Source: an optimization exercise on an open RTL-to-GDS flow (aim: small area). Production flows keep margins and buffers that such runs may drop. In this exercise RTL edits were held to simulation tests only and were not proved equivalent to the original. Some runs may be left out. An edit can pass the tests and still lose a function that they never use.

### The metal 1 layer, run 1

Bar = 50 um.
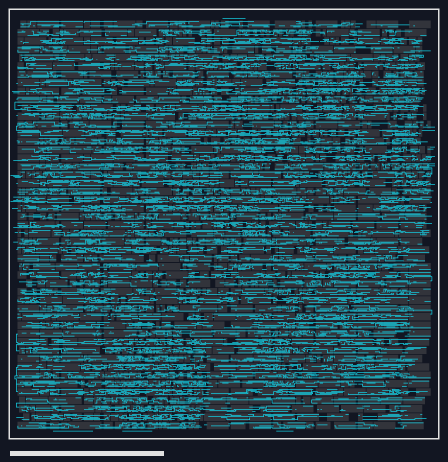
### Met2 routing, run 1

Bar = 50 um.
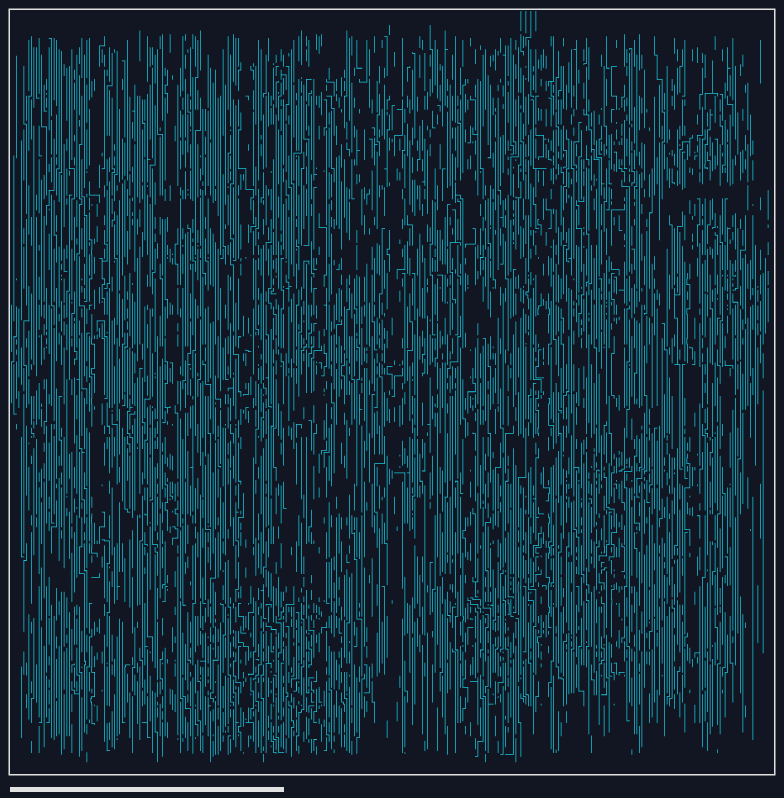
### M3 wires, run 1

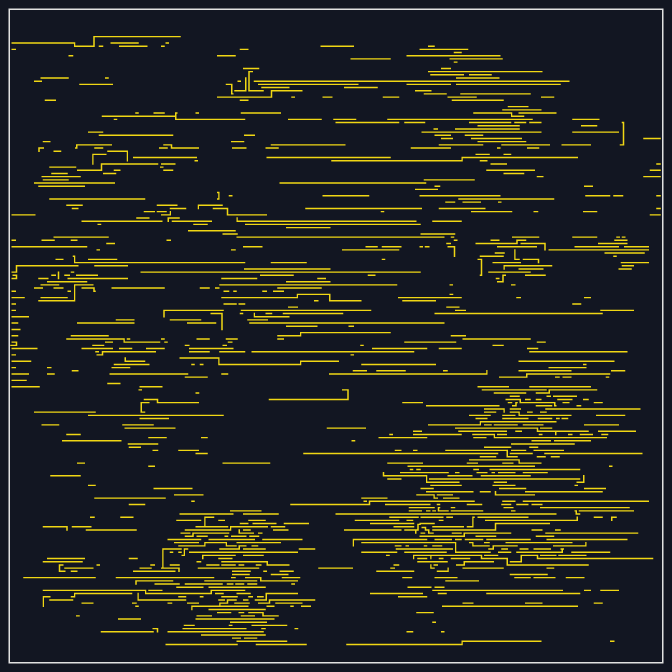
### Signal wires on met4, run 1

Bar = 50 um.
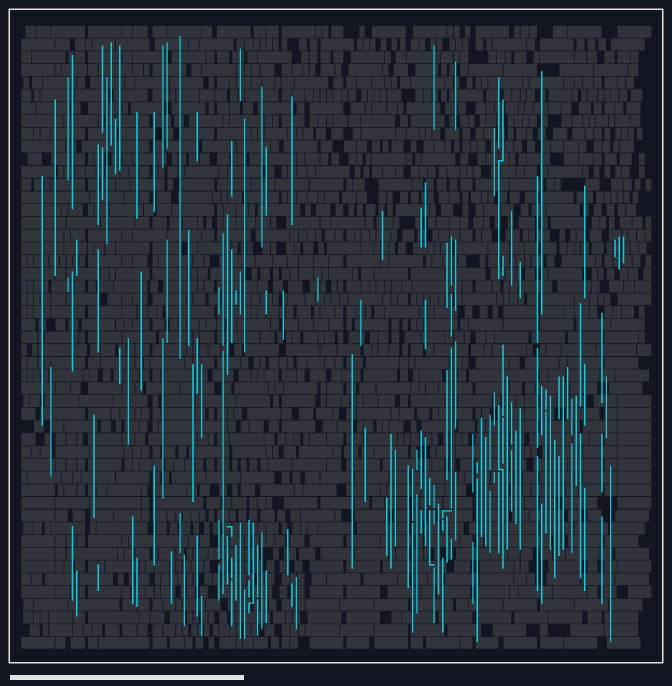
## flow/design.v

```verilog
`timescale 1ns / 1ps
module pattern_rom(
    input  [7:0] addr,
    output [2:0] code
    );
    reg [27:0] mem [0:255];
    initial $readmemh("pattern.hex", mem);
    wire [27:0] w = mem[addr];
    assign code = {w[7], w[3], w[0]};
endmodule
`timescale 1ns / 1ps
module masterCLK(
    input clk,
    input rst,
    output reg clock0, output reg clock1, output reg clock2, output reg clock3,
    output reg clock4, output reg clock5, output reg clock6,
    output scrollRise
    );
    reg clockScroll;
    reg [1:0] c3, c9;
    wire c3last = c3[1];
    wire c9last = c9[1];
    always @ (posedge clk)
        if (rst) begin
            c3 <= 2'b00;
            c9 <= 2'b00;
        end else begin
            c3 <= {c3[0], ~(c3[1] | c3[0])};
            if (c3last)
                c9 <= {c9[0], ~(c9[1] | c9[0])};
        end
    reg [10:0] c1409;
    wire c1409last = c1409[0] & ~c1409[1] & ~c1409[4] & c1409[5] & c1409[7] & ~c1409[8] & ~c1409[9] & c1409[10];
    always @ (posedge clk)
        if (rst || c1409last)
            c1409 <= 11'h18;
        else
            c1409 <= {c1409[9:0], ~(c1409[10] ^ c1409[8])};
    reg [10:0] c1201;
    wire c1201last = ~c1201[0] & c1201[1] & c1201[3] & c1201[4] & ~c1201[5] & ~c1201[6] & ~c1201[8] & ~c1201[10];
    always @ (posedge clk)
        if (rst || c1201last)
            c1201 <= 11'h0;
        else
            c1201 <= {c1201[9:0], ~(c1201[10] ^ c1201[8])};
    reg [9:0] c1001;
    wire c1001last = c1001[0] & c1001[1] & c1001[2] & c1001[4] & c1001[5] & ~c1001[6] & c1001[7] & c1001[8];
    always @ (posedge clk)
        if (rst || c1001last)
            c1001 <= 10'h1bb;
        else
            c1001 <= {c1001[8:0], ~(c1001[9] ^ c1001[6])};
    reg [8:0] c401;
    wire c401last = c401[0] & c401[1] & c401[2] & c401[4] & c401[5] & c401[6] & c401[8];
    always @ (posedge clk)
        if (rst || c401last)
            c401 <= 9'h6;
        else
            c401 <= {c401[7:0], ~(c401[8] ^ c401[4])};
    reg [6:0] c67;
    wire c67last = ~c67[1] & c67[2] & ~c67[4] & c67[5];
    always @ (posedge clk)
        if (rst || c67last)
            c67 <= 7'hc;
        else
            c67 <= {c67[5:0], ~(c67[6] ^ c67[5])};
    reg [6:0] c89;
    wire c89last = ~c89[2] & ~c89[3] & ~c89[4] & c89[5] & ~c89[6];
    always @ (posedge clk)
        if (rst || c89last)
            c89 <= 7'h0;
        else
            c89 <= {c89[5:0], ~(c89[6] ^ c89[5])};
    reg [7:0] c167;
    wire c167last = c167[2] & c167[4] & c167[5] & c167[6] & c167[7];
    always @ (posedge clk)
        if (rst || c167last)
            c167 <= 8'h49;
        else
            c167 <= {c167[6:0], ~(c167[7] ^ c167[5] ^ c167[4] ^ c167[3])};
    wire w0 = c1409last;
    wire w1 = c1201last;
    wire w2 = c1001last;
    wire w3 = c9last & c3last & c89last;
    wire w4 = c9last & c3last & c67last;
    wire w5 = c401last;
    wire w6 = c3last & c67last;
    wire ws = c3last & c167last;
    always @ (posedge clk)
        if (rst) begin
            clock0 <= 1'b0; clock1 <= 1'b0; clock2 <= 1'b0; clock3 <= 1'b0;
            clock4 <= 1'b0; clock5 <= 1'b0; clock6 <= 1'b0; clockScroll <= 1'b0;
        end else begin
            clock0 <= clock0 ^ w0;
            clock1 <= clock1 ^ w1;
            clock2 <= clock2 ^ w2;
            clock3 <= clock3 ^ w3;
            clock4 <= clock4 ^ w4;
            clock5 <= clock5 ^ w5;
            clock6 <= clock6 ^ w6;
            clockScroll <= clockScroll ^ ws;
        end
    assign scrollRise = ws & ~clockScroll;
endmodule
`timescale 1ns / 1ps
module levels(
    input clk,
    input [7:0] sw,
    input clock0, input clock1, input clock2, input clock3,
    input clock4, input clock5, input clock6,
    output reg validStart,
    output lvlRise           
    );
    reg clkOut;
    reg clkNext;
    reg valid;
    always @ (*)
        case (sw)
            8'b00000001: begin clkNext = clock0; valid = 1'b1; end
            8'b00000011: begin clkNext = clock1; valid = 1'b1; end
            8'b00000111: begin clkNext = clock2; valid = 1'b1; end
            8'b00001111: begin clkNext = clock3; valid = 1'b1; end
            8'b00011111: begin clkNext = clock4; valid = 1'b1; end
            8'b00111111: begin clkNext = clock5; valid = 1'b1; end
            8'b01111111: begin clkNext = clock6; valid = 1'b1; end
            default:     begin clkNext = clock0; valid = 1'b0; end
        endcase
    assign lvlRise = clkNext & ~clkOut;
    always @ (posedge clk) begin
        clkOut <= clkNext;
        validStart <= valid;
    end
endmodule
`timescale 1ns / 1ps
module mainMenu(
    input clk,
    input rst,
    input btnM,
    input btnR,
    input btnL,
    input validStart,
    input newGameFlag,
    input gameOver,
    output reg [1:0] state
    );
    always @ (posedge clk)
        if (rst || newGameFlag)
            state <= 2'b00;
        else
            case (state)
                2'b00: if (btnM && validStart && !gameOver) state <= 2'b01;
                       else if (btnR) state <= 2'b10;
                2'b01: ;
                2'b10: if (btnL) state <= 2'b00;
                default: state <= 2'b00;
            endcase
endmodule
`timescale 1ns / 1ps
module gameplay(
    input clk,
    input rst,
    input lvlEn,
    input fastEn,         
    input scrollEn,
    input [1:0] state,
    input [1:0] random,
    input btnR,
    input btnM,
    input btnL,
    input btnU,
    input btnD,
    input hint,
    output [3:0] an,
    output reg [6:0] out,   
    output reg newGameFlag,
    output reg gameOverOut
    );
    localparam [2:0] C_UP = 3'b111, C_DOWN = 3'b110, C_LEFT = 3'b001,
                     C_RITE = 3'b100, C_MID = 3'b011, C_ZERO = 3'b000;
    localparam [2:0] M_BLANK = 3'b000, M_LOSE = 3'b010, M_GOOD = 3'b101;
    reg [5:0] index;
    reg [7:0] sel;
    reg [7:0] snap;
    reg       snapV;
    reg gameOver;
    reg display, on, newRd, timeUp, prevHint, scoreSet, allCorrect;
    reg [5:0] loop, max, oldhs;
    reg scoreAdj;
    wire [5:0] score = gameOver ? max - 6'd2 + {5'd0, scoreAdj} : 6'd0;
    reg [8:0] timer;
    reg [2:0] quickPause;
    reg [7:0] scrCount;
    wire [2:0] newhsTextSel = scrCount[7:5];
    wire [6:0] hsCount = scrCount[6:0];    
    always @ (posedge clk)
        if (rst)
            snapV <= 1'b0;
        else if (lvlEn) begin
            snapV <= 1'b1;
            snap <= sel;
        end
    reg [7:0] offs;
    always @ (*)
        case (random)
            2'b00: offs = 8'd0;
            2'b01: offs = 8'd50;
            2'b10: offs = 8'd100;
            2'b11: offs = 8'd150;
        endcase
    wire [2:0] romCode;
    pattern_rom rom (.addr(snap + offs), .code(romCode));
    wire [2:0] newCode = snapV ? romCode : C_ZERO;
    wire store = fastEn && !gameOver && state == 2'b01 && index < 6'd50;
    always @ (posedge clk)
        if (rst) begin
            index <= 6'd0;
            sel <= 8'd0;
        end else if (fastEn) begin
            if (gameOver)
                index <= 6'd0;
            else if (state == 2'b01 && index < 6'd50) begin
                sel <= sel + 8'd1;
                index <= index + 6'd1;
            end
        end
    reg [152:0] ring;
    reg [5:0] u;
    always @ (posedge clk) begin
        ring <= {ring[149:0], store ? newCode : ring[152:150]};
        if (store && index == 6'd0)
            u <= 6'd0;
        else
            u <= (u >= 6'd19) ? u - 6'd19 : u + 6'd32;
    end
    reg [5:0] numRight;
    wire [5:0] rdp = on ? loop : numRight;
    wire [6:0] rdiff = {1'b0, u} - {1'b0, rdp};
    wire [5:0] rj = rdiff[6] ? rdiff[5:0] + 6'd51 : rdiff[5:0];
    wire [2:0] slot8 [0:50];
    genvar gk;
    generate
        for (gk = 0; gk < 51; gk = gk + 1) begin : g_slot
            assign slot8[gk] = ring[3 * ((8 * gk) % 51) +: 3];
        end
    endgenerate
    wire [2:0] rd = slot8[rj];
    always @ (posedge clk)
        if (rst) begin
            scoreSet <= 1'b0; gameOver <= 1'b0; max <= 6'd9; scoreAdj <= 1'b0;
            timer <= 9'd3; quickPause <= 3'b111; newRd <= 1'b0; display <= 1'b1;
            on <= 1'b0; loop <= 6'd0; prevHint <= 1'b0; timeUp <= 1'b0;
        end else if (lvlEn) begin
            if (gameOver && score > 0 && !scoreSet)
                scoreSet <= 1'b1;
            else if ((gameOver && score < oldhs && newhsTextSel >= 3'b011) ||
                     (gameOver && score >= oldhs && newGameFlag)) begin
                gameOver <= 1'b0;
                max <= 6'd1;
                scoreSet <= 1'b0;
            end
            if (state == 2'b01 && index >= 6'd50 && !gameOver) begin
                if (newRd) begin
                    timer <= 9'd3;
                    quickPause <= 3'b111;
                    newRd <= 1'b0;
                end else if (display) begin
                    if (!on)
                        on <= 1'b1;
                    else begin
                        if (loop < max - 1)
                            loop <= loop + 6'd1;
                        else begin
                            loop <= 6'd0;
                            max <= max + 6'd1;
                            display <= 1'b0;
                        end
                        on <= 1'b0;
                    end
                    timer <= timer + 9'd3;
                end else begin
                    if (hint && !prevHint) begin
                        newRd <= 1'b1;
                        display <= 1'b1;
                        max <= max - 6'd1;
                        prevHint <= 1'b1;
                    end
                    if (allCorrect) begin
                        quickPause <= quickPause - 3'd1;
                        if (quickPause == 3'd0) begin
                            newRd <= 1'b1;
                            display <= 1'b1;
                        end
                    end else if (timer != 9'd0)
                        timer <= timer - 9'd1;
                    else begin
                        timeUp <= 1'b1;
                        quickPause <= quickPause - 3'd1;
                        if (quickPause == 3'd0) begin
                            newRd <= 1'b1;
                            prevHint <= 1'b0;
                            display <= 1'b1;
                            gameOver <= 1'b1;
                            scoreAdj <= hint && !prevHint;
                        end
                    end
                end
            end
        end
    reg press, correct;
    reg [2:0] msg;
    wire oneBtn = ({btnR, btnM, btnL, btnU, btnD} == 5'b10000) ||
                  ({btnR, btnM, btnL, btnU, btnD} == 5'b01000) ||
                  ({btnR, btnM, btnL, btnU, btnD} == 5'b00100) ||
                  ({btnR, btnM, btnL, btnU, btnD} == 5'b00010) ||
                  ({btnR, btnM, btnL, btnU, btnD} == 5'b00001);
    wire [2:0] btnCode = btnR ? C_RITE : btnM ? C_MID : btnL ? C_LEFT :
                         btnU ? C_UP : C_DOWN;
    wire noBtn = ~(btnR | btnM | btnL | btnU | btnD);
    always @ (posedge clk)
        if (rst) begin
            numRight <= 6'd0; press <= 1'b0; correct <= 1'b0;
            allCorrect <= 1'b0; msg <= M_BLANK;
        end else if (fastEn) begin
            if (newRd || gameOver) begin
                numRight <= 6'd0; press <= 1'b0; correct <= 1'b0;
                allCorrect <= 1'b0; msg <= M_BLANK;
            end else if (state == 2'b01 && !display) begin
                if (timeUp)
                    msg <= M_LOSE;
                else if (numRight == max - 1) begin
                    msg <= M_GOOD;
                    allCorrect <= 1'b1;
                end else if (oneBtn && rd == btnCode) begin
                    press <= 1'b1;
                    correct <= 1'b1;
                    msg <= btnCode;
                end else if (noBtn) begin
                    press <= 1'b0;
                    msg <= M_BLANK;
                end else begin
                    press <= 1'b1;
                    msg <= M_LOSE;
                end
                if (!press && correct) begin
                    numRight <= numRight + 6'd1;
                    correct <= 1'b0;
                end
            end
        end
    reg [4:0] inner;
    always @ (posedge clk)
        if (rst)
            inner <= 5'd0;
        else if (scrollEn && state == 2'b00)
            inner <= inner + 5'd1;
    reg btnDPrev, btnUPrev, btnRPrev, btnMPrev, btnLPrev;
    reg [4:0] letterSel;
    reg [1:0] trackInitial;
    reg [4:0] name0, name1, name2;    
    wire nameEdit = gameOver && score >= oldhs && newhsTextSel >= 3'b101;
    wire dEv = btnD && !btnDPrev && letterSel != 5'd25;
    wire uEv = btnU && !btnUPrev && letterSel != 5'd0;
    wire mEv = btnM && !btnMPrev;
    wire rEv = btnR && !btnRPrev && trackInitial != 2'd2;
    wire lEv = btnL && !btnLPrev && trackInitial != 2'd0;
    wire ls0 = letterSel == 5'd0;
    reg [4:0] newLetter;
    always @ (*)
        newLetter = dEv ? letterSel + 5'd1 : letterSel - 5'd1;
    always @ (posedge clk)
        if (rst) begin
            newGameFlag <= 1'b0;
            btnDPrev <= 1'b0; btnUPrev <= 1'b0; btnRPrev <= 1'b0;
            btnMPrev <= 1'b0; btnLPrev <= 1'b0;
            letterSel <= 5'd0; trackInitial <= 2'd0;
            name0 <= 5'd0; name1 <= 5'd0; name2 <= 5'd0;
        end else if (fastEn) begin
            if (nameEdit) begin
                if (trackInitial != 2'd3 && letterSel <= 5'd25) begin
                    if (dEv || uEv) begin
                        letterSel <= newLetter;
                        case (trackInitial)
                            2'd0: name0 <= newLetter;
                            2'd1: name1 <= newLetter;
                            default: name2 <= newLetter;
                        endcase
                        if (dEv) btnDPrev <= 1'b1;
                        else btnUPrev <= 1'b1;
                    end else if (ls0 && rEv) begin
                        trackInitial <= trackInitial + 2'd1;
                        letterSel <= 5'd0;
                        btnRPrev <= 1'b1;
                    end else if (ls0 && trackInitial == 2'd2 && lEv) begin
                        trackInitial <= trackInitial - 2'd1;
                        letterSel <= 5'd0;
                        btnLPrev <= 1'b1;
                    end else if (mEv) begin
                        btnMPrev <= 1'b1;
                        newGameFlag <= 1'b1;
                    end else if (lEv) begin
                        trackInitial <= trackInitial - 2'd1;
                        letterSel <= 5'd0;
                        btnLPrev <= 1'b1;
                    end else if (!ls0 && rEv) begin
                        trackInitial <= trackInitial + 2'd1;
                        letterSel <= 5'd0;
                        btnRPrev <= 1'b1;
                    end
                    if (!btnR) btnRPrev <= 1'b0;
                    if (!btnM) begin newGameFlag <= 1'b0; btnMPrev <= 1'b0; end
                    if (!btnD) btnDPrev <= 1'b0;
                    if (!btnU) btnUPrev <= 1'b0;
                    if (!btnL) btnLPrev <= 1'b0;
                end
            end else if (gameOver && score < oldhs) begin
                if (newhsTextSel == 3'b011)
                    newGameFlag <= 1'b1;
            end else if (!gameOver && !btnM) begin
                newGameFlag <= 1'b0;
                btnMPrev <= 1'b0;
                letterSel <= 5'd0;
                trackInitial <= 2'd0;
                name0 <= 5'd0; name1 <= 5'd0; name2 <= 5'd0;
            end
        end
    localparam [5:0] kA = 6'd0, kC = 6'd2, kD = 6'd3, kE = 6'd4, kF = 6'd5,
        kG = 6'd6, kH = 6'd7, kI = 6'd8, kL = 6'd11, kM = 6'd12, kN = 6'd13,
        kO = 6'd14, kP = 6'd15, kR = 6'd17, kS = 6'd18, kT = 6'd19, kU = 6'd20,
        kW = 6'd22, kY = 6'd24,
        kSP = 6'd32, k1 = 6'd33, k2 = 6'd34, k3 = 6'd35, k4 = 6'd36,
        k6 = 6'd38, k7 = 6'd39, k8 = 6'd40, k9 = 6'd41;
    localparam [447:0] GLYPHS = {
        7'b1111111,  
        7'b1111111,  
        7'b1111111,  
        7'b1111111,  
        7'b1111111,  
        7'b1111111,  
        7'b1111111,  
        7'b1111111,  
        7'b1111111,  
        7'b1111111,  
        7'b1111111,  
        7'b1111111,  
        7'b1111111,  
        7'b1111111,  
        7'b1111111,  
        7'b1111111,  
        7'b1111111,  
        7'b1111111,  
        7'b1111111,  
        7'b1111111,  
        7'b1111111,  
        7'b1111111,  
        7'b0011000,  
        7'b0000000,  
        7'b1111000,  
        7'b0000010,  
        7'b1111111,  
        7'b0011001,  
        7'b0110000,  
        7'b0100100,  
        7'b1111001,  
        7'b1111111,  
        7'b1111111,  
        7'b1111111,  
        7'b1111111,  
        7'b1111111,  
        7'b1111111,  
        7'b1111111,  
        7'b0110100,  
        7'b0010001,  
        7'b0001001,  
        7'b1010101,  
        7'b1010001,  
        7'b1000001,  
        7'b0000111,  
        7'b0010010,  
        7'b1001100,  
        7'b0011000,  
        7'b0001100,  
        7'b1000000,  
        7'b1001000,  
        7'b1101010,  
        7'b1000111,  
        7'b0001010,  
        7'b1100001,  
        7'b1001111,  
        7'b0001001,  
        7'b1000010,  
        7'b0001110,  
        7'b0000110,  
        7'b0100001,  
        7'b1000110,  
        7'b0000011,  
        7'b0100000   
    };
    function [5:0] welcome;
        input [4:0] i;
        case (i)
            5'd0:  welcome = kW;
            5'd1:  welcome = kE;
            5'd2:  welcome = kL;
            5'd3:  welcome = kC;
            5'd4:  welcome = kO;
            5'd5:  welcome = kM;
            5'd6:  welcome = kE;
            5'd8:  welcome = kT;
            5'd9:  welcome = kO;
            5'd11: welcome = kS;
            5'd12: welcome = kI;
            5'd13: welcome = kM;
            5'd14: welcome = kO;
            5'd15: welcome = kN;
            5'd17: welcome = kS;
            5'd18: welcome = kA;
            5'd19: welcome = kY;
            5'd20: welcome = kS;
            default: welcome = kSP;
        endcase
    endfunction
    function [5:0] digit;
        input [3:0] d;
        case (d)
            4'd0: digit = kO;
            4'd1: digit = k1;
            4'd2: digit = k2;
            4'd3: digit = k3;
            4'd4: digit = k4;
            4'd5: digit = kS;
            4'd6: digit = k6;
            4'd7: digit = k7;
            4'd8: digit = k8;
            4'd9: digit = k9;
            default: digit = 6'bxxxxxx;
        endcase
    endfunction
    function [5:0] wordChar;
        input isMsg;
        input [2:0] c;
        input [1:0] p;
        case ({isMsg, c})
            {1'b0, C_UP}, {1'b1, C_UP}:     wordChar = p == 2'd3 ? kU : p == 2'd2 ? kP : kSP;
            {1'b0, C_DOWN}, {1'b1, C_DOWN}: wordChar = p == 2'd3 ? kO : p == 2'd2 ? kO : p == 2'd1 ? kW : kN;
            {1'b0, C_LEFT}, {1'b1, C_LEFT}: wordChar = p == 2'd3 ? kL : p == 2'd2 ? kE : p == 2'd1 ? kF : kT;
            {1'b0, C_RITE}, {1'b1, C_RITE}: wordChar = p == 2'd3 ? kR : p == 2'd2 ? k1 : p == 2'd1 ? kT : kE;
            {1'b0, C_MID}, {1'b1, C_MID}:   wordChar = p == 2'd3 ? kM : p == 2'd2 ? k1 : p == 2'd1 ? kO : kSP;
            {1'b0, C_ZERO}:                 wordChar = k8;
            {1'b1, M_BLANK}:                wordChar = kSP;
            {1'b1, M_LOSE}:                 wordChar = p == 2'd3 ? kL : p == 2'd2 ? kO : p == 2'd1 ? kS : kE;
            {1'b1, M_GOOD}:                 wordChar = p == 2'd3 ? kG : p == 2'd2 ? kO : p == 2'd1 ? kO : kD;
            default:                        wordChar = 6'bxxxxxx;
        endcase
    endfunction
    reg [1:0] cnt;
    reg blank;                     
    reg [5:0] outChar;
    reg hsSet;                     
    assign an = blank ? 4'b1111 : ~(4'b0001 << (cnt - 2'd1));
    always @ (*) out = GLYPHS[7 * outChar +: 7];
    wire [5:0] num = (state == 2'b10) ? (hsSet ? oldhs : 6'd0)
                                      : (scoreSet ? score : 6'd0);
    reg [1:0] tensVal;
    reg [3:0] onesVal;
    always @ (*) begin
        if (num >= 6'd30) begin tensVal = 2'd2; onesVal = 4'd0; end
        else if (num >= 6'd20) begin tensVal = 2'd2; onesVal = num - 6'd20; end
        else if (num >= 6'd10) begin tensVal = 2'd1; onesVal = num - 6'd10; end
        else begin tensVal = 2'd0; onesVal = num[3:0]; end
    end
    function [5:0] fixedChar;
        input [2:0] s;
        input [1:0] c;
        case ({s, c})
            {3'd0, 2'd0}: fixedChar = kH; {3'd0, 2'd1}: fixedChar = kG;
            {3'd0, 2'd2}: fixedChar = kI; {3'd0, 2'd3}: fixedChar = kH;
            {3'd1, 2'd0}: fixedChar = kR; {3'd1, 2'd1}: fixedChar = kO;
            {3'd1, 2'd2}: fixedChar = kC; {3'd1, 2'd3}: fixedChar = kS;
            {3'd2, 2'd0}: fixedChar = kSP;
            {3'd4, 2'd0}: fixedChar = kSP; {3'd4, 2'd1}: fixedChar = kW;
            {3'd4, 2'd2}: fixedChar = kE; {3'd4, 2'd3}: fixedChar = kN;
            {3'd5, 2'd0}: fixedChar = kR; {3'd5, 2'd1}: fixedChar = kT;
            {3'd5, 2'd2}: fixedChar = kN; {3'd5, 2'd3}: fixedChar = kE;
            {3'd6, 2'd0}: fixedChar = kE; {3'd6, 2'd1}: fixedChar = kM;
            {3'd6, 2'd2}: fixedChar = kA; {3'd6, 2'd3}: fixedChar = kN;
            {3'd7, 2'd0}: fixedChar = kR; {3'd7, 2'd1}: fixedChar = kU;
            {3'd7, 2'd2}: fixedChar = kO; {3'd7, 2'd3}: fixedChar = kY;
            default: fixedChar = 6'bxxxxxx;
        endcase
    endfunction
    reg [2:0] scr;
    reg useScr, upd;
    reg [5:0] val;
    wire highScore = score >= oldhs;
    wire [4:0] nameSel = cnt == 2'd1 ? name2 : cnt == 2'd2 ? name1 : name0;
    wire [3:0] digSel = cnt == 2'd0 ? onesVal : cnt == 2'd1 ? {2'd0, tensVal} : 4'd0;
    always @ (*) begin
        scr = 3'd0; useScr = 1'b0; upd = 1'b0;
        val = kSP;
        if (state == 2'b00) begin
            upd = 1'b1;
            val = welcome(inner - 5'd1 - {3'd0, cnt});
        end else if (state == 2'b10) begin
            upd = 1'b1; useScr = 1'b1;
            scr = {1'b0, hsCount[6:5]};
        end else if (gameOver) begin
            useScr = 1'b1;
            if (highScore) begin
                upd = newhsTextSel != 3'd7;
                case (newhsTextSel)
                    3'd0: scr = 3'd4;
                    3'd1: scr = 3'd0;
                    3'd2: scr = 3'd1;
                    3'd3: scr = 3'd3;
                    3'd4: scr = 3'd5;
                    3'd5: scr = 3'd6;
                    default: scr = 3'd2;
                endcase
            end else begin
                upd = newhsTextSel < 3'd3;
                case (newhsTextSel)
                    3'd0: scr = 3'd7;
                    3'd1: scr = 3'd1;
                    default: scr = 3'd3;
                endcase
            end
        end else if (!on && display) begin
            upd = 1'b0;
        end else begin
            upd = 1'b1;
            val = wordChar(!on, on ? rd : msg, cnt);
        end
        if (useScr)
            val = (scr == 3'd2 && cnt != 2'd0) ? {1'b0, nameSel} :
                  (scr == 3'd3) ? digit(digSel) : fixedChar(scr, cnt);
    end
    always @ (posedge clk)
        if (rst) begin
            gameOverOut <= 1'b0; outChar <= kSP; blank <= 1'b1; cnt <= 2'd0;
            scrCount <= 8'd0;
            oldhs <= 6'd0; hsSet <= 1'b0;
        end else if (fastEn) begin
            gameOverOut <= gameOver;
            if (state == 2'b00) begin
                scrCount <= 8'd0;
            end else if (state == 2'b10)
                scrCount <= {1'b0, scrCount[6:0] + 7'd1};
            else if (gameOver) begin
                if (highScore) begin
                    oldhs <= score;
                    hsSet <= scoreSet;
                end
                if (scrCount[4:0] != 5'b11111)
                    scrCount[4:0] <= scrCount[4:0] + 5'd1;
                else if (scrCount[7:5] < 3'b110) begin
                    scrCount[4:0] <= 5'd0;
                    scrCount[7:5] <= scrCount[7:5] + 3'd1;
                end
            end else if (!on && display) begin
                outChar <= kSP;
                blank <= 1'b1;
            end
            if (upd) begin
                outChar <= val;
                blank <= 1'b0;
                cnt <= cnt + 2'd1;
            end
        end
endmodule
`timescale 1ns / 1ps
module master(
    input clk,
    input rst,
    input btnM, input btnL, input btnR, input btnU, input btnD,
    input [7:0] sw,
    output [7:0] led,
    output [6:0] out,
    output [3:0] an
    );
    reg [2:0] clk_dv;
    reg       clk_en;
    reg [2:0] step_dR, step_dM, step_dL, step_dU, step_dD;
    reg [1:0] random;
    always @ (posedge clk)
        if (rst) begin
            clk_dv <= 3'd0;
            clk_en <= 1'b0;
        end else begin
            clk_dv <= clk_dv + 3'd1;
            clk_en <= (clk_dv == 3'd7);
        end
    always @ (posedge clk)
        if (rst) begin
            step_dR <= 0; step_dM <= 0; step_dL <= 0; step_dU <= 0; step_dD <= 0;
        end else if (clk_en) begin
            step_dR <= {btnR, step_dR[2:1]};
            step_dM <= {btnM, step_dM[2:1]};
            step_dL <= {btnL, step_dL[2:1]};
            step_dU <= {btnU, step_dU[2:1]};
            step_dD <= {btnD, step_dD[2:1]};
        end
    wire fastEn = (clk_dv == 3'd3);
    wire rOut = fastEn & ~step_dR[0] & step_dR[1];
    wire mOut = fastEn & ~step_dM[0] & step_dM[1];
    wire lOut = fastEn & ~step_dL[0] & step_dL[1];
    wire uOut = fastEn & ~step_dU[0] & step_dU[1];
    wire dOut = fastEn & ~step_dD[0] & step_dD[1];
    always @ (posedge clk)
        if (rst)
            random <= 2'b00;
        else if (btnR || btnL || btnM || btnU || btnD)
            random <= random + 2'd1;
    assign led = sw;
    wire clock0, clock1, clock2, clock3, clock4, clock5, clock6;
    wire scrollRise, lvlRise, validStart;
    wire [1:0] state;
    wire gameOver, newGameFlag;
    masterCLK myCLK (
        .clk(clk), .rst(rst),
        .clock0(clock0), .clock1(clock1), .clock2(clock2), .clock3(clock3),
        .clock4(clock4), .clock5(clock5), .clock6(clock6),
        .scrollRise(scrollRise)
    );
    levels theLevels (
        .clk(clk), .sw(sw),
        .clock0(clock0), .clock1(clock1), .clock2(clock2), .clock3(clock3),
        .clock4(clock4), .clock5(clock5), .clock6(clock6),
        .validStart(validStart), .lvlRise(lvlRise)
    );
    mainMenu mm (
        .clk(clk), .rst(rst),
        .btnM(mOut), .btnR(rOut), .btnL(lOut),
        .validStart(validStart),
        .newGameFlag(newGameFlag), .gameOver(gameOver),
        .state(state)
    );
    gameplay gp (
        .clk(clk), .rst(rst),
        .lvlEn(lvlRise), .fastEn(fastEn), .scrollEn(scrollRise),
        .state(state), .random(random),
        .btnR(rOut), .btnM(mOut), .btnL(lOut), .btnU(uOut), .btnD(dOut),
        .hint(sw[7]),
        .an(an), .out(out),
        .newGameFlag(newGameFlag), .gameOverOut(gameOver)
    );
endmodule
```

## flow/pattern.hex

```
8e18707
8233fff
8102ac8
8102ac8
d5e607f
8e18707
8233fff
8102ac8
8102ac8
8233fff
d5e607f
d5e607f
8e18707
8e18707
8e18707
8102ac8
8e18707
8233fff
d5e607f
8e18707
8102ac8
8233fff
8233fff
8e18707
d5e607f
8102ac8
8233fff
8102ac8
99e4386
d5e607f
8e18707
99e4386
8e18707
8e18707
d5e607f
8102ac8
8233fff
8233fff
8233fff
99e4386
8e18707
8e18707
8102ac8
99e4386
d5e607f
d5e607f
8102ac8
99e4386
8233fff
8e18707
99e4386
8102ac8
8102ac8
8233fff
8102ac8
d5e607f
8233fff
99e4386
d5e607f
8102ac8
8e18707
99e4386
8233fff
8233fff
99e4386
8102ac8
8e18707
8102ac8
8102ac8
8102ac8
8102ac8
99e4386
d5e607f
8102ac8
d5e607f
8233fff
8102ac8
99e4386
d5e607f
8233fff
d5e607f
8233fff
8233fff
99e4386
8e18707
d5e607f
d5e607f
8233fff
99e4386
8102ac8
8102ac8
8102ac8
d5e607f
8e18707
8e18707
99e4386
99e4386
8e18707
8102ac8
8233fff
99e4386
8e18707
99e4386
8102ac8
8e18707
8102ac8
8e18707
8e18707
8233fff
8233fff
8233fff
99e4386
d5e607f
d5e607f
d5e607f
8102ac8
8e18707
8233fff
8102ac8
8e18707
d5e607f
8e18707
8233fff
8102ac8
d5e607f
8102ac8
8102ac8
d5e607f
99e4386
8e18707
8e18707
d5e607f
8e18707
8e18707
8e18707
99e4386
d5e607f
8e18707
99e4386
99e4386
d5e607f
99e4386
8102ac8
8e18707
99e4386
d5e607f
d5e607f
8233fff
d5e607f
99e4386
8e18707
8102ac8
d5e607f
8233fff
8233fff
8102ac8
8233fff
d5e607f
d5e607f
99e4386
8102ac8
99e4386
8102ac8
d5e607f
8102ac8
8233fff
d5e607f
8233fff
99e4386
8233fff
99e4386
8233fff
8102ac8
8102ac8
8233fff
d5e607f
d5e607f
8233fff
8102ac8
8e18707
d5e607f
8e18707
8e18707
8233fff
8e18707
d5e607f
99e4386
d5e607f
8102ac8
d5e607f
8233fff
8102ac8
d5e607f
d5e607f
d5e607f
8233fff
8e18707
99e4386
8233fff
8e18707
0000000
0000000
0000000
0000000
0000000
0000000
0000000
0000000
0000000
0000000
0000000
0000000
0000000
0000000
0000000
0000000
0000000
0000000
0000000
0000000
0000000
0000000
0000000
0000000
0000000
0000000
0000000
0000000
0000000
0000000
0000000
0000000
0000000
0000000
0000000
0000000
0000000
0000000
0000000
0000000
0000000
0000000
0000000
0000000
0000000
0000000
0000000
0000000
0000000
0000000
0000000
0000000
0000000
0000000
0000000
0000000
```

## flow/flow/area.abc

```
strash
&get -n
&deepsyn -J 50 -T 240
&put
&get -n
&deepsyn -J 50 -T 240
&put
&get -n
&dch -f
&nf -R 1000
&put
```

## flow/config.mk

```make
export PLATFORM = sky130hd
export DESIGN_NAME = master
export DESIGN_NICKNAME = master
export VERILOG_FILES = /design/flow/design.v
export SDC_FILE = /design/flow/constraint.sdc
export NUM_CORES = 4
export LEC_CHECK = 0
export ABC_AREA = 1
export CAP_MARGIN = 20
export CORE_MARGIN = 2
export CORE_UTILIZATION = 85
export CTS_BUF_LIST = sky130_fd_sc_hd__clkbuf_8
export CTS_CLUSTER_DIAMETER = 60
export CTS_CLUSTER_SIZE = 16
export SLEW_MARGIN = 20
export SYNTH_MEMORY_MAX_BITS = 16384
```

## flow/constraint.sdc

```tcl
create_clock -name core_clock -period 10.0 [get_ports {clk}]
set_input_delay 2.0000 -clock core_clock [delete_from_list [all_inputs] [get_ports {clk}]]
set_output_delay 2.0000 -clock core_clock [all_outputs]
set_load 0.01 [all_outputs]
```

## flow/standard.sh

```bash
#!/bin/bash
# synth_recipe.tcl (not shown) runs the flow's synth.tcl, then flattens the netlist and writes it again
# the make line also repeats each setting of config.mk as NAME=value (left out here)
make -C /OpenROAD-flow-scripts/flow DESIGN_CONFIG=/design/flow/config.mk WORK_HOME=/design/flow/orfs CLKGATE_MAP_FILE= SYNTH_SCRIPT=/design/flow/synth_recipe.tcl "${@:-finish}"
```

## flow/flow/reabc.tcl

```tcl
# Map the combinational logic of the standard synthesis netlist again with
# ABC, for area. Flip-flop cells are black boxes here, so they keep their
# instance names and cell types; nothing merges or removes them.
set lib $::env(REABC_LIB)
yosys read_liberty -ignore_miss_func $lib
yosys setattr -mod -set blackbox 1 sky130_fd_sc_hd__df* sky130_fd_sc_hd__edf* sky130_fd_sc_hd__sdf* sky130_fd_sc_hd__sedf* sky130_fd_sc_hd__dl*
yosys read_verilog $::env(REABC_IN)
yosys hierarchy -top master
yosys tee -o $::env(REABC_OUT).before.stat stat -liberty $lib
yosys flatten
yosys hierarchy -top master
yosys opt_clean -purge
yosys abc -script $::env(REABC_SCRIPT) -liberty $lib {*}[exec cat $::env(REABC_DONTUSE)]
yosys opt_clean -purge
# cell definitions again (black boxes), for the tie cells, buffers and check
yosys read_liberty -lib -overwrite $lib
yosys hilomap -singleton -hicell sky130_fd_sc_hd__conb_1 HI -locell sky130_fd_sc_hd__conb_1 LO
yosys insbuf -buf sky130_fd_sc_hd__buf_4 A X
yosys splitnets
yosys opt_clean -purge
yosys tee -o $::env(REABC_OUT).after.stat stat -liberty $lib
yosys check -assert
yosys write_verilog -noattr -nohex -nodec $::env(REABC_OUT)
```

## flow/flow/run.sh

```bash
#!/bin/bash
# Own layout flow: the standard synthesis, then the combinational logic
# of its netlist is mapped again by ABC for area (flip-flops, their names and
# cell types are kept as the standard synthesis made them), then the standard flow's
# standard layout from floorplan to finish on that netlist.
set -euo pipefail
W=$PWD
R=$W/orfs/results/${FLOW_PLATFORM:-sky130hd}/master/base
L=$W/orfs/logs/${FLOW_PLATFORM:-sky130hd}/master/base
YOSYS=$(command -v yosys || echo /OpenROAD-flow-scripts/tools/install/yosys/bin/yosys)

bash standard.sh synth > $W/standard_synth.log 2>&1

# the don't-use cells that ORFS gave ABC
grep -o -- '-dont_use [A-Za-z0-9_]*' $L/1_2_yosys.log | sort -u | tr '\n' ' ' > $W/dont_use.txt || true

cp $R/1_2_yosys.v $W/1_2_yosys_standard.v
REABC_IN=$W/1_2_yosys_standard.v REABC_OUT=$R/1_2_yosys.v \
REABC_LIB=$FLOW_HOME/platforms/sky130hd/lib/sky130_fd_sc_hd__tt_025C_1v80.lib \
REABC_DONTUSE=$W/dont_use.txt REABC_SCRIPT=$W/flow/area.abc \
  $YOSYS -c $W/flow/reabc.tcl > $W/reabc.log 2>&1

# lay out the new netlist
rm -f $R/1_synth.odb $R/1_synth.sdc
touch $R/1_2_yosys.v
bash standard.sh finish "BUFFER_PORTS_ARGS=-buffer_cell sky130_fd_sc_hd__buf_1" > $W/standard_finish.log 2>&1
```

==> flow_metrics.py, run 1 <==
metrics = {
    "clock_network": {
        "cts_buffers": 28,
        "hold_buffers": 0,
        "clk_pin_slew_worst_paths_ns": 0.10,
        "htreeDepth": 1,
        "cts_setup_buffers": 0,
        "cts_sinks": 384,
        "clock_latency_ns": 0.61,
        "root_buffer": "clkbuf_8",
        "tritoncts": "built",
        "cts_max_path_buffers": 3,
        "cts.repair.resized": 0,
    },
    "sta": {
        "finalSetupViolCount": 0,
        "hold_violations": 0,
        "max_freq_mhz": 121,
        "max_slew_margin_pct": 25.4,
        "layout_worst_path_cycle_share_pct": 82.7,
        "slew_violations": 0,
        "fin_hold_ws_ns": 0.351,
        "tightest_slew_ns": 1.11,
        "min_period_ns": 8.27,
        "fin_setup_tns_ns": 0,
        "rsz0062_at_grt": "false",
        "skew_ns": 0.0194,
    },
    "drt": {
        "firstDrtPassIters": 12,
        "routed_wire_length_per_instance_um": 22.2,
        "ant_nets": 0,
        "drc": 0,
        "avgViaCountPerCell": 7.35,
        "drtIter0Drc": 2672,
    },
    "cells_and_area": {
        "nets": 1835,
        "diodes": 0,
        "final_cell_area_mm2": 0.0164,
        "fin_util_pct": 91.5,
        "drive_gt1_share_pct": 2.41,
        "synthToLayoutAreaGrowth_pct": 5.57,
        "fill_cells": 755,
    },
    "placed_design": {
        "io_buffers": 33,
        "dpl.hpwl_um": 29600,
        "gp_congestion": 1.08,
        "place_area_mm2": 0.0160,
    },
    "global_routing": {
        "grt_overflow": 0,
        "grt_max_degree": 58,
        "track_usage_pct": 45.8,
        "grt_pass1_wl_um": 73100,
        "first_global_vias": 14353,
        "antenna_found_initial": 0,
    },
    "worst_setup_path": {
        "endpoint_kind": "flip-flop",
        "crit_arrival_ns": 8.75,
        "crit_fanout": 17,
        "crit_type": "reg -> reg",
        "cp.required_ns": 10.48,
        "critPathLaunchType": "flip-flop",
    },
    "synthesis": {
        "yosysWarnings": 6,
        "netlist_area_mm2": 0.0156,
        "synth_fp_nets": 1772,
        "synthCells": 1757,
        "syn_avg_cell_area_um2": 8.86,
    },
    "die": {
        "io_pins": 34,
        "fp.dieArea_mm2": 0.0194,
        "core_mm2": 0.0180,
        "fp.dieH_um": 139,
        "initial_utilization_pct": 86.6,
        "rows": 49,
        "dieWidth_um": 139,
    },
    "outcome": {
        "status": "timing/DRC/antenna clean",
    },
    "job": {
        "cap_viol_max_count": 0,
    },
    "min_path": {
        "min_path_type": "reg -> reg",
    },
}
## Picture notes: 'The metal 1 layer'
nets with wire on the layer: 1769
longest straight run: 44.2 um

## Picture notes: 'Met2 routing'
share of all routed wire: 47%
main direction: vertical
drt total wl: 45600 um
DR vias: 15082
met2 GRT Util: 75.3%

## Picture notes: 'M3 wires'
longest straight run: 67.2 um
nets with wire on the layer: 451
wire length on this layer: 5190 um

## Picture notes: 'Signal wires on met4'
share of all routed wire: 6.6%
wire length on this layer: 3000 um
longest straight run: 68.7 um

-- run 1: worst max-delay path: stages, from the launching register on --
cell and delay [ns]:
dfxtp_1 0.81, nand2_1 0.15, a21oi_1 0.29, a21oi_1 0.16, maj3_1 0.40, maj3_1 0.40
maj3_1 0.40, maj3_1 0.49, nor2_1 0.25, xnor2_1 0.21, nor3_1 0.71, buf_4 0.32
a211oi_1 0.11, o21a_1 0.16, a221oi_1 0.40, o211ai_1 0.42, a21oi_1 0.48, nor2b_1 0.37
nand2_1 0.11, nand2_1 0.09, or2_0 0.28, nand2_1 0.12, nor4_1 0.36, o21bai_1 0.14
a311o_1 0.30, a21oi_1 0.13, a21oi_1 0.05
-- run 1: cells in the final DEF (no fill, tap or decap), types with 26 or more instances in the layout --
cell type and n:
a21oi_1 116, nor3_1 78, nor2_1 204, o21ai_0 120, buf_1 32, dfxtp_1 376, clkbuf_8 30, a22o_1 26
nand2_1 185, xnor2_1 42, nand3_1 52, and2_0 52, nor2b_1 38, a22oi_1 44, clkinv_1 39
-- run 1: sequential cells by signal (all words and copies together) (netlist names), 6 cells and up --
signal	flops
gp.outChar	6
myCLK.c67	7
gp.scrCount	8
myCLK.c167	8
gp.ring	153
gp.u	6
gp.sel	8
myCLK.c1409	11
myCLK.c1201	11
myCLK.c401	9
gp.oldhs	6
gp.numRight	6
myCLK.c89	7
gp.max	6
gp.loop	6
gp.snap	8
myCLK.c1001	10
gp.timer	9
gp.index	6
-- run 1: routing by layer --
metal | track usage [%] | routed length, um
met1 | 56.4 | 16100
met2 | 75.3 | 21300
met3 | 10.4 | 5190
met4 | 24.0 | 3000
met5 | 0 | 0
-- run 1: worst paths after layout --
kind               start            end  slack, ns  depth (start not counted)
max reg2reg        gp.on  gp.outChar[5]       1.73                         26
max                gp.on  gp.outChar[5]       1.73                         26
min          gp.ring[46]    gp.ring[49]       0.35                          0
min reg2reg  gp.ring[46]    gp.ring[49]       0.35                          0
-- run 1: through the flow --
stage          cells  setup WS [ns]
2_1_floorplan   1757           3.57
3_3_place_gp    2019           3.01
3_5_place_dp    2019           2.46
4_1_cts         2053           2.25
5_1_grt         2053           1.43
6_report        2053           1.73
-- run 1: final cells by class --
type                    instances  area, um2  area share (%)
well taps                     229        287            1.74
clock inverters                 4       25.0           0.152
repair buffers                 41        188            1.14
clock buffers                  30        413            2.51
inverters                      39        146           0.891
flip-flops and latches        384       7770            47.3
multi-input cells            1326       7600            46.3
==> run 1 -> run 2 <==
--- a/flow/flow/run.sh
+++ b/flow/flow/run.sh
@@ -4,3 +4,4 @@
 # cell types are kept as the standard synthesis made them), then the standard flow's
-# standard layout from floorplan to finish on that netlist.
+# standard layout from floorplan to finish on that netlist, with the
+# smallest buffer cell for the port buffers.
 set -euo pipefail
@@ -10,2 +11,3 @@
 YOSYS=$(command -v yosys || echo /OpenROAD-flow-scripts/tools/install/yosys/bin/yosys)
+LIB=$FLOW_HOME/platforms/sky130hd/lib/sky130_fd_sc_hd__tt_025C_1v80.lib
 
@@ -15,8 +17,21 @@
 grep -o -- '-dont_use [A-Za-z0-9_]*' $L/1_2_yosys.log | sort -u | tr '\n' ' ' > $W/dont_use.txt || true
+cp $R/1_2_yosys.v $W/1_2_yosys_standard.v
 
-cp $R/1_2_yosys.v $W/1_2_yosys_standard.v
-REABC_IN=$W/1_2_yosys_standard.v REABC_OUT=$R/1_2_yosys.v \
-REABC_LIB=$FLOW_HOME/platforms/sky130hd/lib/sky130_fd_sc_hd__tt_025C_1v80.lib \
-REABC_DONTUSE=$W/dont_use.txt REABC_SCRIPT=$W/flow/area.abc \
-  $YOSYS -c $W/flow/reabc.tcl > $W/reabc.log 2>&1
+# three ABC runs with different random seeds, in parallel; keep the smallest
+for s in 0 1 2; do
+  REABC_IN=$W/1_2_yosys_standard.v REABC_OUT=$W/reabc$s.v REABC_LIB=$LIB \
+  REABC_DONTUSE=$W/dont_use.txt REABC_SCRIPT=$W/flow/area$s.abc \
+    $YOSYS -c $W/flow/reabc.tcl > $W/reabc$s.log 2>&1 &
+done
+wait
+best=""; bestarea=""
+for s in 0 1 2; do
+  a=$(grep "Chip area for module" $W/reabc$s.v.after.stat | head -1 | awk '{print $NF}')
+  echo "seed $s: $a" >> $W/reabc_choice.txt
+  if [[ -z "$best" ]] || awk -v a="$a" -v b="$bestarea" 'BEGIN{exit !(a < b)}'; then
+    best=$s; bestarea=$a
+  fi
+done
+echo "chosen: seed $best ($bestarea)" >> $W/reabc_choice.txt
+cp $W/reabc$best.v $R/1_2_yosys.v
 
==> flow/flow/area0.abc (new file) <==
strash
&get -n
&deepsyn -S 0 -J 200 -T 900
&put
&get -n
&deepsyn -S 0 -J 200 -T 900
&put
&get -n
&dch -f
&nf -R 1000
&put
==> flow/flow/area1.abc (new file) <==
strash
&get -n
&deepsyn -S 1 -J 200 -T 900
&put
&get -n
&deepsyn -S 1 -J 200 -T 900
&put
&get -n
&dch -f
&nf -R 1000
&put
==> flow/flow/area2.abc (new file) <==
strash
&get -n
&deepsyn -S 2 -J 200 -T 900
&put
&get -n
&deepsyn -S 2 -J 200 -T 900
&put
&get -n
&dch -f
&nf -R 1000
&put
--- a/flow/config.mk
+++ b/flow/config.mk
@@ -10,3 +10,3 @@
 export CORE_MARGIN = 2
-export CORE_UTILIZATION = 85
+export CORE_UTILIZATION = 70
 export CTS_BUF_LIST = sky130_fd_sc_hd__clkbuf_8
removed: flow/flow/area.abc
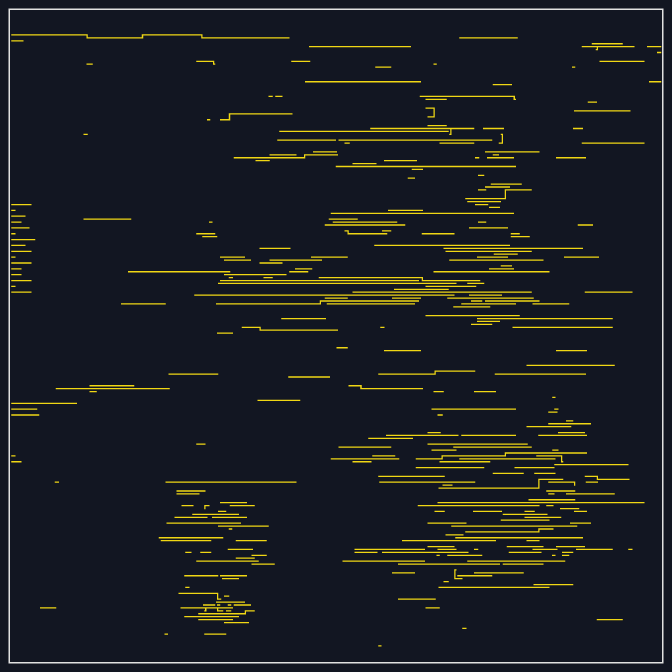
*M3 wires, run 2*
nets with wire on the layer: 209
main direction: horizontal
wire length on this layer: 3020 um
longest straight run: 60.3 um
share of all routed wire: 8.4%
global routing usage on met3: 5.09%
DR vias: 13017
drt total wl: 35900 um

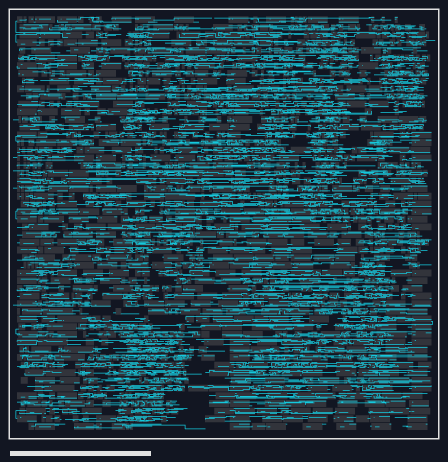
*The metal 1 layer, run 2*
Bar = 50 um.
met1 GRT Util: 43.6%

==> run 2 against run 1 <==
Non-clock buffer count is 3 lower. Clock-buffer cell count increased by 3. Die area grew 19%. Still clean. Critical endpoint is now gp.outChar[0]. Critical path depth is 6 higher. Worst hold slack lost 0.0083 ns. Via count decreased by 14%. Utilization decreased by 16 points. Global-route usage down 15 points. Setup slack gained 0.051 ns.
==> flow_metrics.py, run 2 <==
metrics = {
    "synthesis": {
        "syn_avg_cell_area_um2": 9.00,
        "synthCells": 1697,
        "synth_fp_nets": 1712,
    },
    "cells_and_area": {
        "diodes": 0,
        "largest_registers": "gp.ring x153, myCLK.c1201 x11, myCLK.c1409 x11",
        "synthToLayoutAreaGrowth_pct": 6.60,
        "drive_gt1_share_pct": 2.77,
        "fill_cells": 1620,
        "final_common_cell": "dfxtp_1",
        "fin_util_pct": 75.3,
    },
    "global_routing": {
        "antenna_found_initial": 0,
        "first_global_vias": 11524,
        "grt_pass1_wl_um": 56900,
        "grt_overflow": 0,
    },
    "clock_network": {
        "hold_buffers": 0,
        "cts.repair.resized": 0,
        "clock_latency_ns": 0.61,
        "tritoncts": "built",
    },
    "die": {
        "io_pins": 34,
        "dieWidth_um": 152,
        "initial_utilization_pct": 70.6,
        "fp.dieArea_mm2": 0.0230,
        "rows": 54,
        "core_mm2": 0.0216,
    },
    "worst_setup_path": {
        "cp.required_ns": 10.50,
        "crit_fanout": 17,
        "endpoint_kind": "flip-flop",
        "crit_type": "reg -> reg",
        "critPathLaunchType": "flip-flop",
    },
    "sta": {
        "tightest_slew_ns": 1.08,
        "rsz0062_at_grt": "false",
        "fin_ws_ns": 1.78,
        "skew_ns": 0.0234,
        "max_freq_mhz": 122,
        "fin_setup_tns_ns": 0,
    },
    "placed_design": {
        "place_ws_ns": 2.15,
        "dpl.hpwl_um": 25500,
        "gp_congestion": 0.960,
        "io_buffers": 33,
    },
    "drt": {
        "ant_nets": 0,
        "drc": 0,
        "avgViaCountPerCell": 6.35,
        "firstDrtPassIters": 6,
        "drtIter0Drc": 1500,
    },
    "job": {
        "cap_viol_max_count": 0,
    },
    "outcome": {
        "status": "timing/DRC/antenna clean",
    },
}
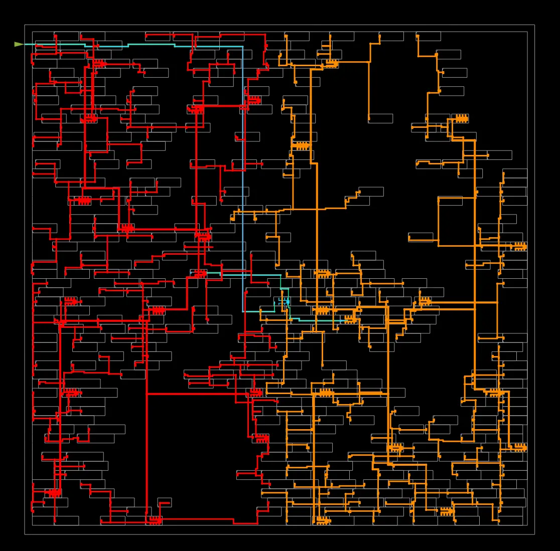
*CTS result over the die, run 2*
H-tree Lvls: 1
Root Buffer: clkbuf_8
clk sinks: 384
number of CTS-inserted buffers: 30

-- run 2: path summary, 6_finish.rpt --
kind               start             to  slack, ns  cells after the start
max reg2reg        gp.on  gp.outChar[0]       1.78                     32
max                gp.on  gp.outChar[0]       1.78                     32
min reg2reg  gp.ring[54]    gp.ring[57]       0.34                      0
min          gp.ring[54]    gp.ring[57]       0.34                      0
-- run 2: through the flow --
stage	std cells	hold slack, ns	instance area [um2]
after global placement	2007	0.334	15700
final	2049	0.343	16300
after detailed placement	2007	0.338	15700
after CTS	2049	0.351	16300
after floorplan	1697	0.330	15300
after global routing	2049	0.349	16300
-- run 2: layer usage --
metal  global-route usage (%)  vias up  share of wire, %
li1                         -     6303                 -
met1                     43.6     6068                45
met2                     47.0      559                44
met3                     5.09       87               8.4
met4                     9.86        0               2.7
met5                        0        -                 0
-- run 2: layout make-up --
type                       instances  area [um2]  share of cell area, %
timing repair buffer              38         165                   1.01
inverter                          34         128                  0.784
tap                              280         350                   2.15
clock buffer                      33         454                   2.79
multi-input combinational       1271        7320                   45.0
clock inverter                     9        86.3                  0.531
sequential                       384        7770                   47.7
-- run 2: critical path: cells and delay by family, from the launching register on --
kind                       cells  cell delay, ns
muxes                          1            0.21
DFF                            1            0.75
adders and majority gates      3            1.27
AOI/OAI and AO/OA             15            3.22
buffers and inverters          2            0.18
xor gates and xnor gates       1            0.41
and+or+nand+nor               10            2.06
==> run 2 -> run 3 <==
--- a/flow/design.v
+++ b/flow/design.v
@@ -180,3 +180,3 @@
     localparam [2:0] M_BLANK = 3'b000, M_LOSE = 3'b010, M_GOOD = 3'b101;
-    reg [5:0] index;
+    reg loading, full;
     reg [7:0] sel;
@@ -186,5 +186,5 @@
     reg display, on, newRd, timeUp, prevHint, scoreSet, allCorrect;
-    reg [5:0] loop, max, oldhs;
+    reg [5:0] loop, max1, oldhs;    
     reg scoreAdj;
-    wire [5:0] score = gameOver ? max - 6'd2 + {5'd0, scoreAdj} : 6'd0;
+    wire [5:0] score = max1 - 6'd1 + {5'd0, scoreAdj};
     reg [8:0] timer;
@@ -212,13 +212,19 @@
     wire [2:0] newCode = snapV ? romCode : C_ZERO;
-    wire store = fastEn && !gameOver && state == 2'b01 && index < 6'd50;
+    wire store = fastEn && !gameOver && state == 2'b01 && !full;
     always @ (posedge clk)
         if (rst) begin
-            index <= 6'd0;
+            loading <= 1'b0;
+            full <= 1'b0;
             sel <= 8'd0;
         end else if (fastEn) begin
-            if (gameOver)
-                index <= 6'd0;
-            else if (state == 2'b01 && index < 6'd50) begin
+            if (gameOver) begin
+                loading <= 1'b0;
+                full <= 1'b0;
+            end else if (state == 2'b01 && !full) begin
                 sel <= sel + 8'd1;
-                index <= index + 6'd1;
+                if (loading && u == 6'd17) begin
+                    loading <= 1'b0;
+                    full <= 1'b1;
+                end else
+                    loading <= 1'b1;
             end
@@ -229,3 +235,3 @@
         ring <= {ring[149:0], store ? newCode : ring[152:150]};
-        if (store && index == 6'd0)
+        if (store && !loading)
             u <= 6'd0;
@@ -248,3 +254,3 @@
         if (rst) begin
-            scoreSet <= 1'b0; gameOver <= 1'b0; max <= 6'd9; scoreAdj <= 1'b0;
+            scoreSet <= 1'b0; gameOver <= 1'b0; max1 <= 6'd8; scoreAdj <= 1'b0;
             timer <= 9'd3; quickPause <= 3'b111; newRd <= 1'b0; display <= 1'b1;
@@ -257,6 +263,6 @@
                 gameOver <= 1'b0;
-                max <= 6'd1;
+                max1 <= 6'd0;
                 scoreSet <= 1'b0;
             end
-            if (state == 2'b01 && index >= 6'd50 && !gameOver) begin
+            if (full && !gameOver) begin
                 if (newRd) begin
@@ -269,3 +275,3 @@
                     else begin
-                        if (loop < max - 1)
+                        if (loop < max1)
                             loop <= loop + 6'd1;
@@ -273,3 +279,3 @@
                             loop <= 6'd0;
-                            max <= max + 6'd1;
+                            max1 <= max1 + 6'd1;
                             display <= 1'b0;
@@ -283,3 +289,3 @@
                         display <= 1'b1;
-                        max <= max - 6'd1;
+                        max1 <= max1 - 6'd1;
                         prevHint <= 1'b1;
@@ -326,6 +332,6 @@
                 allCorrect <= 1'b0; msg <= M_BLANK;
-            end else if (state == 2'b01 && !display) begin
+            end else if (!display) begin    
                 if (timeUp)
                     msg <= M_LOSE;
-                else if (numRight == max - 1) begin
+                else if (numRight == max1) begin
                     msg <= M_GOOD;
@@ -349,6 +355,6 @@
         end
-    reg [4:0] inner;
+    reg [4:0] inner;    
     always @ (posedge clk)
         if (rst)
-            inner <= 5'd0;
+            inner <= 5'd31;
         else if (scrollEn && state == 2'b00)
@@ -378,3 +384,3 @@
             if (nameEdit) begin
-                if (trackInitial != 2'd3 && letterSel <= 5'd25) begin
+                begin
                     if (dEv || uEv) begin
@@ -601,3 +607,3 @@
             upd = 1'b1;
-            val = welcome(inner - 5'd1 - {3'd0, cnt});
+            val = welcome(inner - {3'd0, cnt});
         end else if (state == 2'b10) begin
@@ -608,3 +614,3 @@
             if (highScore) begin
-                upd = newhsTextSel != 3'd7;
+                upd = 1'b1;                    
                 case (newhsTextSel)
==> run 3 against run 2 <==
Die area decreased by 0.80%. Critical path depth is 2 lower. Clock skew up 0.0025 ns. Critical endpoint unchanged. Highest routed layer unchanged. First-iteration DRC count decreased by 12%. Synthesized cell count down 1.8%. Non-clock buffer count up 2. Final area decreased by 1.5%. Clock-buffer cell count down 4. Synthesized area shrank 0.83%. Still clean.
==> flow_metrics.py, run 3 <==
metrics = {
    "cells_and_area": {
        "fill_cells": 1521,
        "fin_util_pct": 75.8,
        "diodes": 0,
        "final_cell_area_mm2": 0.0160,
        "stdcell_count": 2008,
    },
    "drt": {
        "drtIter0Drc": 1322,
        "avgViaCountPerCell": 6.41,
        "ant_nets": 0,
    },
    "worst_setup_path": {
        "crit_fanout": 17,
        "cp.required_ns": 10.49,
        "r2r_start": "gp.on",
        "critPathLaunchType": "flip-flop",
        "endpoint_kind": "flip-flop",
    },
    "synthesis": {
        "synth_fp_nets": 1681,
        "syn_avg_cell_area_um2": 9.09,
        "synthCells": 1666,
    },
    "sta": {
        "skew_ns": 0.0259,
        "max_freq_mhz": 138,
        "rsz0062_at_grt": "false",
        "tightest_slew_ns": 1.06,
    },
    "placed_design": {
        "gp_congestion": 0.961,
        "io_buffers": 33,
        "dpl.hpwl_um": 25800,
        "post-place-cells": 1973,
        "place_area_mm2": 0.0156,
    },
    "global_routing": {
        "grt_overflow": 0,
        "grt_pass1_wl_um": 58100,
        "antenna_found_initial": 0,
    },
    "clock_network": {
        "cts.repair.resized": 0,
        "htreeDepth": 1,
        "clock_latency_ns": 0.59,
        "tritoncts": "built",
        "root_buffer": "clkbuf_8",
        "hold_buffers": 0,
    },
    "outcome": {
        "status": "timing/DRC/antenna clean",
    },
    "min_path": {
        "hold_path_startpoint": "gp.ring[146]",
    },
    "die": {
        "core_mm2": 0.0212,
    },
    "job": {
        "cap_viol_max_count": 0,
    },
}
run 3: per-layer routing:
layer / wire length, um / up-vias / GRT usage, % / share of wire (%)
met3: 3390 / 93 / 6.11 / 9.4
met1: 15700 / 5929 / 44.0 / 44
met4: 979 / 0 / 9.39 / 2.7
met5: 0 / - / 0 / 0
li1: - / 6200 / - / -
met2: 16000 / 657 / 49.2 / 44
run 3: metrics by stage:
stage / hold slack (ns) / setup WS [ns]
2_1_floorplan: 0.326 / 4.22
3_3_place_gp: 0.338 / 3.37
3_5_place_dp: 0.337 / 3.06
4_1_cts: 0.346 / 2.99
5_1_grt: 0.357 / 2.08
6_report: 0.340 / 2.74
run 3: final timing paths:
check	end	slack (ns)	cells past startpoint
setup reg to reg	gp.outChar[0]	2.74	30
setup / recovery	gp.outChar[0]	2.74	30
hold / removal	gp.ring[149]	0.34	0
hold reg to reg	gp.ring[149]	0.34	0
run 3: area by class of cell:
cell class | instances | area [um2] | area share, %
Tap cell | 275 | 344 | 2.15
Clock buffer | 29 | 399 | 2.49
Inverter | 44 | 165 | 1.03
Sequential cell | 380 | 7690 | 47.9
Timing Repair Buffer | 40 | 176 | 1.10
Clock inverter | 6 | 36.3 | 0.226
Multi-Input combinational cell | 1234 | 7230 | 45.1
run 3: critical path: cells and delay by family (launching register included):
family	cells	cell delay (ns)
AOI/OAI and AO/OA	12	2.44
adders and majority gates	1	0.39
muxes	3	0.68
and+or+nand+nor	14	2.86
DFF	1	0.77
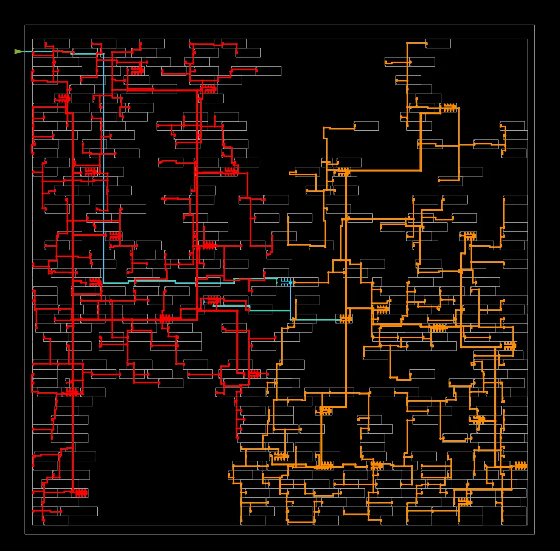
*CTS result over the die, run 3*
number of CTS-inserted buffers: 28
clk sinks: 380
FFs & Latches: 380

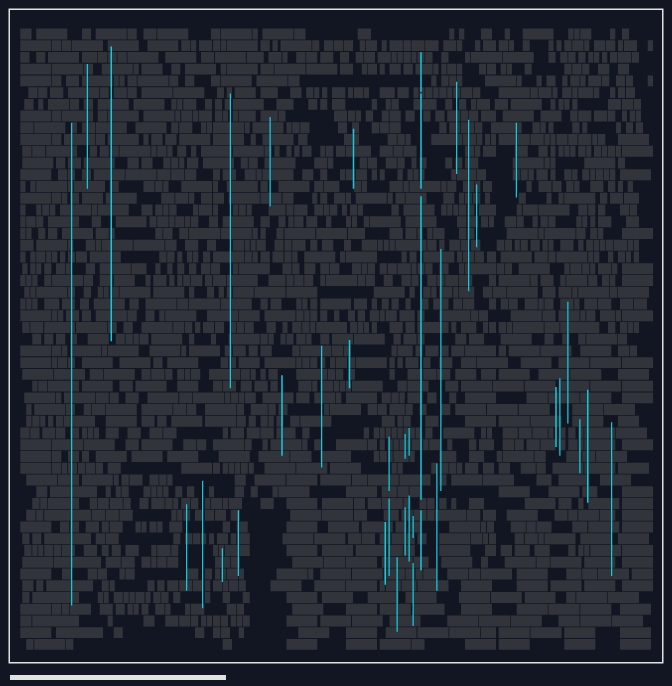
*Signal wires on met4, run 3*
Bar = 50 um.
drt total wl: 36100 um
DR vias: 12879

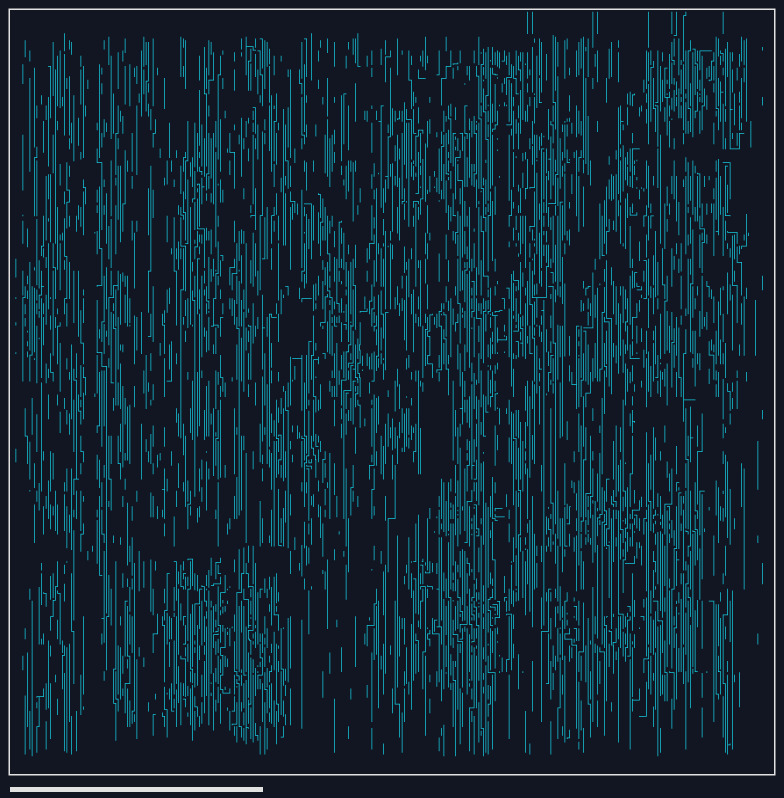
*Met2 routing, run 3*
Bar = 50 um.
met2 GRT Util: 49.2%

==> run 3 -> run 4 <==
--- a/flow/design.v
+++ b/flow/design.v
@@ -438,24 +438,24 @@
     localparam [447:0] GLYPHS = {
-        7'b1111111,  
-        7'b1111111,  
-        7'b1111111,  
-        7'b1111111,  
-        7'b1111111,  
-        7'b1111111,  
-        7'b1111111,  
-        7'b1111111,  
-        7'b1111111,  
-        7'b1111111,  
-        7'b1111111,  
-        7'b1111111,  
-        7'b1111111,  
-        7'b1111111,  
-        7'b1111111,  
-        7'b1111111,  
-        7'b1111111,  
-        7'b1111111,  
-        7'b1111111,  
-        7'b1111111,  
-        7'b1111111,  
-        7'b1111111,  
+        7'bxxxxxxx,  
+        7'bxxxxxxx,  
+        7'bxxxxxxx,  
+        7'bxxxxxxx,  
+        7'bxxxxxxx,  
+        7'bxxxxxxx,  
+        7'bxxxxxxx,  
+        7'bxxxxxxx,  
+        7'bxxxxxxx,  
+        7'bxxxxxxx,  
+        7'bxxxxxxx,  
+        7'bxxxxxxx,  
+        7'bxxxxxxx,  
+        7'bxxxxxxx,  
+        7'bxxxxxxx,  
+        7'bxxxxxxx,  
+        7'bxxxxxxx,  
+        7'bxxxxxxx,  
+        7'bxxxxxxx,  
+        7'bxxxxxxx,  
+        7'bxxxxxxx,  
+        7'bxxxxxxx,  
         7'b0011000,  
@@ -470,8 +470,8 @@
         7'b1111111,  
-        7'b1111111,  
-        7'b1111111,  
-        7'b1111111,  
-        7'b1111111,  
-        7'b1111111,  
-        7'b1111111,  
+        7'bxxxxxxx,  
+        7'bxxxxxxx,  
+        7'bxxxxxxx,  
+        7'bxxxxxxx,  
+        7'bxxxxxxx,  
+        7'bxxxxxxx,  
         7'b0110100,  
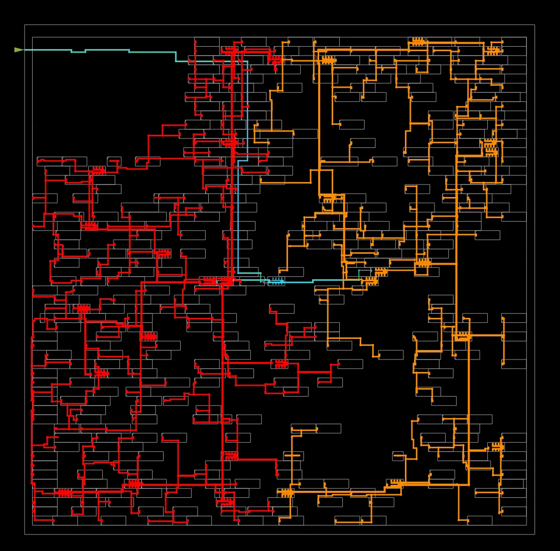
*CTS result over the die, run 4*
number of CTS-inserted buffers: 30

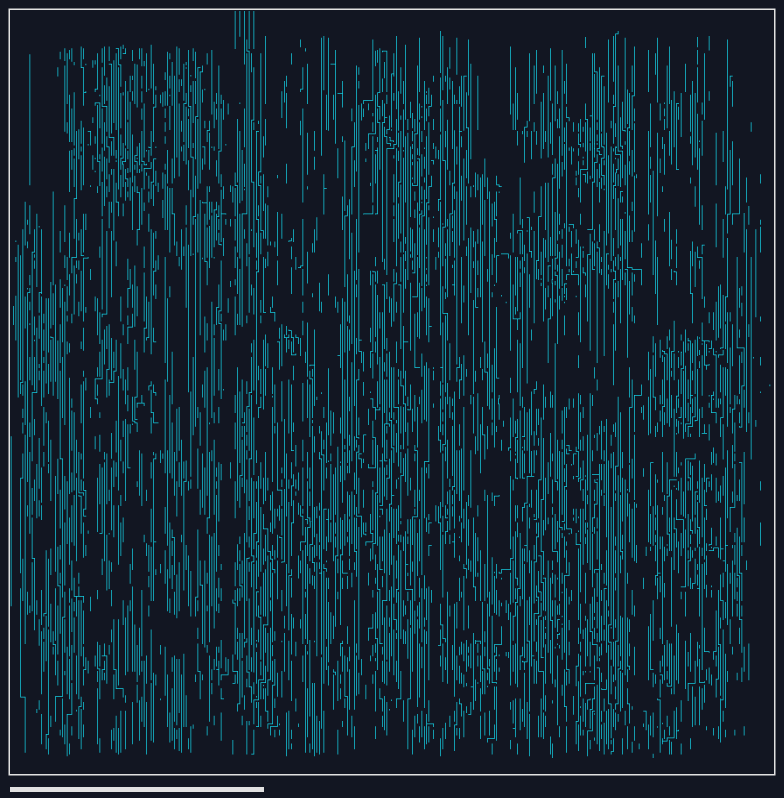
*Met2 routing, run 4*
Bar = 50 um.
main direction: vertical
longest straight run: 42.8 um
nets with wire on the layer: 1498

==> run 4 against run 3 <==
Maximum frequency down 5.7%. Final cell count is 0.45% lower. Final area rose by 0.30%. Still clean. Largest cell class unchanged.
==> flow_metrics.py, run 4 <==
metrics = {
    "die": {
        "initial_utilization_pct": 71.5,
        "core_mm2": 0.0210,
        "fp.dieArea_mm2": 0.0227,
        "io_pins": 34,
        "rows": 53,
        "dieWidth_um": 151,
        "fp.dieH_um": 151,
    },
    "worst_setup_path": {
        "endpoint_kind": "flip-flop",
        "cp.required_ns": 10.48,
        "r2r_cells": 26,
        "crit_fanout": 18,
        "critPathLaunchType": "flip-flop",
        "crit_type": "reg -> reg",
        "crit_arrival_ns": 8.17,
    },
    "sta": {
        "min_period_ns": 7.70,
        "fin_setup_tns_ns": 0,
        "fin_hold_ws_ns": 0.355,
        "hold_violations": 0,
        "finalSetupViolCount": 0,
        "max_slew_margin_pct": 31.6,
        "layout_worst_path_cycle_share_pct": 77.0,
        "max_freq_mhz": 130,
        "slew_violations": 0,
        "rsz0062_at_grt": "false",
        "tightest_slew_ns": 1.02,
        "skew_ns": 0.0271,
    },
    "min_path": {
        "hold_depth": 0,
        "min_path_type": "reg -> reg",
    },
    "cells_and_area": {
        "final_common_cell": "dfxtp_1",
        "fin_util_pct": 76.5,
        "synthToLayoutAreaGrowth_pct": 6.96,
        "drive_gt1_share_pct": 2.90,
        "top_register": "gp.ring",
        "fill_cells": 1457,
        "final_cell_mix": "dfxtp_1, nor2_1, nand2_1",
        "largest_reg_flops": 153,
        "diodes": 0,
        "largest_registers": "gp.ring x153, myCLK.c1201 x11, myCLK.c1409 x11",
        "nets": 1728,
    },
    "synthesis": {
        "synth_fp_nets": 1661,
        "synthCells": 1646,
        "netlist_area_mm2": 0.0150,
        "yosysWarnings": 6,
        "syn_avg_cell_area_um2": 9.14,
    },
    "drt": {
        "wl_met3_um": 3200,
        "routed_wire_length_per_instance_um": 18.7,
        "drtIter0Drc": 1076,
        "vias": 12922,
        "wl_met1_um": 15900,
        "firstDrtPassIters": 9,
        "top_layer_used": "met5",
        "avgViaCountPerCell": 6.46,
        "drc": 0,
        "ant_nets": 0,
        "wl_met2_um": 17300,
    },
    "global_routing": {
        "grt_pass1_wl_um": 60100,
        "grt_overflow": 0,
        "antenna_found_initial": 1,
        "track_usage_pct": 32.7,
        "grt_max_degree": 68,
        "first_global_vias": 12097,
    },
    "clock_network": {
        "cts.repair.resized": 0,
        "tritoncts": "built",
        "root_buffer": "clkbuf_8",
        "cts_sinks": 380,
        "cts_max_path_buffers": 3,
        "cts_setup_buffers": 0,
        "htreeDepth": 1,
        "hold_buffers": 0,
        "clk_pin_slew_worst_paths_ns": 0.10,
        "clock_latency_ns": 0.60,
    },
    "outcome": {
        "status": "timing/DRC/antenna clean",
    },
    "placed_design": {
        "io_buffers": 33,
        "dpl.hpwl_um": 26400,
        "gp_congestion": 0.964,
    },
    "job": {
        "cap_viol_max_count": 0,
    },
}
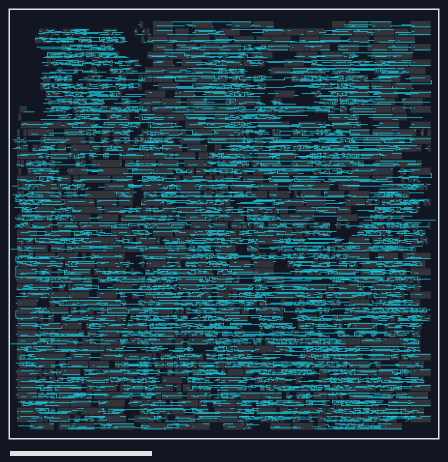
*The metal 1 layer, run 4*
Bar = 50 um.
met1 GRT Util: 43.5%
drt total wl: 37400 um

-- run 4: critical path, stage by stage (launching register included) --
cell and delay, ns:
dfxtp_1 0.80, mux2i_1 0.34, xor2_1 0.29, nand2_1 0.12, o21a_1 0.15, maj3_1 0.41, maj3_1 0.42, maj3_1 0.41
maj3_1 0.50, xnor2_1 0.30, o21ai_0 0.21, nor2_1 0.71, a22oi_1 0.15, and4_1 0.24, a31oi_1 0.17, o21ai_0 0.11
o21ai_0 0.53, mux2i_1 0.35, and2_0 0.33, o31ai_1 0.27, o221ai_1 0.16, nand2_1 0.11, nand3_1 0.08, nand2_1 0.11
nor3_1 0.06, nor3_1 0.18, a21oi_1 0.05
-- run 4: final timing paths --
path / endpoint / start / slack [ns]
min: gp.ring[98] / gp.ring[95] / 0.35
max reg2reg: gp.outChar[5] / gp.on / 2.30
max: gp.outChar[5] / gp.on / 2.30
min reg2reg: gp.ring[98] / gp.ring[95] / 0.35
-- run 4: stage by stage --
stage | setup WS, ns | area, um2 | cells
4_1_cts | 2.40 | 16100 | 1999
2_1_floorplan | 3.58 | 15000 | 1646
3_3_place_gp | 2.67 | 15500 | 1956
3_5_place_dp | 2.42 | 15500 | 1956
5_1_grt | 1.73 | 16100 | 1999
6_report | 2.30 | 16100 | 1999
-- run 4: per-layer routing --
| layer | vias up | GRT usage, % |
|---|---|---|
| li1 | 6139 | - |
| met1 | 6051 | 43.5 |
| met2 | 631 | 55.3 |
| met3 | 99 | 5.55 |
| met4 | 2 | 9.15 |
| met5 | - | 0 |
-- run 4: area by class of cell --
type	instances	area (um2)	area share, %
clock buffer	30	413	2.57
clock inverter	13	141	0.879
inverter	25	93.8	0.583
multi-input combinational	1233	7200	44.8
sequential	380	7690	47.8
tap	275	344	2.14
timing repair buffer	43	203	1.26
==> run 4 -> run 5 <==
--- a/flow/design.v
+++ b/flow/design.v
@@ -438,24 +438,24 @@
     localparam [447:0] GLYPHS = {
-        7'bxxxxxxx,  
-        7'bxxxxxxx,  
-        7'bxxxxxxx,  
-        7'bxxxxxxx,  
-        7'bxxxxxxx,  
-        7'bxxxxxxx,  
-        7'bxxxxxxx,  
-        7'bxxxxxxx,  
-        7'bxxxxxxx,  
-        7'bxxxxxxx,  
-        7'bxxxxxxx,  
-        7'bxxxxxxx,  
-        7'bxxxxxxx,  
-        7'bxxxxxxx,  
-        7'bxxxxxxx,  
-        7'bxxxxxxx,  
-        7'bxxxxxxx,  
-        7'bxxxxxxx,  
-        7'bxxxxxxx,  
-        7'bxxxxxxx,  
-        7'bxxxxxxx,  
-        7'bxxxxxxx,  
+        7'b1111111,  
+        7'b1111111,  
+        7'b1111111,  
+        7'b1111111,  
+        7'b1111111,  
+        7'b1111111,  
+        7'b1111111,  
+        7'b1111111,  
+        7'b1111111,  
+        7'b1111111,  
+        7'b1111111,  
+        7'b1111111,  
+        7'b1111111,  
+        7'b1111111,  
+        7'b1111111,  
+        7'b1111111,  
+        7'b1111111,  
+        7'b1111111,  
+        7'b1111111,  
+        7'b1111111,  
+        7'b1111111,  
+        7'b1111111,  
         7'b0011000,  
@@ -470,8 +470,8 @@
         7'b1111111,  
-        7'bxxxxxxx,  
-        7'bxxxxxxx,  
-        7'bxxxxxxx,  
-        7'bxxxxxxx,  
-        7'bxxxxxxx,  
-        7'bxxxxxxx,  
+        7'b1111111,  
+        7'b1111111,  
+        7'b1111111,  
+        7'b1111111,  
+        7'b1111111,  
+        7'b1111111,  
         7'b0110100,  
--- a/flow/flow/run.sh
+++ b/flow/flow/run.sh
@@ -19,4 +19,4 @@
 
-# three ABC runs with different random seeds, in parallel; keep the smallest
-for s in 0 1 2; do
+# four ABC runs with different random seeds, in parallel; keep the smallest
+for s in 0 1 2 3; do
   REABC_IN=$W/1_2_yosys_standard.v REABC_OUT=$W/reabc$s.v REABC_LIB=$LIB \
@@ -27,3 +27,3 @@
 best=""; bestarea=""
-for s in 0 1 2; do
+for s in 0 1 2 3; do
   a=$(grep "Chip area for module" $W/reabc$s.v.after.stat | head -1 | awk '{print $NF}')
==> flow/flow/area0.abc (replaced) <==
strash
&get -n
&deepsyn -S 0 -J 300 -T 1200
&put
&get -n
&deepsyn -S 0 -J 300 -T 1200
&put
&get -n
&dch -f
&nf -R 1000
&put
==> flow/flow/area1.abc (replaced) <==
strash
&get -n
&deepsyn -S 1 -J 300 -T 1200
&put
&get -n
&deepsyn -S 1 -J 300 -T 1200
&put
&get -n
&dch -f
&nf -R 1000
&put
==> flow/flow/area2.abc (replaced) <==
strash
&get -n
&deepsyn -S 2 -J 300 -T 1200
&put
&get -n
&deepsyn -S 2 -J 300 -T 1200
&put
&get -n
&dch -f
&nf -R 1000
&put
==> flow/flow/area3.abc (new file) <==
strash
&get -n
&deepsyn -S 3 -J 300 -T 1200
&put
&get -n
&deepsyn -S 3 -J 300 -T 1200
&put
&get -n
&dch -f
&nf -R 1000
&put
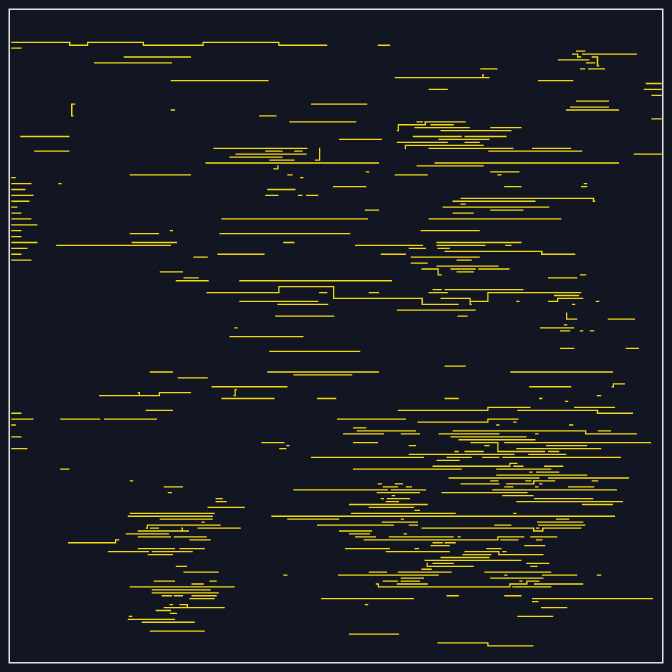
*M3 wires, run 5*
wire length on this layer: 3460 um
nets with wire on the layer: 240

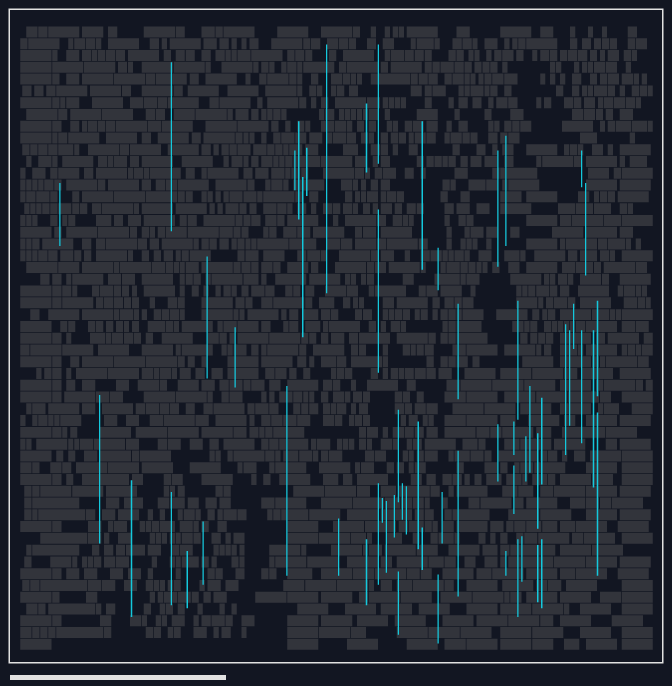
*Signal wires on met4, run 5*
Bar = 50 um.
longest straight run: 57.1 um
share of all routed wire: 3.2%
wire length on this layer: 1230 um
DR vias: 13202
drt total wl: 38500 um

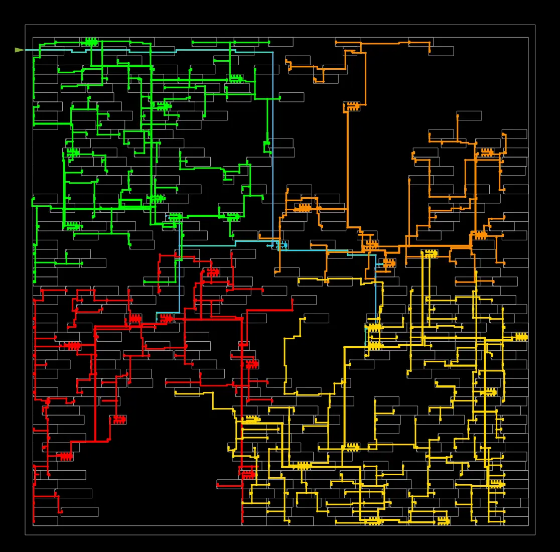
*CTS result over the die, run 5*
number of CTS-inserted buffers: 34
H-tree Lvls: 2

==> run 5 against run 4 <==
Critical path type unchanged. Via count rose by 2.2%. Die area hardly changed.
==> flow_metrics.py, run 5 <==
metrics = {
    "outcome": {
        "status": "timing/DRC/antenna clean",
    },
    "global_routing": {
        "track_usage_pct": 33.0,
        "antenna_found_initial": 0,
        "first_global_vias": 12115,
        "grt_pass1_wl_um": 60700,
        "grt_overflow": 0,
        "grt_max_degree": 53,
    },
    "sta": {
        "fin_setup_tns_ns": 0,
        "finalSetupViolCount": 0,
        "hold_violations": 0,
        "slew_violations": 0,
        "max_slew_margin_pct": 29.4,
        "fin_ws_ns": 2.23,
        "fin_hold_ws_ns": 0.324,
        "layout_worst_path_cycle_share_pct": 77.7,
        "max_freq_mhz": 129,
        "min_period_ns": 7.77,
        "tightest_slew_ns": 1.06,
        "rsz0062_at_grt": "false",
        "skew_ns": 0.0528,
    },
    "cells_and_area": {
        "largest_reg_flops": 153,
        "fill_cells": 1452,
        "final_common_cell": "dfxtp_1",
        "nets": 1755,
        "diodes": 0,
        "synthToLayoutAreaGrowth_pct": 7.71,
        "fin_util_pct": 76.8,
        "drive_gt1_share_pct": 3.76,
        "largest_registers": "gp.ring x153, myCLK.c1201 x11, myCLK.c1409 x11",
        "top_register": "gp.ring",
        "final_cell_mix": "dfxtp_1, nor2_1, nand2_1",
    },
    "worst_setup_path": {
        "crit_type": "reg -> reg",
        "crit_arrival_ns": 8.20,
        "critPathLaunchType": "flip-flop",
        "r2r_cells": 27,
        "r2r_slack_ns": 2.23,
        "endpoint_kind": "flip-flop",
        "reg2reg_to": "gp.outChar[5]",
        "cp.required_ns": 10.43,
        "crit_fanout": 20,
        "r2r_start": "gp.on",
    },
    "synthesis": {
        "syn_avg_cell_area_um2": 9.05,
        "netlist_area_mm2": 0.0150,
        "synth_fp_nets": 1677,
        "yosysWarnings": 6,
        "synthCells": 1662,
    },
    "clock_network": {
        "root_buffer": "clkbuf_8",
        "cts.repair.resized": 0,
        "hold_buffers": 0,
        "cts_sinks": 380,
        "clock_latency_ns": 0.59,
        "cts_max_path_buffers": 3,
        "cts_setup_buffers": 0,
        "clk_pin_slew_worst_paths_ns": 0.09,
        "tritoncts": "built",
    },
    "die": {
        "io_pins": 34,
        "rows": 53,
        "core_mm2": 0.0211,
        "fp.dieH_um": 151,
        "dieWidth_um": 151,
        "fp.dieArea_mm2": 0.0227,
        "initial_utilization_pct": 71.3,
    },
    "placed_design": {
        "dpl.hpwl_um": 26900,
        "place_ws_ns": 2.46,
        "io_buffers": 33,
        "gp_congestion": 0.972,
    },
    "job": {
        "cap_viol_max_count": 0,
    },
    "drt": {
        "avgViaCountPerCell": 6.51,
        "drtIter0Drc": 1258,
        "drc": 0,
        "routed_wire_length_per_instance_um": 19.0,
        "ant_nets": 0,
        "firstDrtPassIters": 7,
    },
    "min_path": {
        "whs_endpoint": "gp.ring[28]",
        "min_path_type": "reg -> reg",
        "hold_depth": 0,
        "hold_path_startpoint": "gp.ring[25]",
    },
}
-- run 5: critical path, cell delays in order, from the launching register on --
cell and delay, ns:
dfxtp_1 0.72, mux2i_1 0.34, xor2_1 0.34, and2_0 0.21, a21oi_1 0.16, o21ai_0 0.37, o21ai_0 0.35, nand2_1 0.17
a21oi_1 0.11, maj3_1 0.40, maj3_1 0.62, or3_1 0.51, o22ai_1 0.82, a22o_1 0.31, a221oi_1 0.07, nand3_1 0.15
a21oi_1 0.05, nand3_1 0.11, a221oi_1 0.13, nand2_1 0.14, o21ai_0 0.32, o21bai_1 0.41, nand2_1 0.11, nor2_1 0.18
nand2_1 0.07, o311ai_0 0.16, o2111a_1 0.27, a21oi_1 0.04
-- run 5: how the worst max path moves through the flow --
| stage | startpoint | endpoint | slack, ns | cells past startpoint |
|---|---|---|---|---|
| global placement | gp.on | gp.outChar[5] | 2.75 | 25 |
| finish | gp.on | gp.outChar[5] | 2.23 | 27 |
| detailed placement | gp.on | gp.outChar[5] | 2.46 | 25 |
| global route | gp.on | gp.outChar[5] | 1.64 | 24 |
| CTS | gp.on | gp.outChar[5] | 2.44 | 25 |
| floorplan | gp.on | gp.outChar[5] | 3.20 | 24 |
-- run 5: area by class of cell --
type | instances | area, um2 | share of cell area, %
Multi-Input combinational cell | 1239 | 7170 | 44.3
Clock buffer | 34 | 468 | 2.89
Inverter | 35 | 131 | 0.811
Tap cell | 275 | 344 | 2.12
Sequential cell | 380 | 7690 | 47.4
Timing Repair Buffer | 50 | 253 | 1.56
Clock inverter | 15 | 149 | 0.919
-- run 5: routing by layer --
layer / wire, um / GRT usage [%] / part of all wire [%] / up-vias
met5: 0 / 0 / 0 / -
met4: 1230 / 11.2 / 3.2 / 0
met3: 3460 / 5.85 / 9.0 / 140
met2: 17500 / 53.5 / 45 / 664
met1: 16300 / 44.8 / 42 / 6129
li1: - / - / - / 6269
-- run 5: through the flow --
| step | std cells | area (um2) |
|---|---|---|
| 6_report | 2028 | 16200 |
| 5_1_grt | 2028 | 16200 |
| 3_5_place_dp | 1979 | 15600 |
| 2_1_floorplan | 1662 | 15000 |
| 3_3_place_gp | 1979 | 15600 |
| 4_1_cts | 2028 | 16200 |
==> run 5 -> run 6 <==
--- a/flow/design.v
+++ b/flow/design.v
@@ -438,24 +438,24 @@
     localparam [447:0] GLYPHS = {
-        7'b1111111,  
-        7'b1111111,  
-        7'b1111111,  
-        7'b1111111,  
-        7'b1111111,  
-        7'b1111111,  
-        7'b1111111,  
-        7'b1111111,  
-        7'b1111111,  
-        7'b1111111,  
-        7'b1111111,  
-        7'b1111111,  
-        7'b1111111,  
-        7'b1111111,  
-        7'b1111111,  
-        7'b1111111,  
-        7'b1111111,  
-        7'b1111111,  
-        7'b1111111,  
-        7'b1111111,  
-        7'b1111111,  
-        7'b1111111,  
+        7'bxxxxxxx,  
+        7'bxxxxxxx,  
+        7'bxxxxxxx,  
+        7'bxxxxxxx,  
+        7'bxxxxxxx,  
+        7'bxxxxxxx,  
+        7'bxxxxxxx,  
+        7'bxxxxxxx,  
+        7'bxxxxxxx,  
+        7'bxxxxxxx,  
+        7'bxxxxxxx,  
+        7'bxxxxxxx,  
+        7'bxxxxxxx,  
+        7'bxxxxxxx,  
+        7'bxxxxxxx,  
+        7'bxxxxxxx,  
+        7'bxxxxxxx,  
+        7'bxxxxxxx,  
+        7'bxxxxxxx,  
+        7'bxxxxxxx,  
+        7'bxxxxxxx,  
+        7'bxxxxxxx,  
         7'b0011000,  
@@ -470,8 +470,8 @@
         7'b1111111,  
-        7'b1111111,  
-        7'b1111111,  
-        7'b1111111,  
-        7'b1111111,  
-        7'b1111111,  
-        7'b1111111,  
+        7'bxxxxxxx,  
+        7'bxxxxxxx,  
+        7'bxxxxxxx,  
+        7'bxxxxxxx,  
+        7'bxxxxxxx,  
+        7'bxxxxxxx,  
         7'b0110100,  
==> flow/flow/area0.abc (replaced) <==
strash
&get -n
&deepsyn -S 4 -J 300 -T 1200
&put
&get -n
&deepsyn -S 4 -J 300 -T 1200
&put
&get -n
&dch -f
&nf -R 1000
&put
==> flow/flow/area1.abc (replaced) <==
strash
&get -n
&deepsyn -S 5 -J 300 -T 1200
&put
&get -n
&deepsyn -S 5 -J 300 -T 1200
&put
&get -n
&dch -f
&nf -R 1000
&put
==> flow/flow/area2.abc (replaced) <==
strash
&get -n
&deepsyn -S 6 -J 300 -T 1200
&put
&get -n
&deepsyn -S 6 -J 300 -T 1200
&put
&get -n
&dch -f
&nf -R 1000
&put
==> flow/flow/area3.abc (replaced) <==
strash
&get -n
&deepsyn -S 7 -J 300 -T 1200
&put
&get -n
&deepsyn -S 7 -J 300 -T 1200
&put
&get -n
&dch -f
&nf -R 1000
&put
==> run 6 against run 5 <==
Maximum frequency shrank 2.3%. First-iteration DRC count shrank 1.5%. Sequential share of layout area grew 0.42 points. Synthesized cell count shrank 0.90%. Critical path depth grew 2. Clock-buffer cell count shrank 2. Utilization shrank 0.43 points.
==> flow_metrics.py, run 6 <==
metrics = {
    "worst_setup_path": {
        "crit_fanout": 18,
        "cpPeakStageDelay_ns": 0.77,
        "critPathLaunchType": "flip-flop",
        "crit_top_cell": "maj3_1",
        "cp.required_ns": 10.55,
        "reg2reg_to": "gp.outChar[5]",
    },
    "global_routing": {
        "antenna_found_initial": 0,
        "grt_max_degree": 60,
        "track_usage_pct": 32.8,
        "grt_overflow": 0,
        "first_global_vias": 11997,
    },
    "placed_design": {
        "gp_congestion": 0.938,
        "place_area_mm2": 0.0155,
        "place_ws_ns": 2.12,
        "dpl.hpwl_um": 26600,
    },
    "cells_and_area": {
        "final_common_cell": "dfxtp_1",
        "nets": 1728,
        "synthToLayoutAreaGrowth_pct": 6.92,
        "drive_gt1_share_pct": 2.91,
        "top_register": "gp.ring",
        "fin_util_pct": 76.4,
        "largest_registers": "gp.ring x153, myCLK.c1201 x11, myCLK.c1409 x11",
        "largest_reg_flops": 153,
        "final_cell_mix": "dfxtp_1, nor2_1, nand2_1",
        "final_cell_area_mm2": 0.0161,
    },
    "clock_network": {
        "hold_buffers": 0,
        "cts_max_path_buffers": 3,
        "clk_pin_slew_worst_paths_ns": 0.10,
        "clock_latency_ns": 0.61,
        "tritoncts": "built",
        "cts_setup_buffers": 0,
        "cts.repair.resized": 0,
    },
    "die": {
        "io_pins": 34,
        "rows": 53,
        "fp.dieArea_mm2": 0.0226,
        "core_mm2": 0.0210,
        "initial_utilization_pct": 71.5,
    },
    "min_path": {
        "hold_depth": 0,
        "hold_path_startpoint": "gp.ring[57]",
    },
    "drt": {
        "drtIter0Drc": 1239,
        "drc": 0,
        "routed_wl_um": 37000,
        "firstDrtPassIters": 8,
        "routed_wire_length_per_instance_um": 18.6,
        "vias": 12680,
        "avgViaCountPerCell": 6.35,
        "ant_nets": 0,
        "wl_met2_um": 17100,
        "top_layer_used": "met4",
        "wl_met3_um": 3070,
    },
    "sta": {
        "slew_violations": 0,
        "rsz0062_at_grt": "false",
        "max_slew_margin_pct": 31.7,
        "finalSetupViolCount": 0,
        "layout_worst_path_cycle_share_pct": 79.5,
        "fin_setup_tns_ns": 0,
    },
    "synthesis": {
        "synth_fp_nets": 1662,
    },
    "job": {
        "cap_viol_max_count": 0,
    },
    "outcome": {
        "status": "timing/DRC/antenna clean",
    },
}
[run 6: stage by stage]
step                std cells
floorplan                1647
global placement         1956
detailed placement       1956
CTS                      1996
global route             1996
finish                   1996
[run 6: critical path: cells and delay by family, from the launching register on]
| family | cells | cell delay, ns |
|---|---|---|
| AND/OR/NAND/NOR | 12 | 2.74 |
| buffers and inverters | 1 | 0.08 |
| AO/OA/AOI/OAI | 11 | 2.49 |
| XOR/XNOR | 1 | 0.22 |
| adder cells (fa/ha/maj) | 4 | 1.62 |
| flip-flops | 1 | 0.74 |
[run 6: cell type report]
class                      count  area, um2
clock buffer                  32        440
clock inverter                 8        115
fill                        1447       4960
inverter                      50        188
multi-input combinational   1209       7090
sequential                   380       7690
tap                          275        344
timing repair buffer          42        195
[run 6: per-layer routing]
metal,vias to the layer above,global-route usage (%)
li1,6106,-
met2,553,54.2
met3,91,4.33
met4,0,10.7
met1,5930,44.8
met5,-,0
[run 6: how the worst max path moves through the flow]
stage               start            end  slack, ns  depth (start not counted)
floorplan           gp.on  gp.outChar[3]       3.46                         30
global placement    gp.on  gp.outChar[3]       2.36                         30
detailed placement  gp.on  gp.outChar[3]       2.12                         30
CTS                 gp.on  gp.outChar[3]       2.08                         30
global route        gp.on  gp.outChar[5]       1.47                         29
finish              gp.on  gp.outChar[5]       2.05                         29
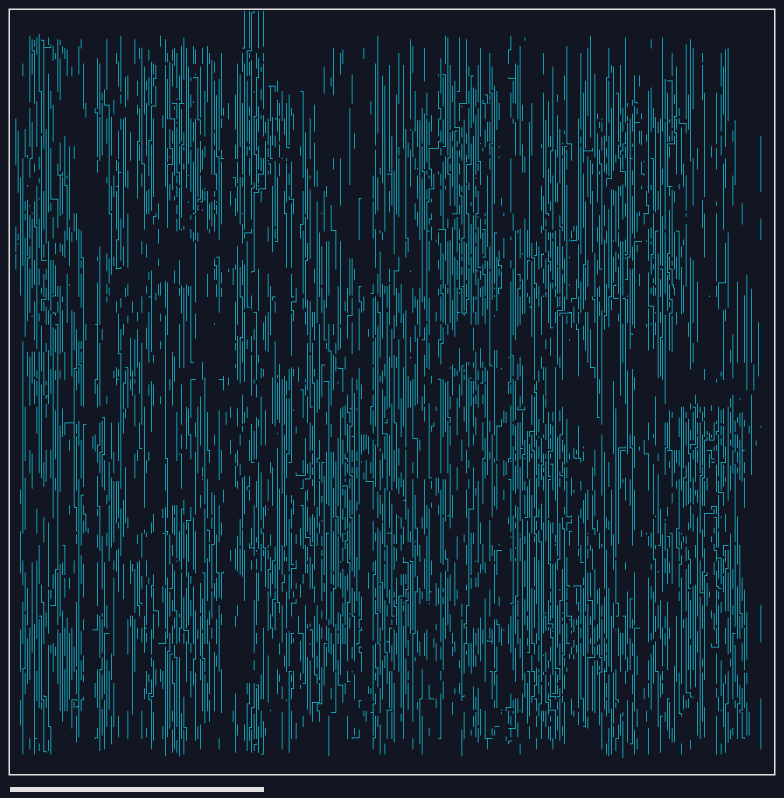
*Met2 routing, run 6*
Bar = 50 um.
share of all routed wire: 46%
longest straight run: 50.7 um
wire length on this layer: 17100 um
nets with wire on the layer: 1500
main direction: vertical

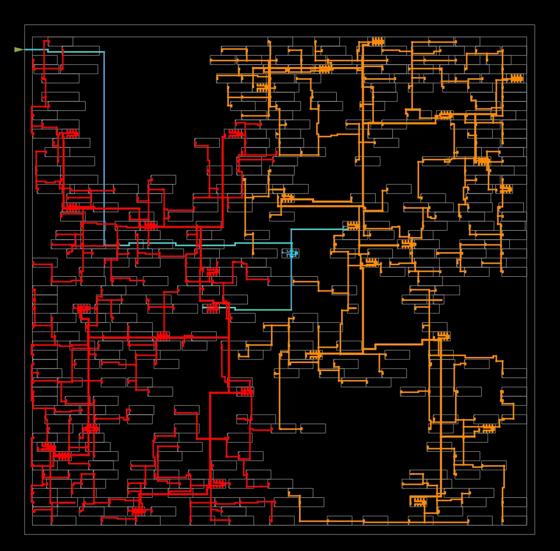
*CTS result over the die, run 6*
H-tree Lvls: 1
number of CTS-inserted buffers: 30

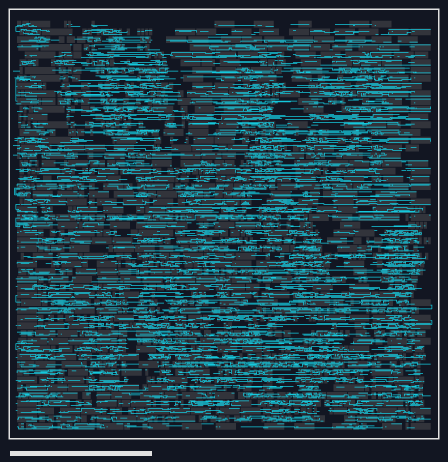
*The metal 1 layer, run 6*
Bar = 50 um.
main direction: horizontal
wire length on this layer: 15800 um
longest straight run: 40.9 um
nets with wire on the layer: 1670
share of all routed wire: 43%


==> notes/layouts.md <==
Pictures saved along the way, in no particular order.

M3 wires.
Plate I
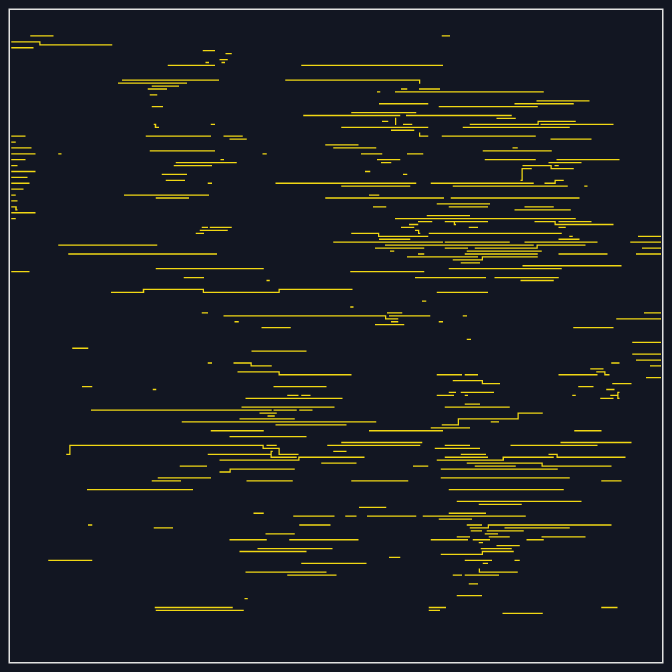
Plate II
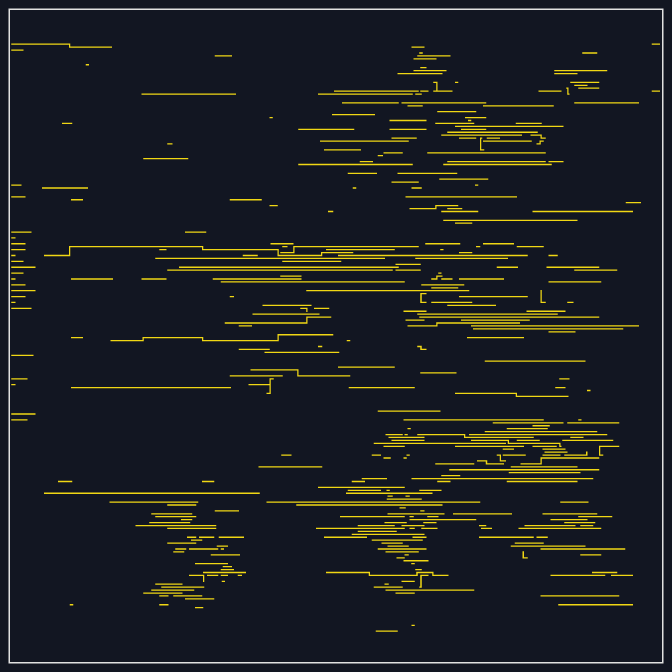
| from | picture |
|---|---|
| run 3 | Plate II |
| run 6 | Plate I |

Key to Plate II:
main direction: horizontal
wire length on this layer: 3390 um
share of all routed wire: 9.4%

port drivers added, routing unchanged:
The results above use ideal ports. As a check the final layouts listed here were re-extracted and re-timed, cells and wires unchanged. Step 1 sets driving cells, clkbuf_16 on the clock port and buf_2 on the other inputs (assumed; they add their load-dependent delay and slew). Step 2 adds t to the input delays and takes it off the output delays; t is the mean of the earliest and latest rising clock arrival at the registers after step 1. Input paths then give back, and output paths get back, about the clock's delay inside the block. a / b / c = ideal ports / drivers / drivers and shift; a / b = the first two.
| run | t (ns) | setup slack, ns | worst setup path after step 2 |
|---|---|---|---|
| run 1 | 0.651 | 1.734 / 1.734 / 1.734 | register to register |
| run 2 | 0.641 | 1.785 / 1.785 / 1.785 | register to register |
| run 3 | 0.623 | 2.741 / 2.741 / 2.741 | register to register |
| run 4 | 0.635 | 2.305 / 2.305 / 2.305 | register to register |
| run 5 | 0.605 | 2.229 / 2.229 / 2.229 | register to register |
| run 6 | 0.642 | 2.049 / 2.049 / 2.049 | register to register |
After both steps setup and hold are still met in every run listed.
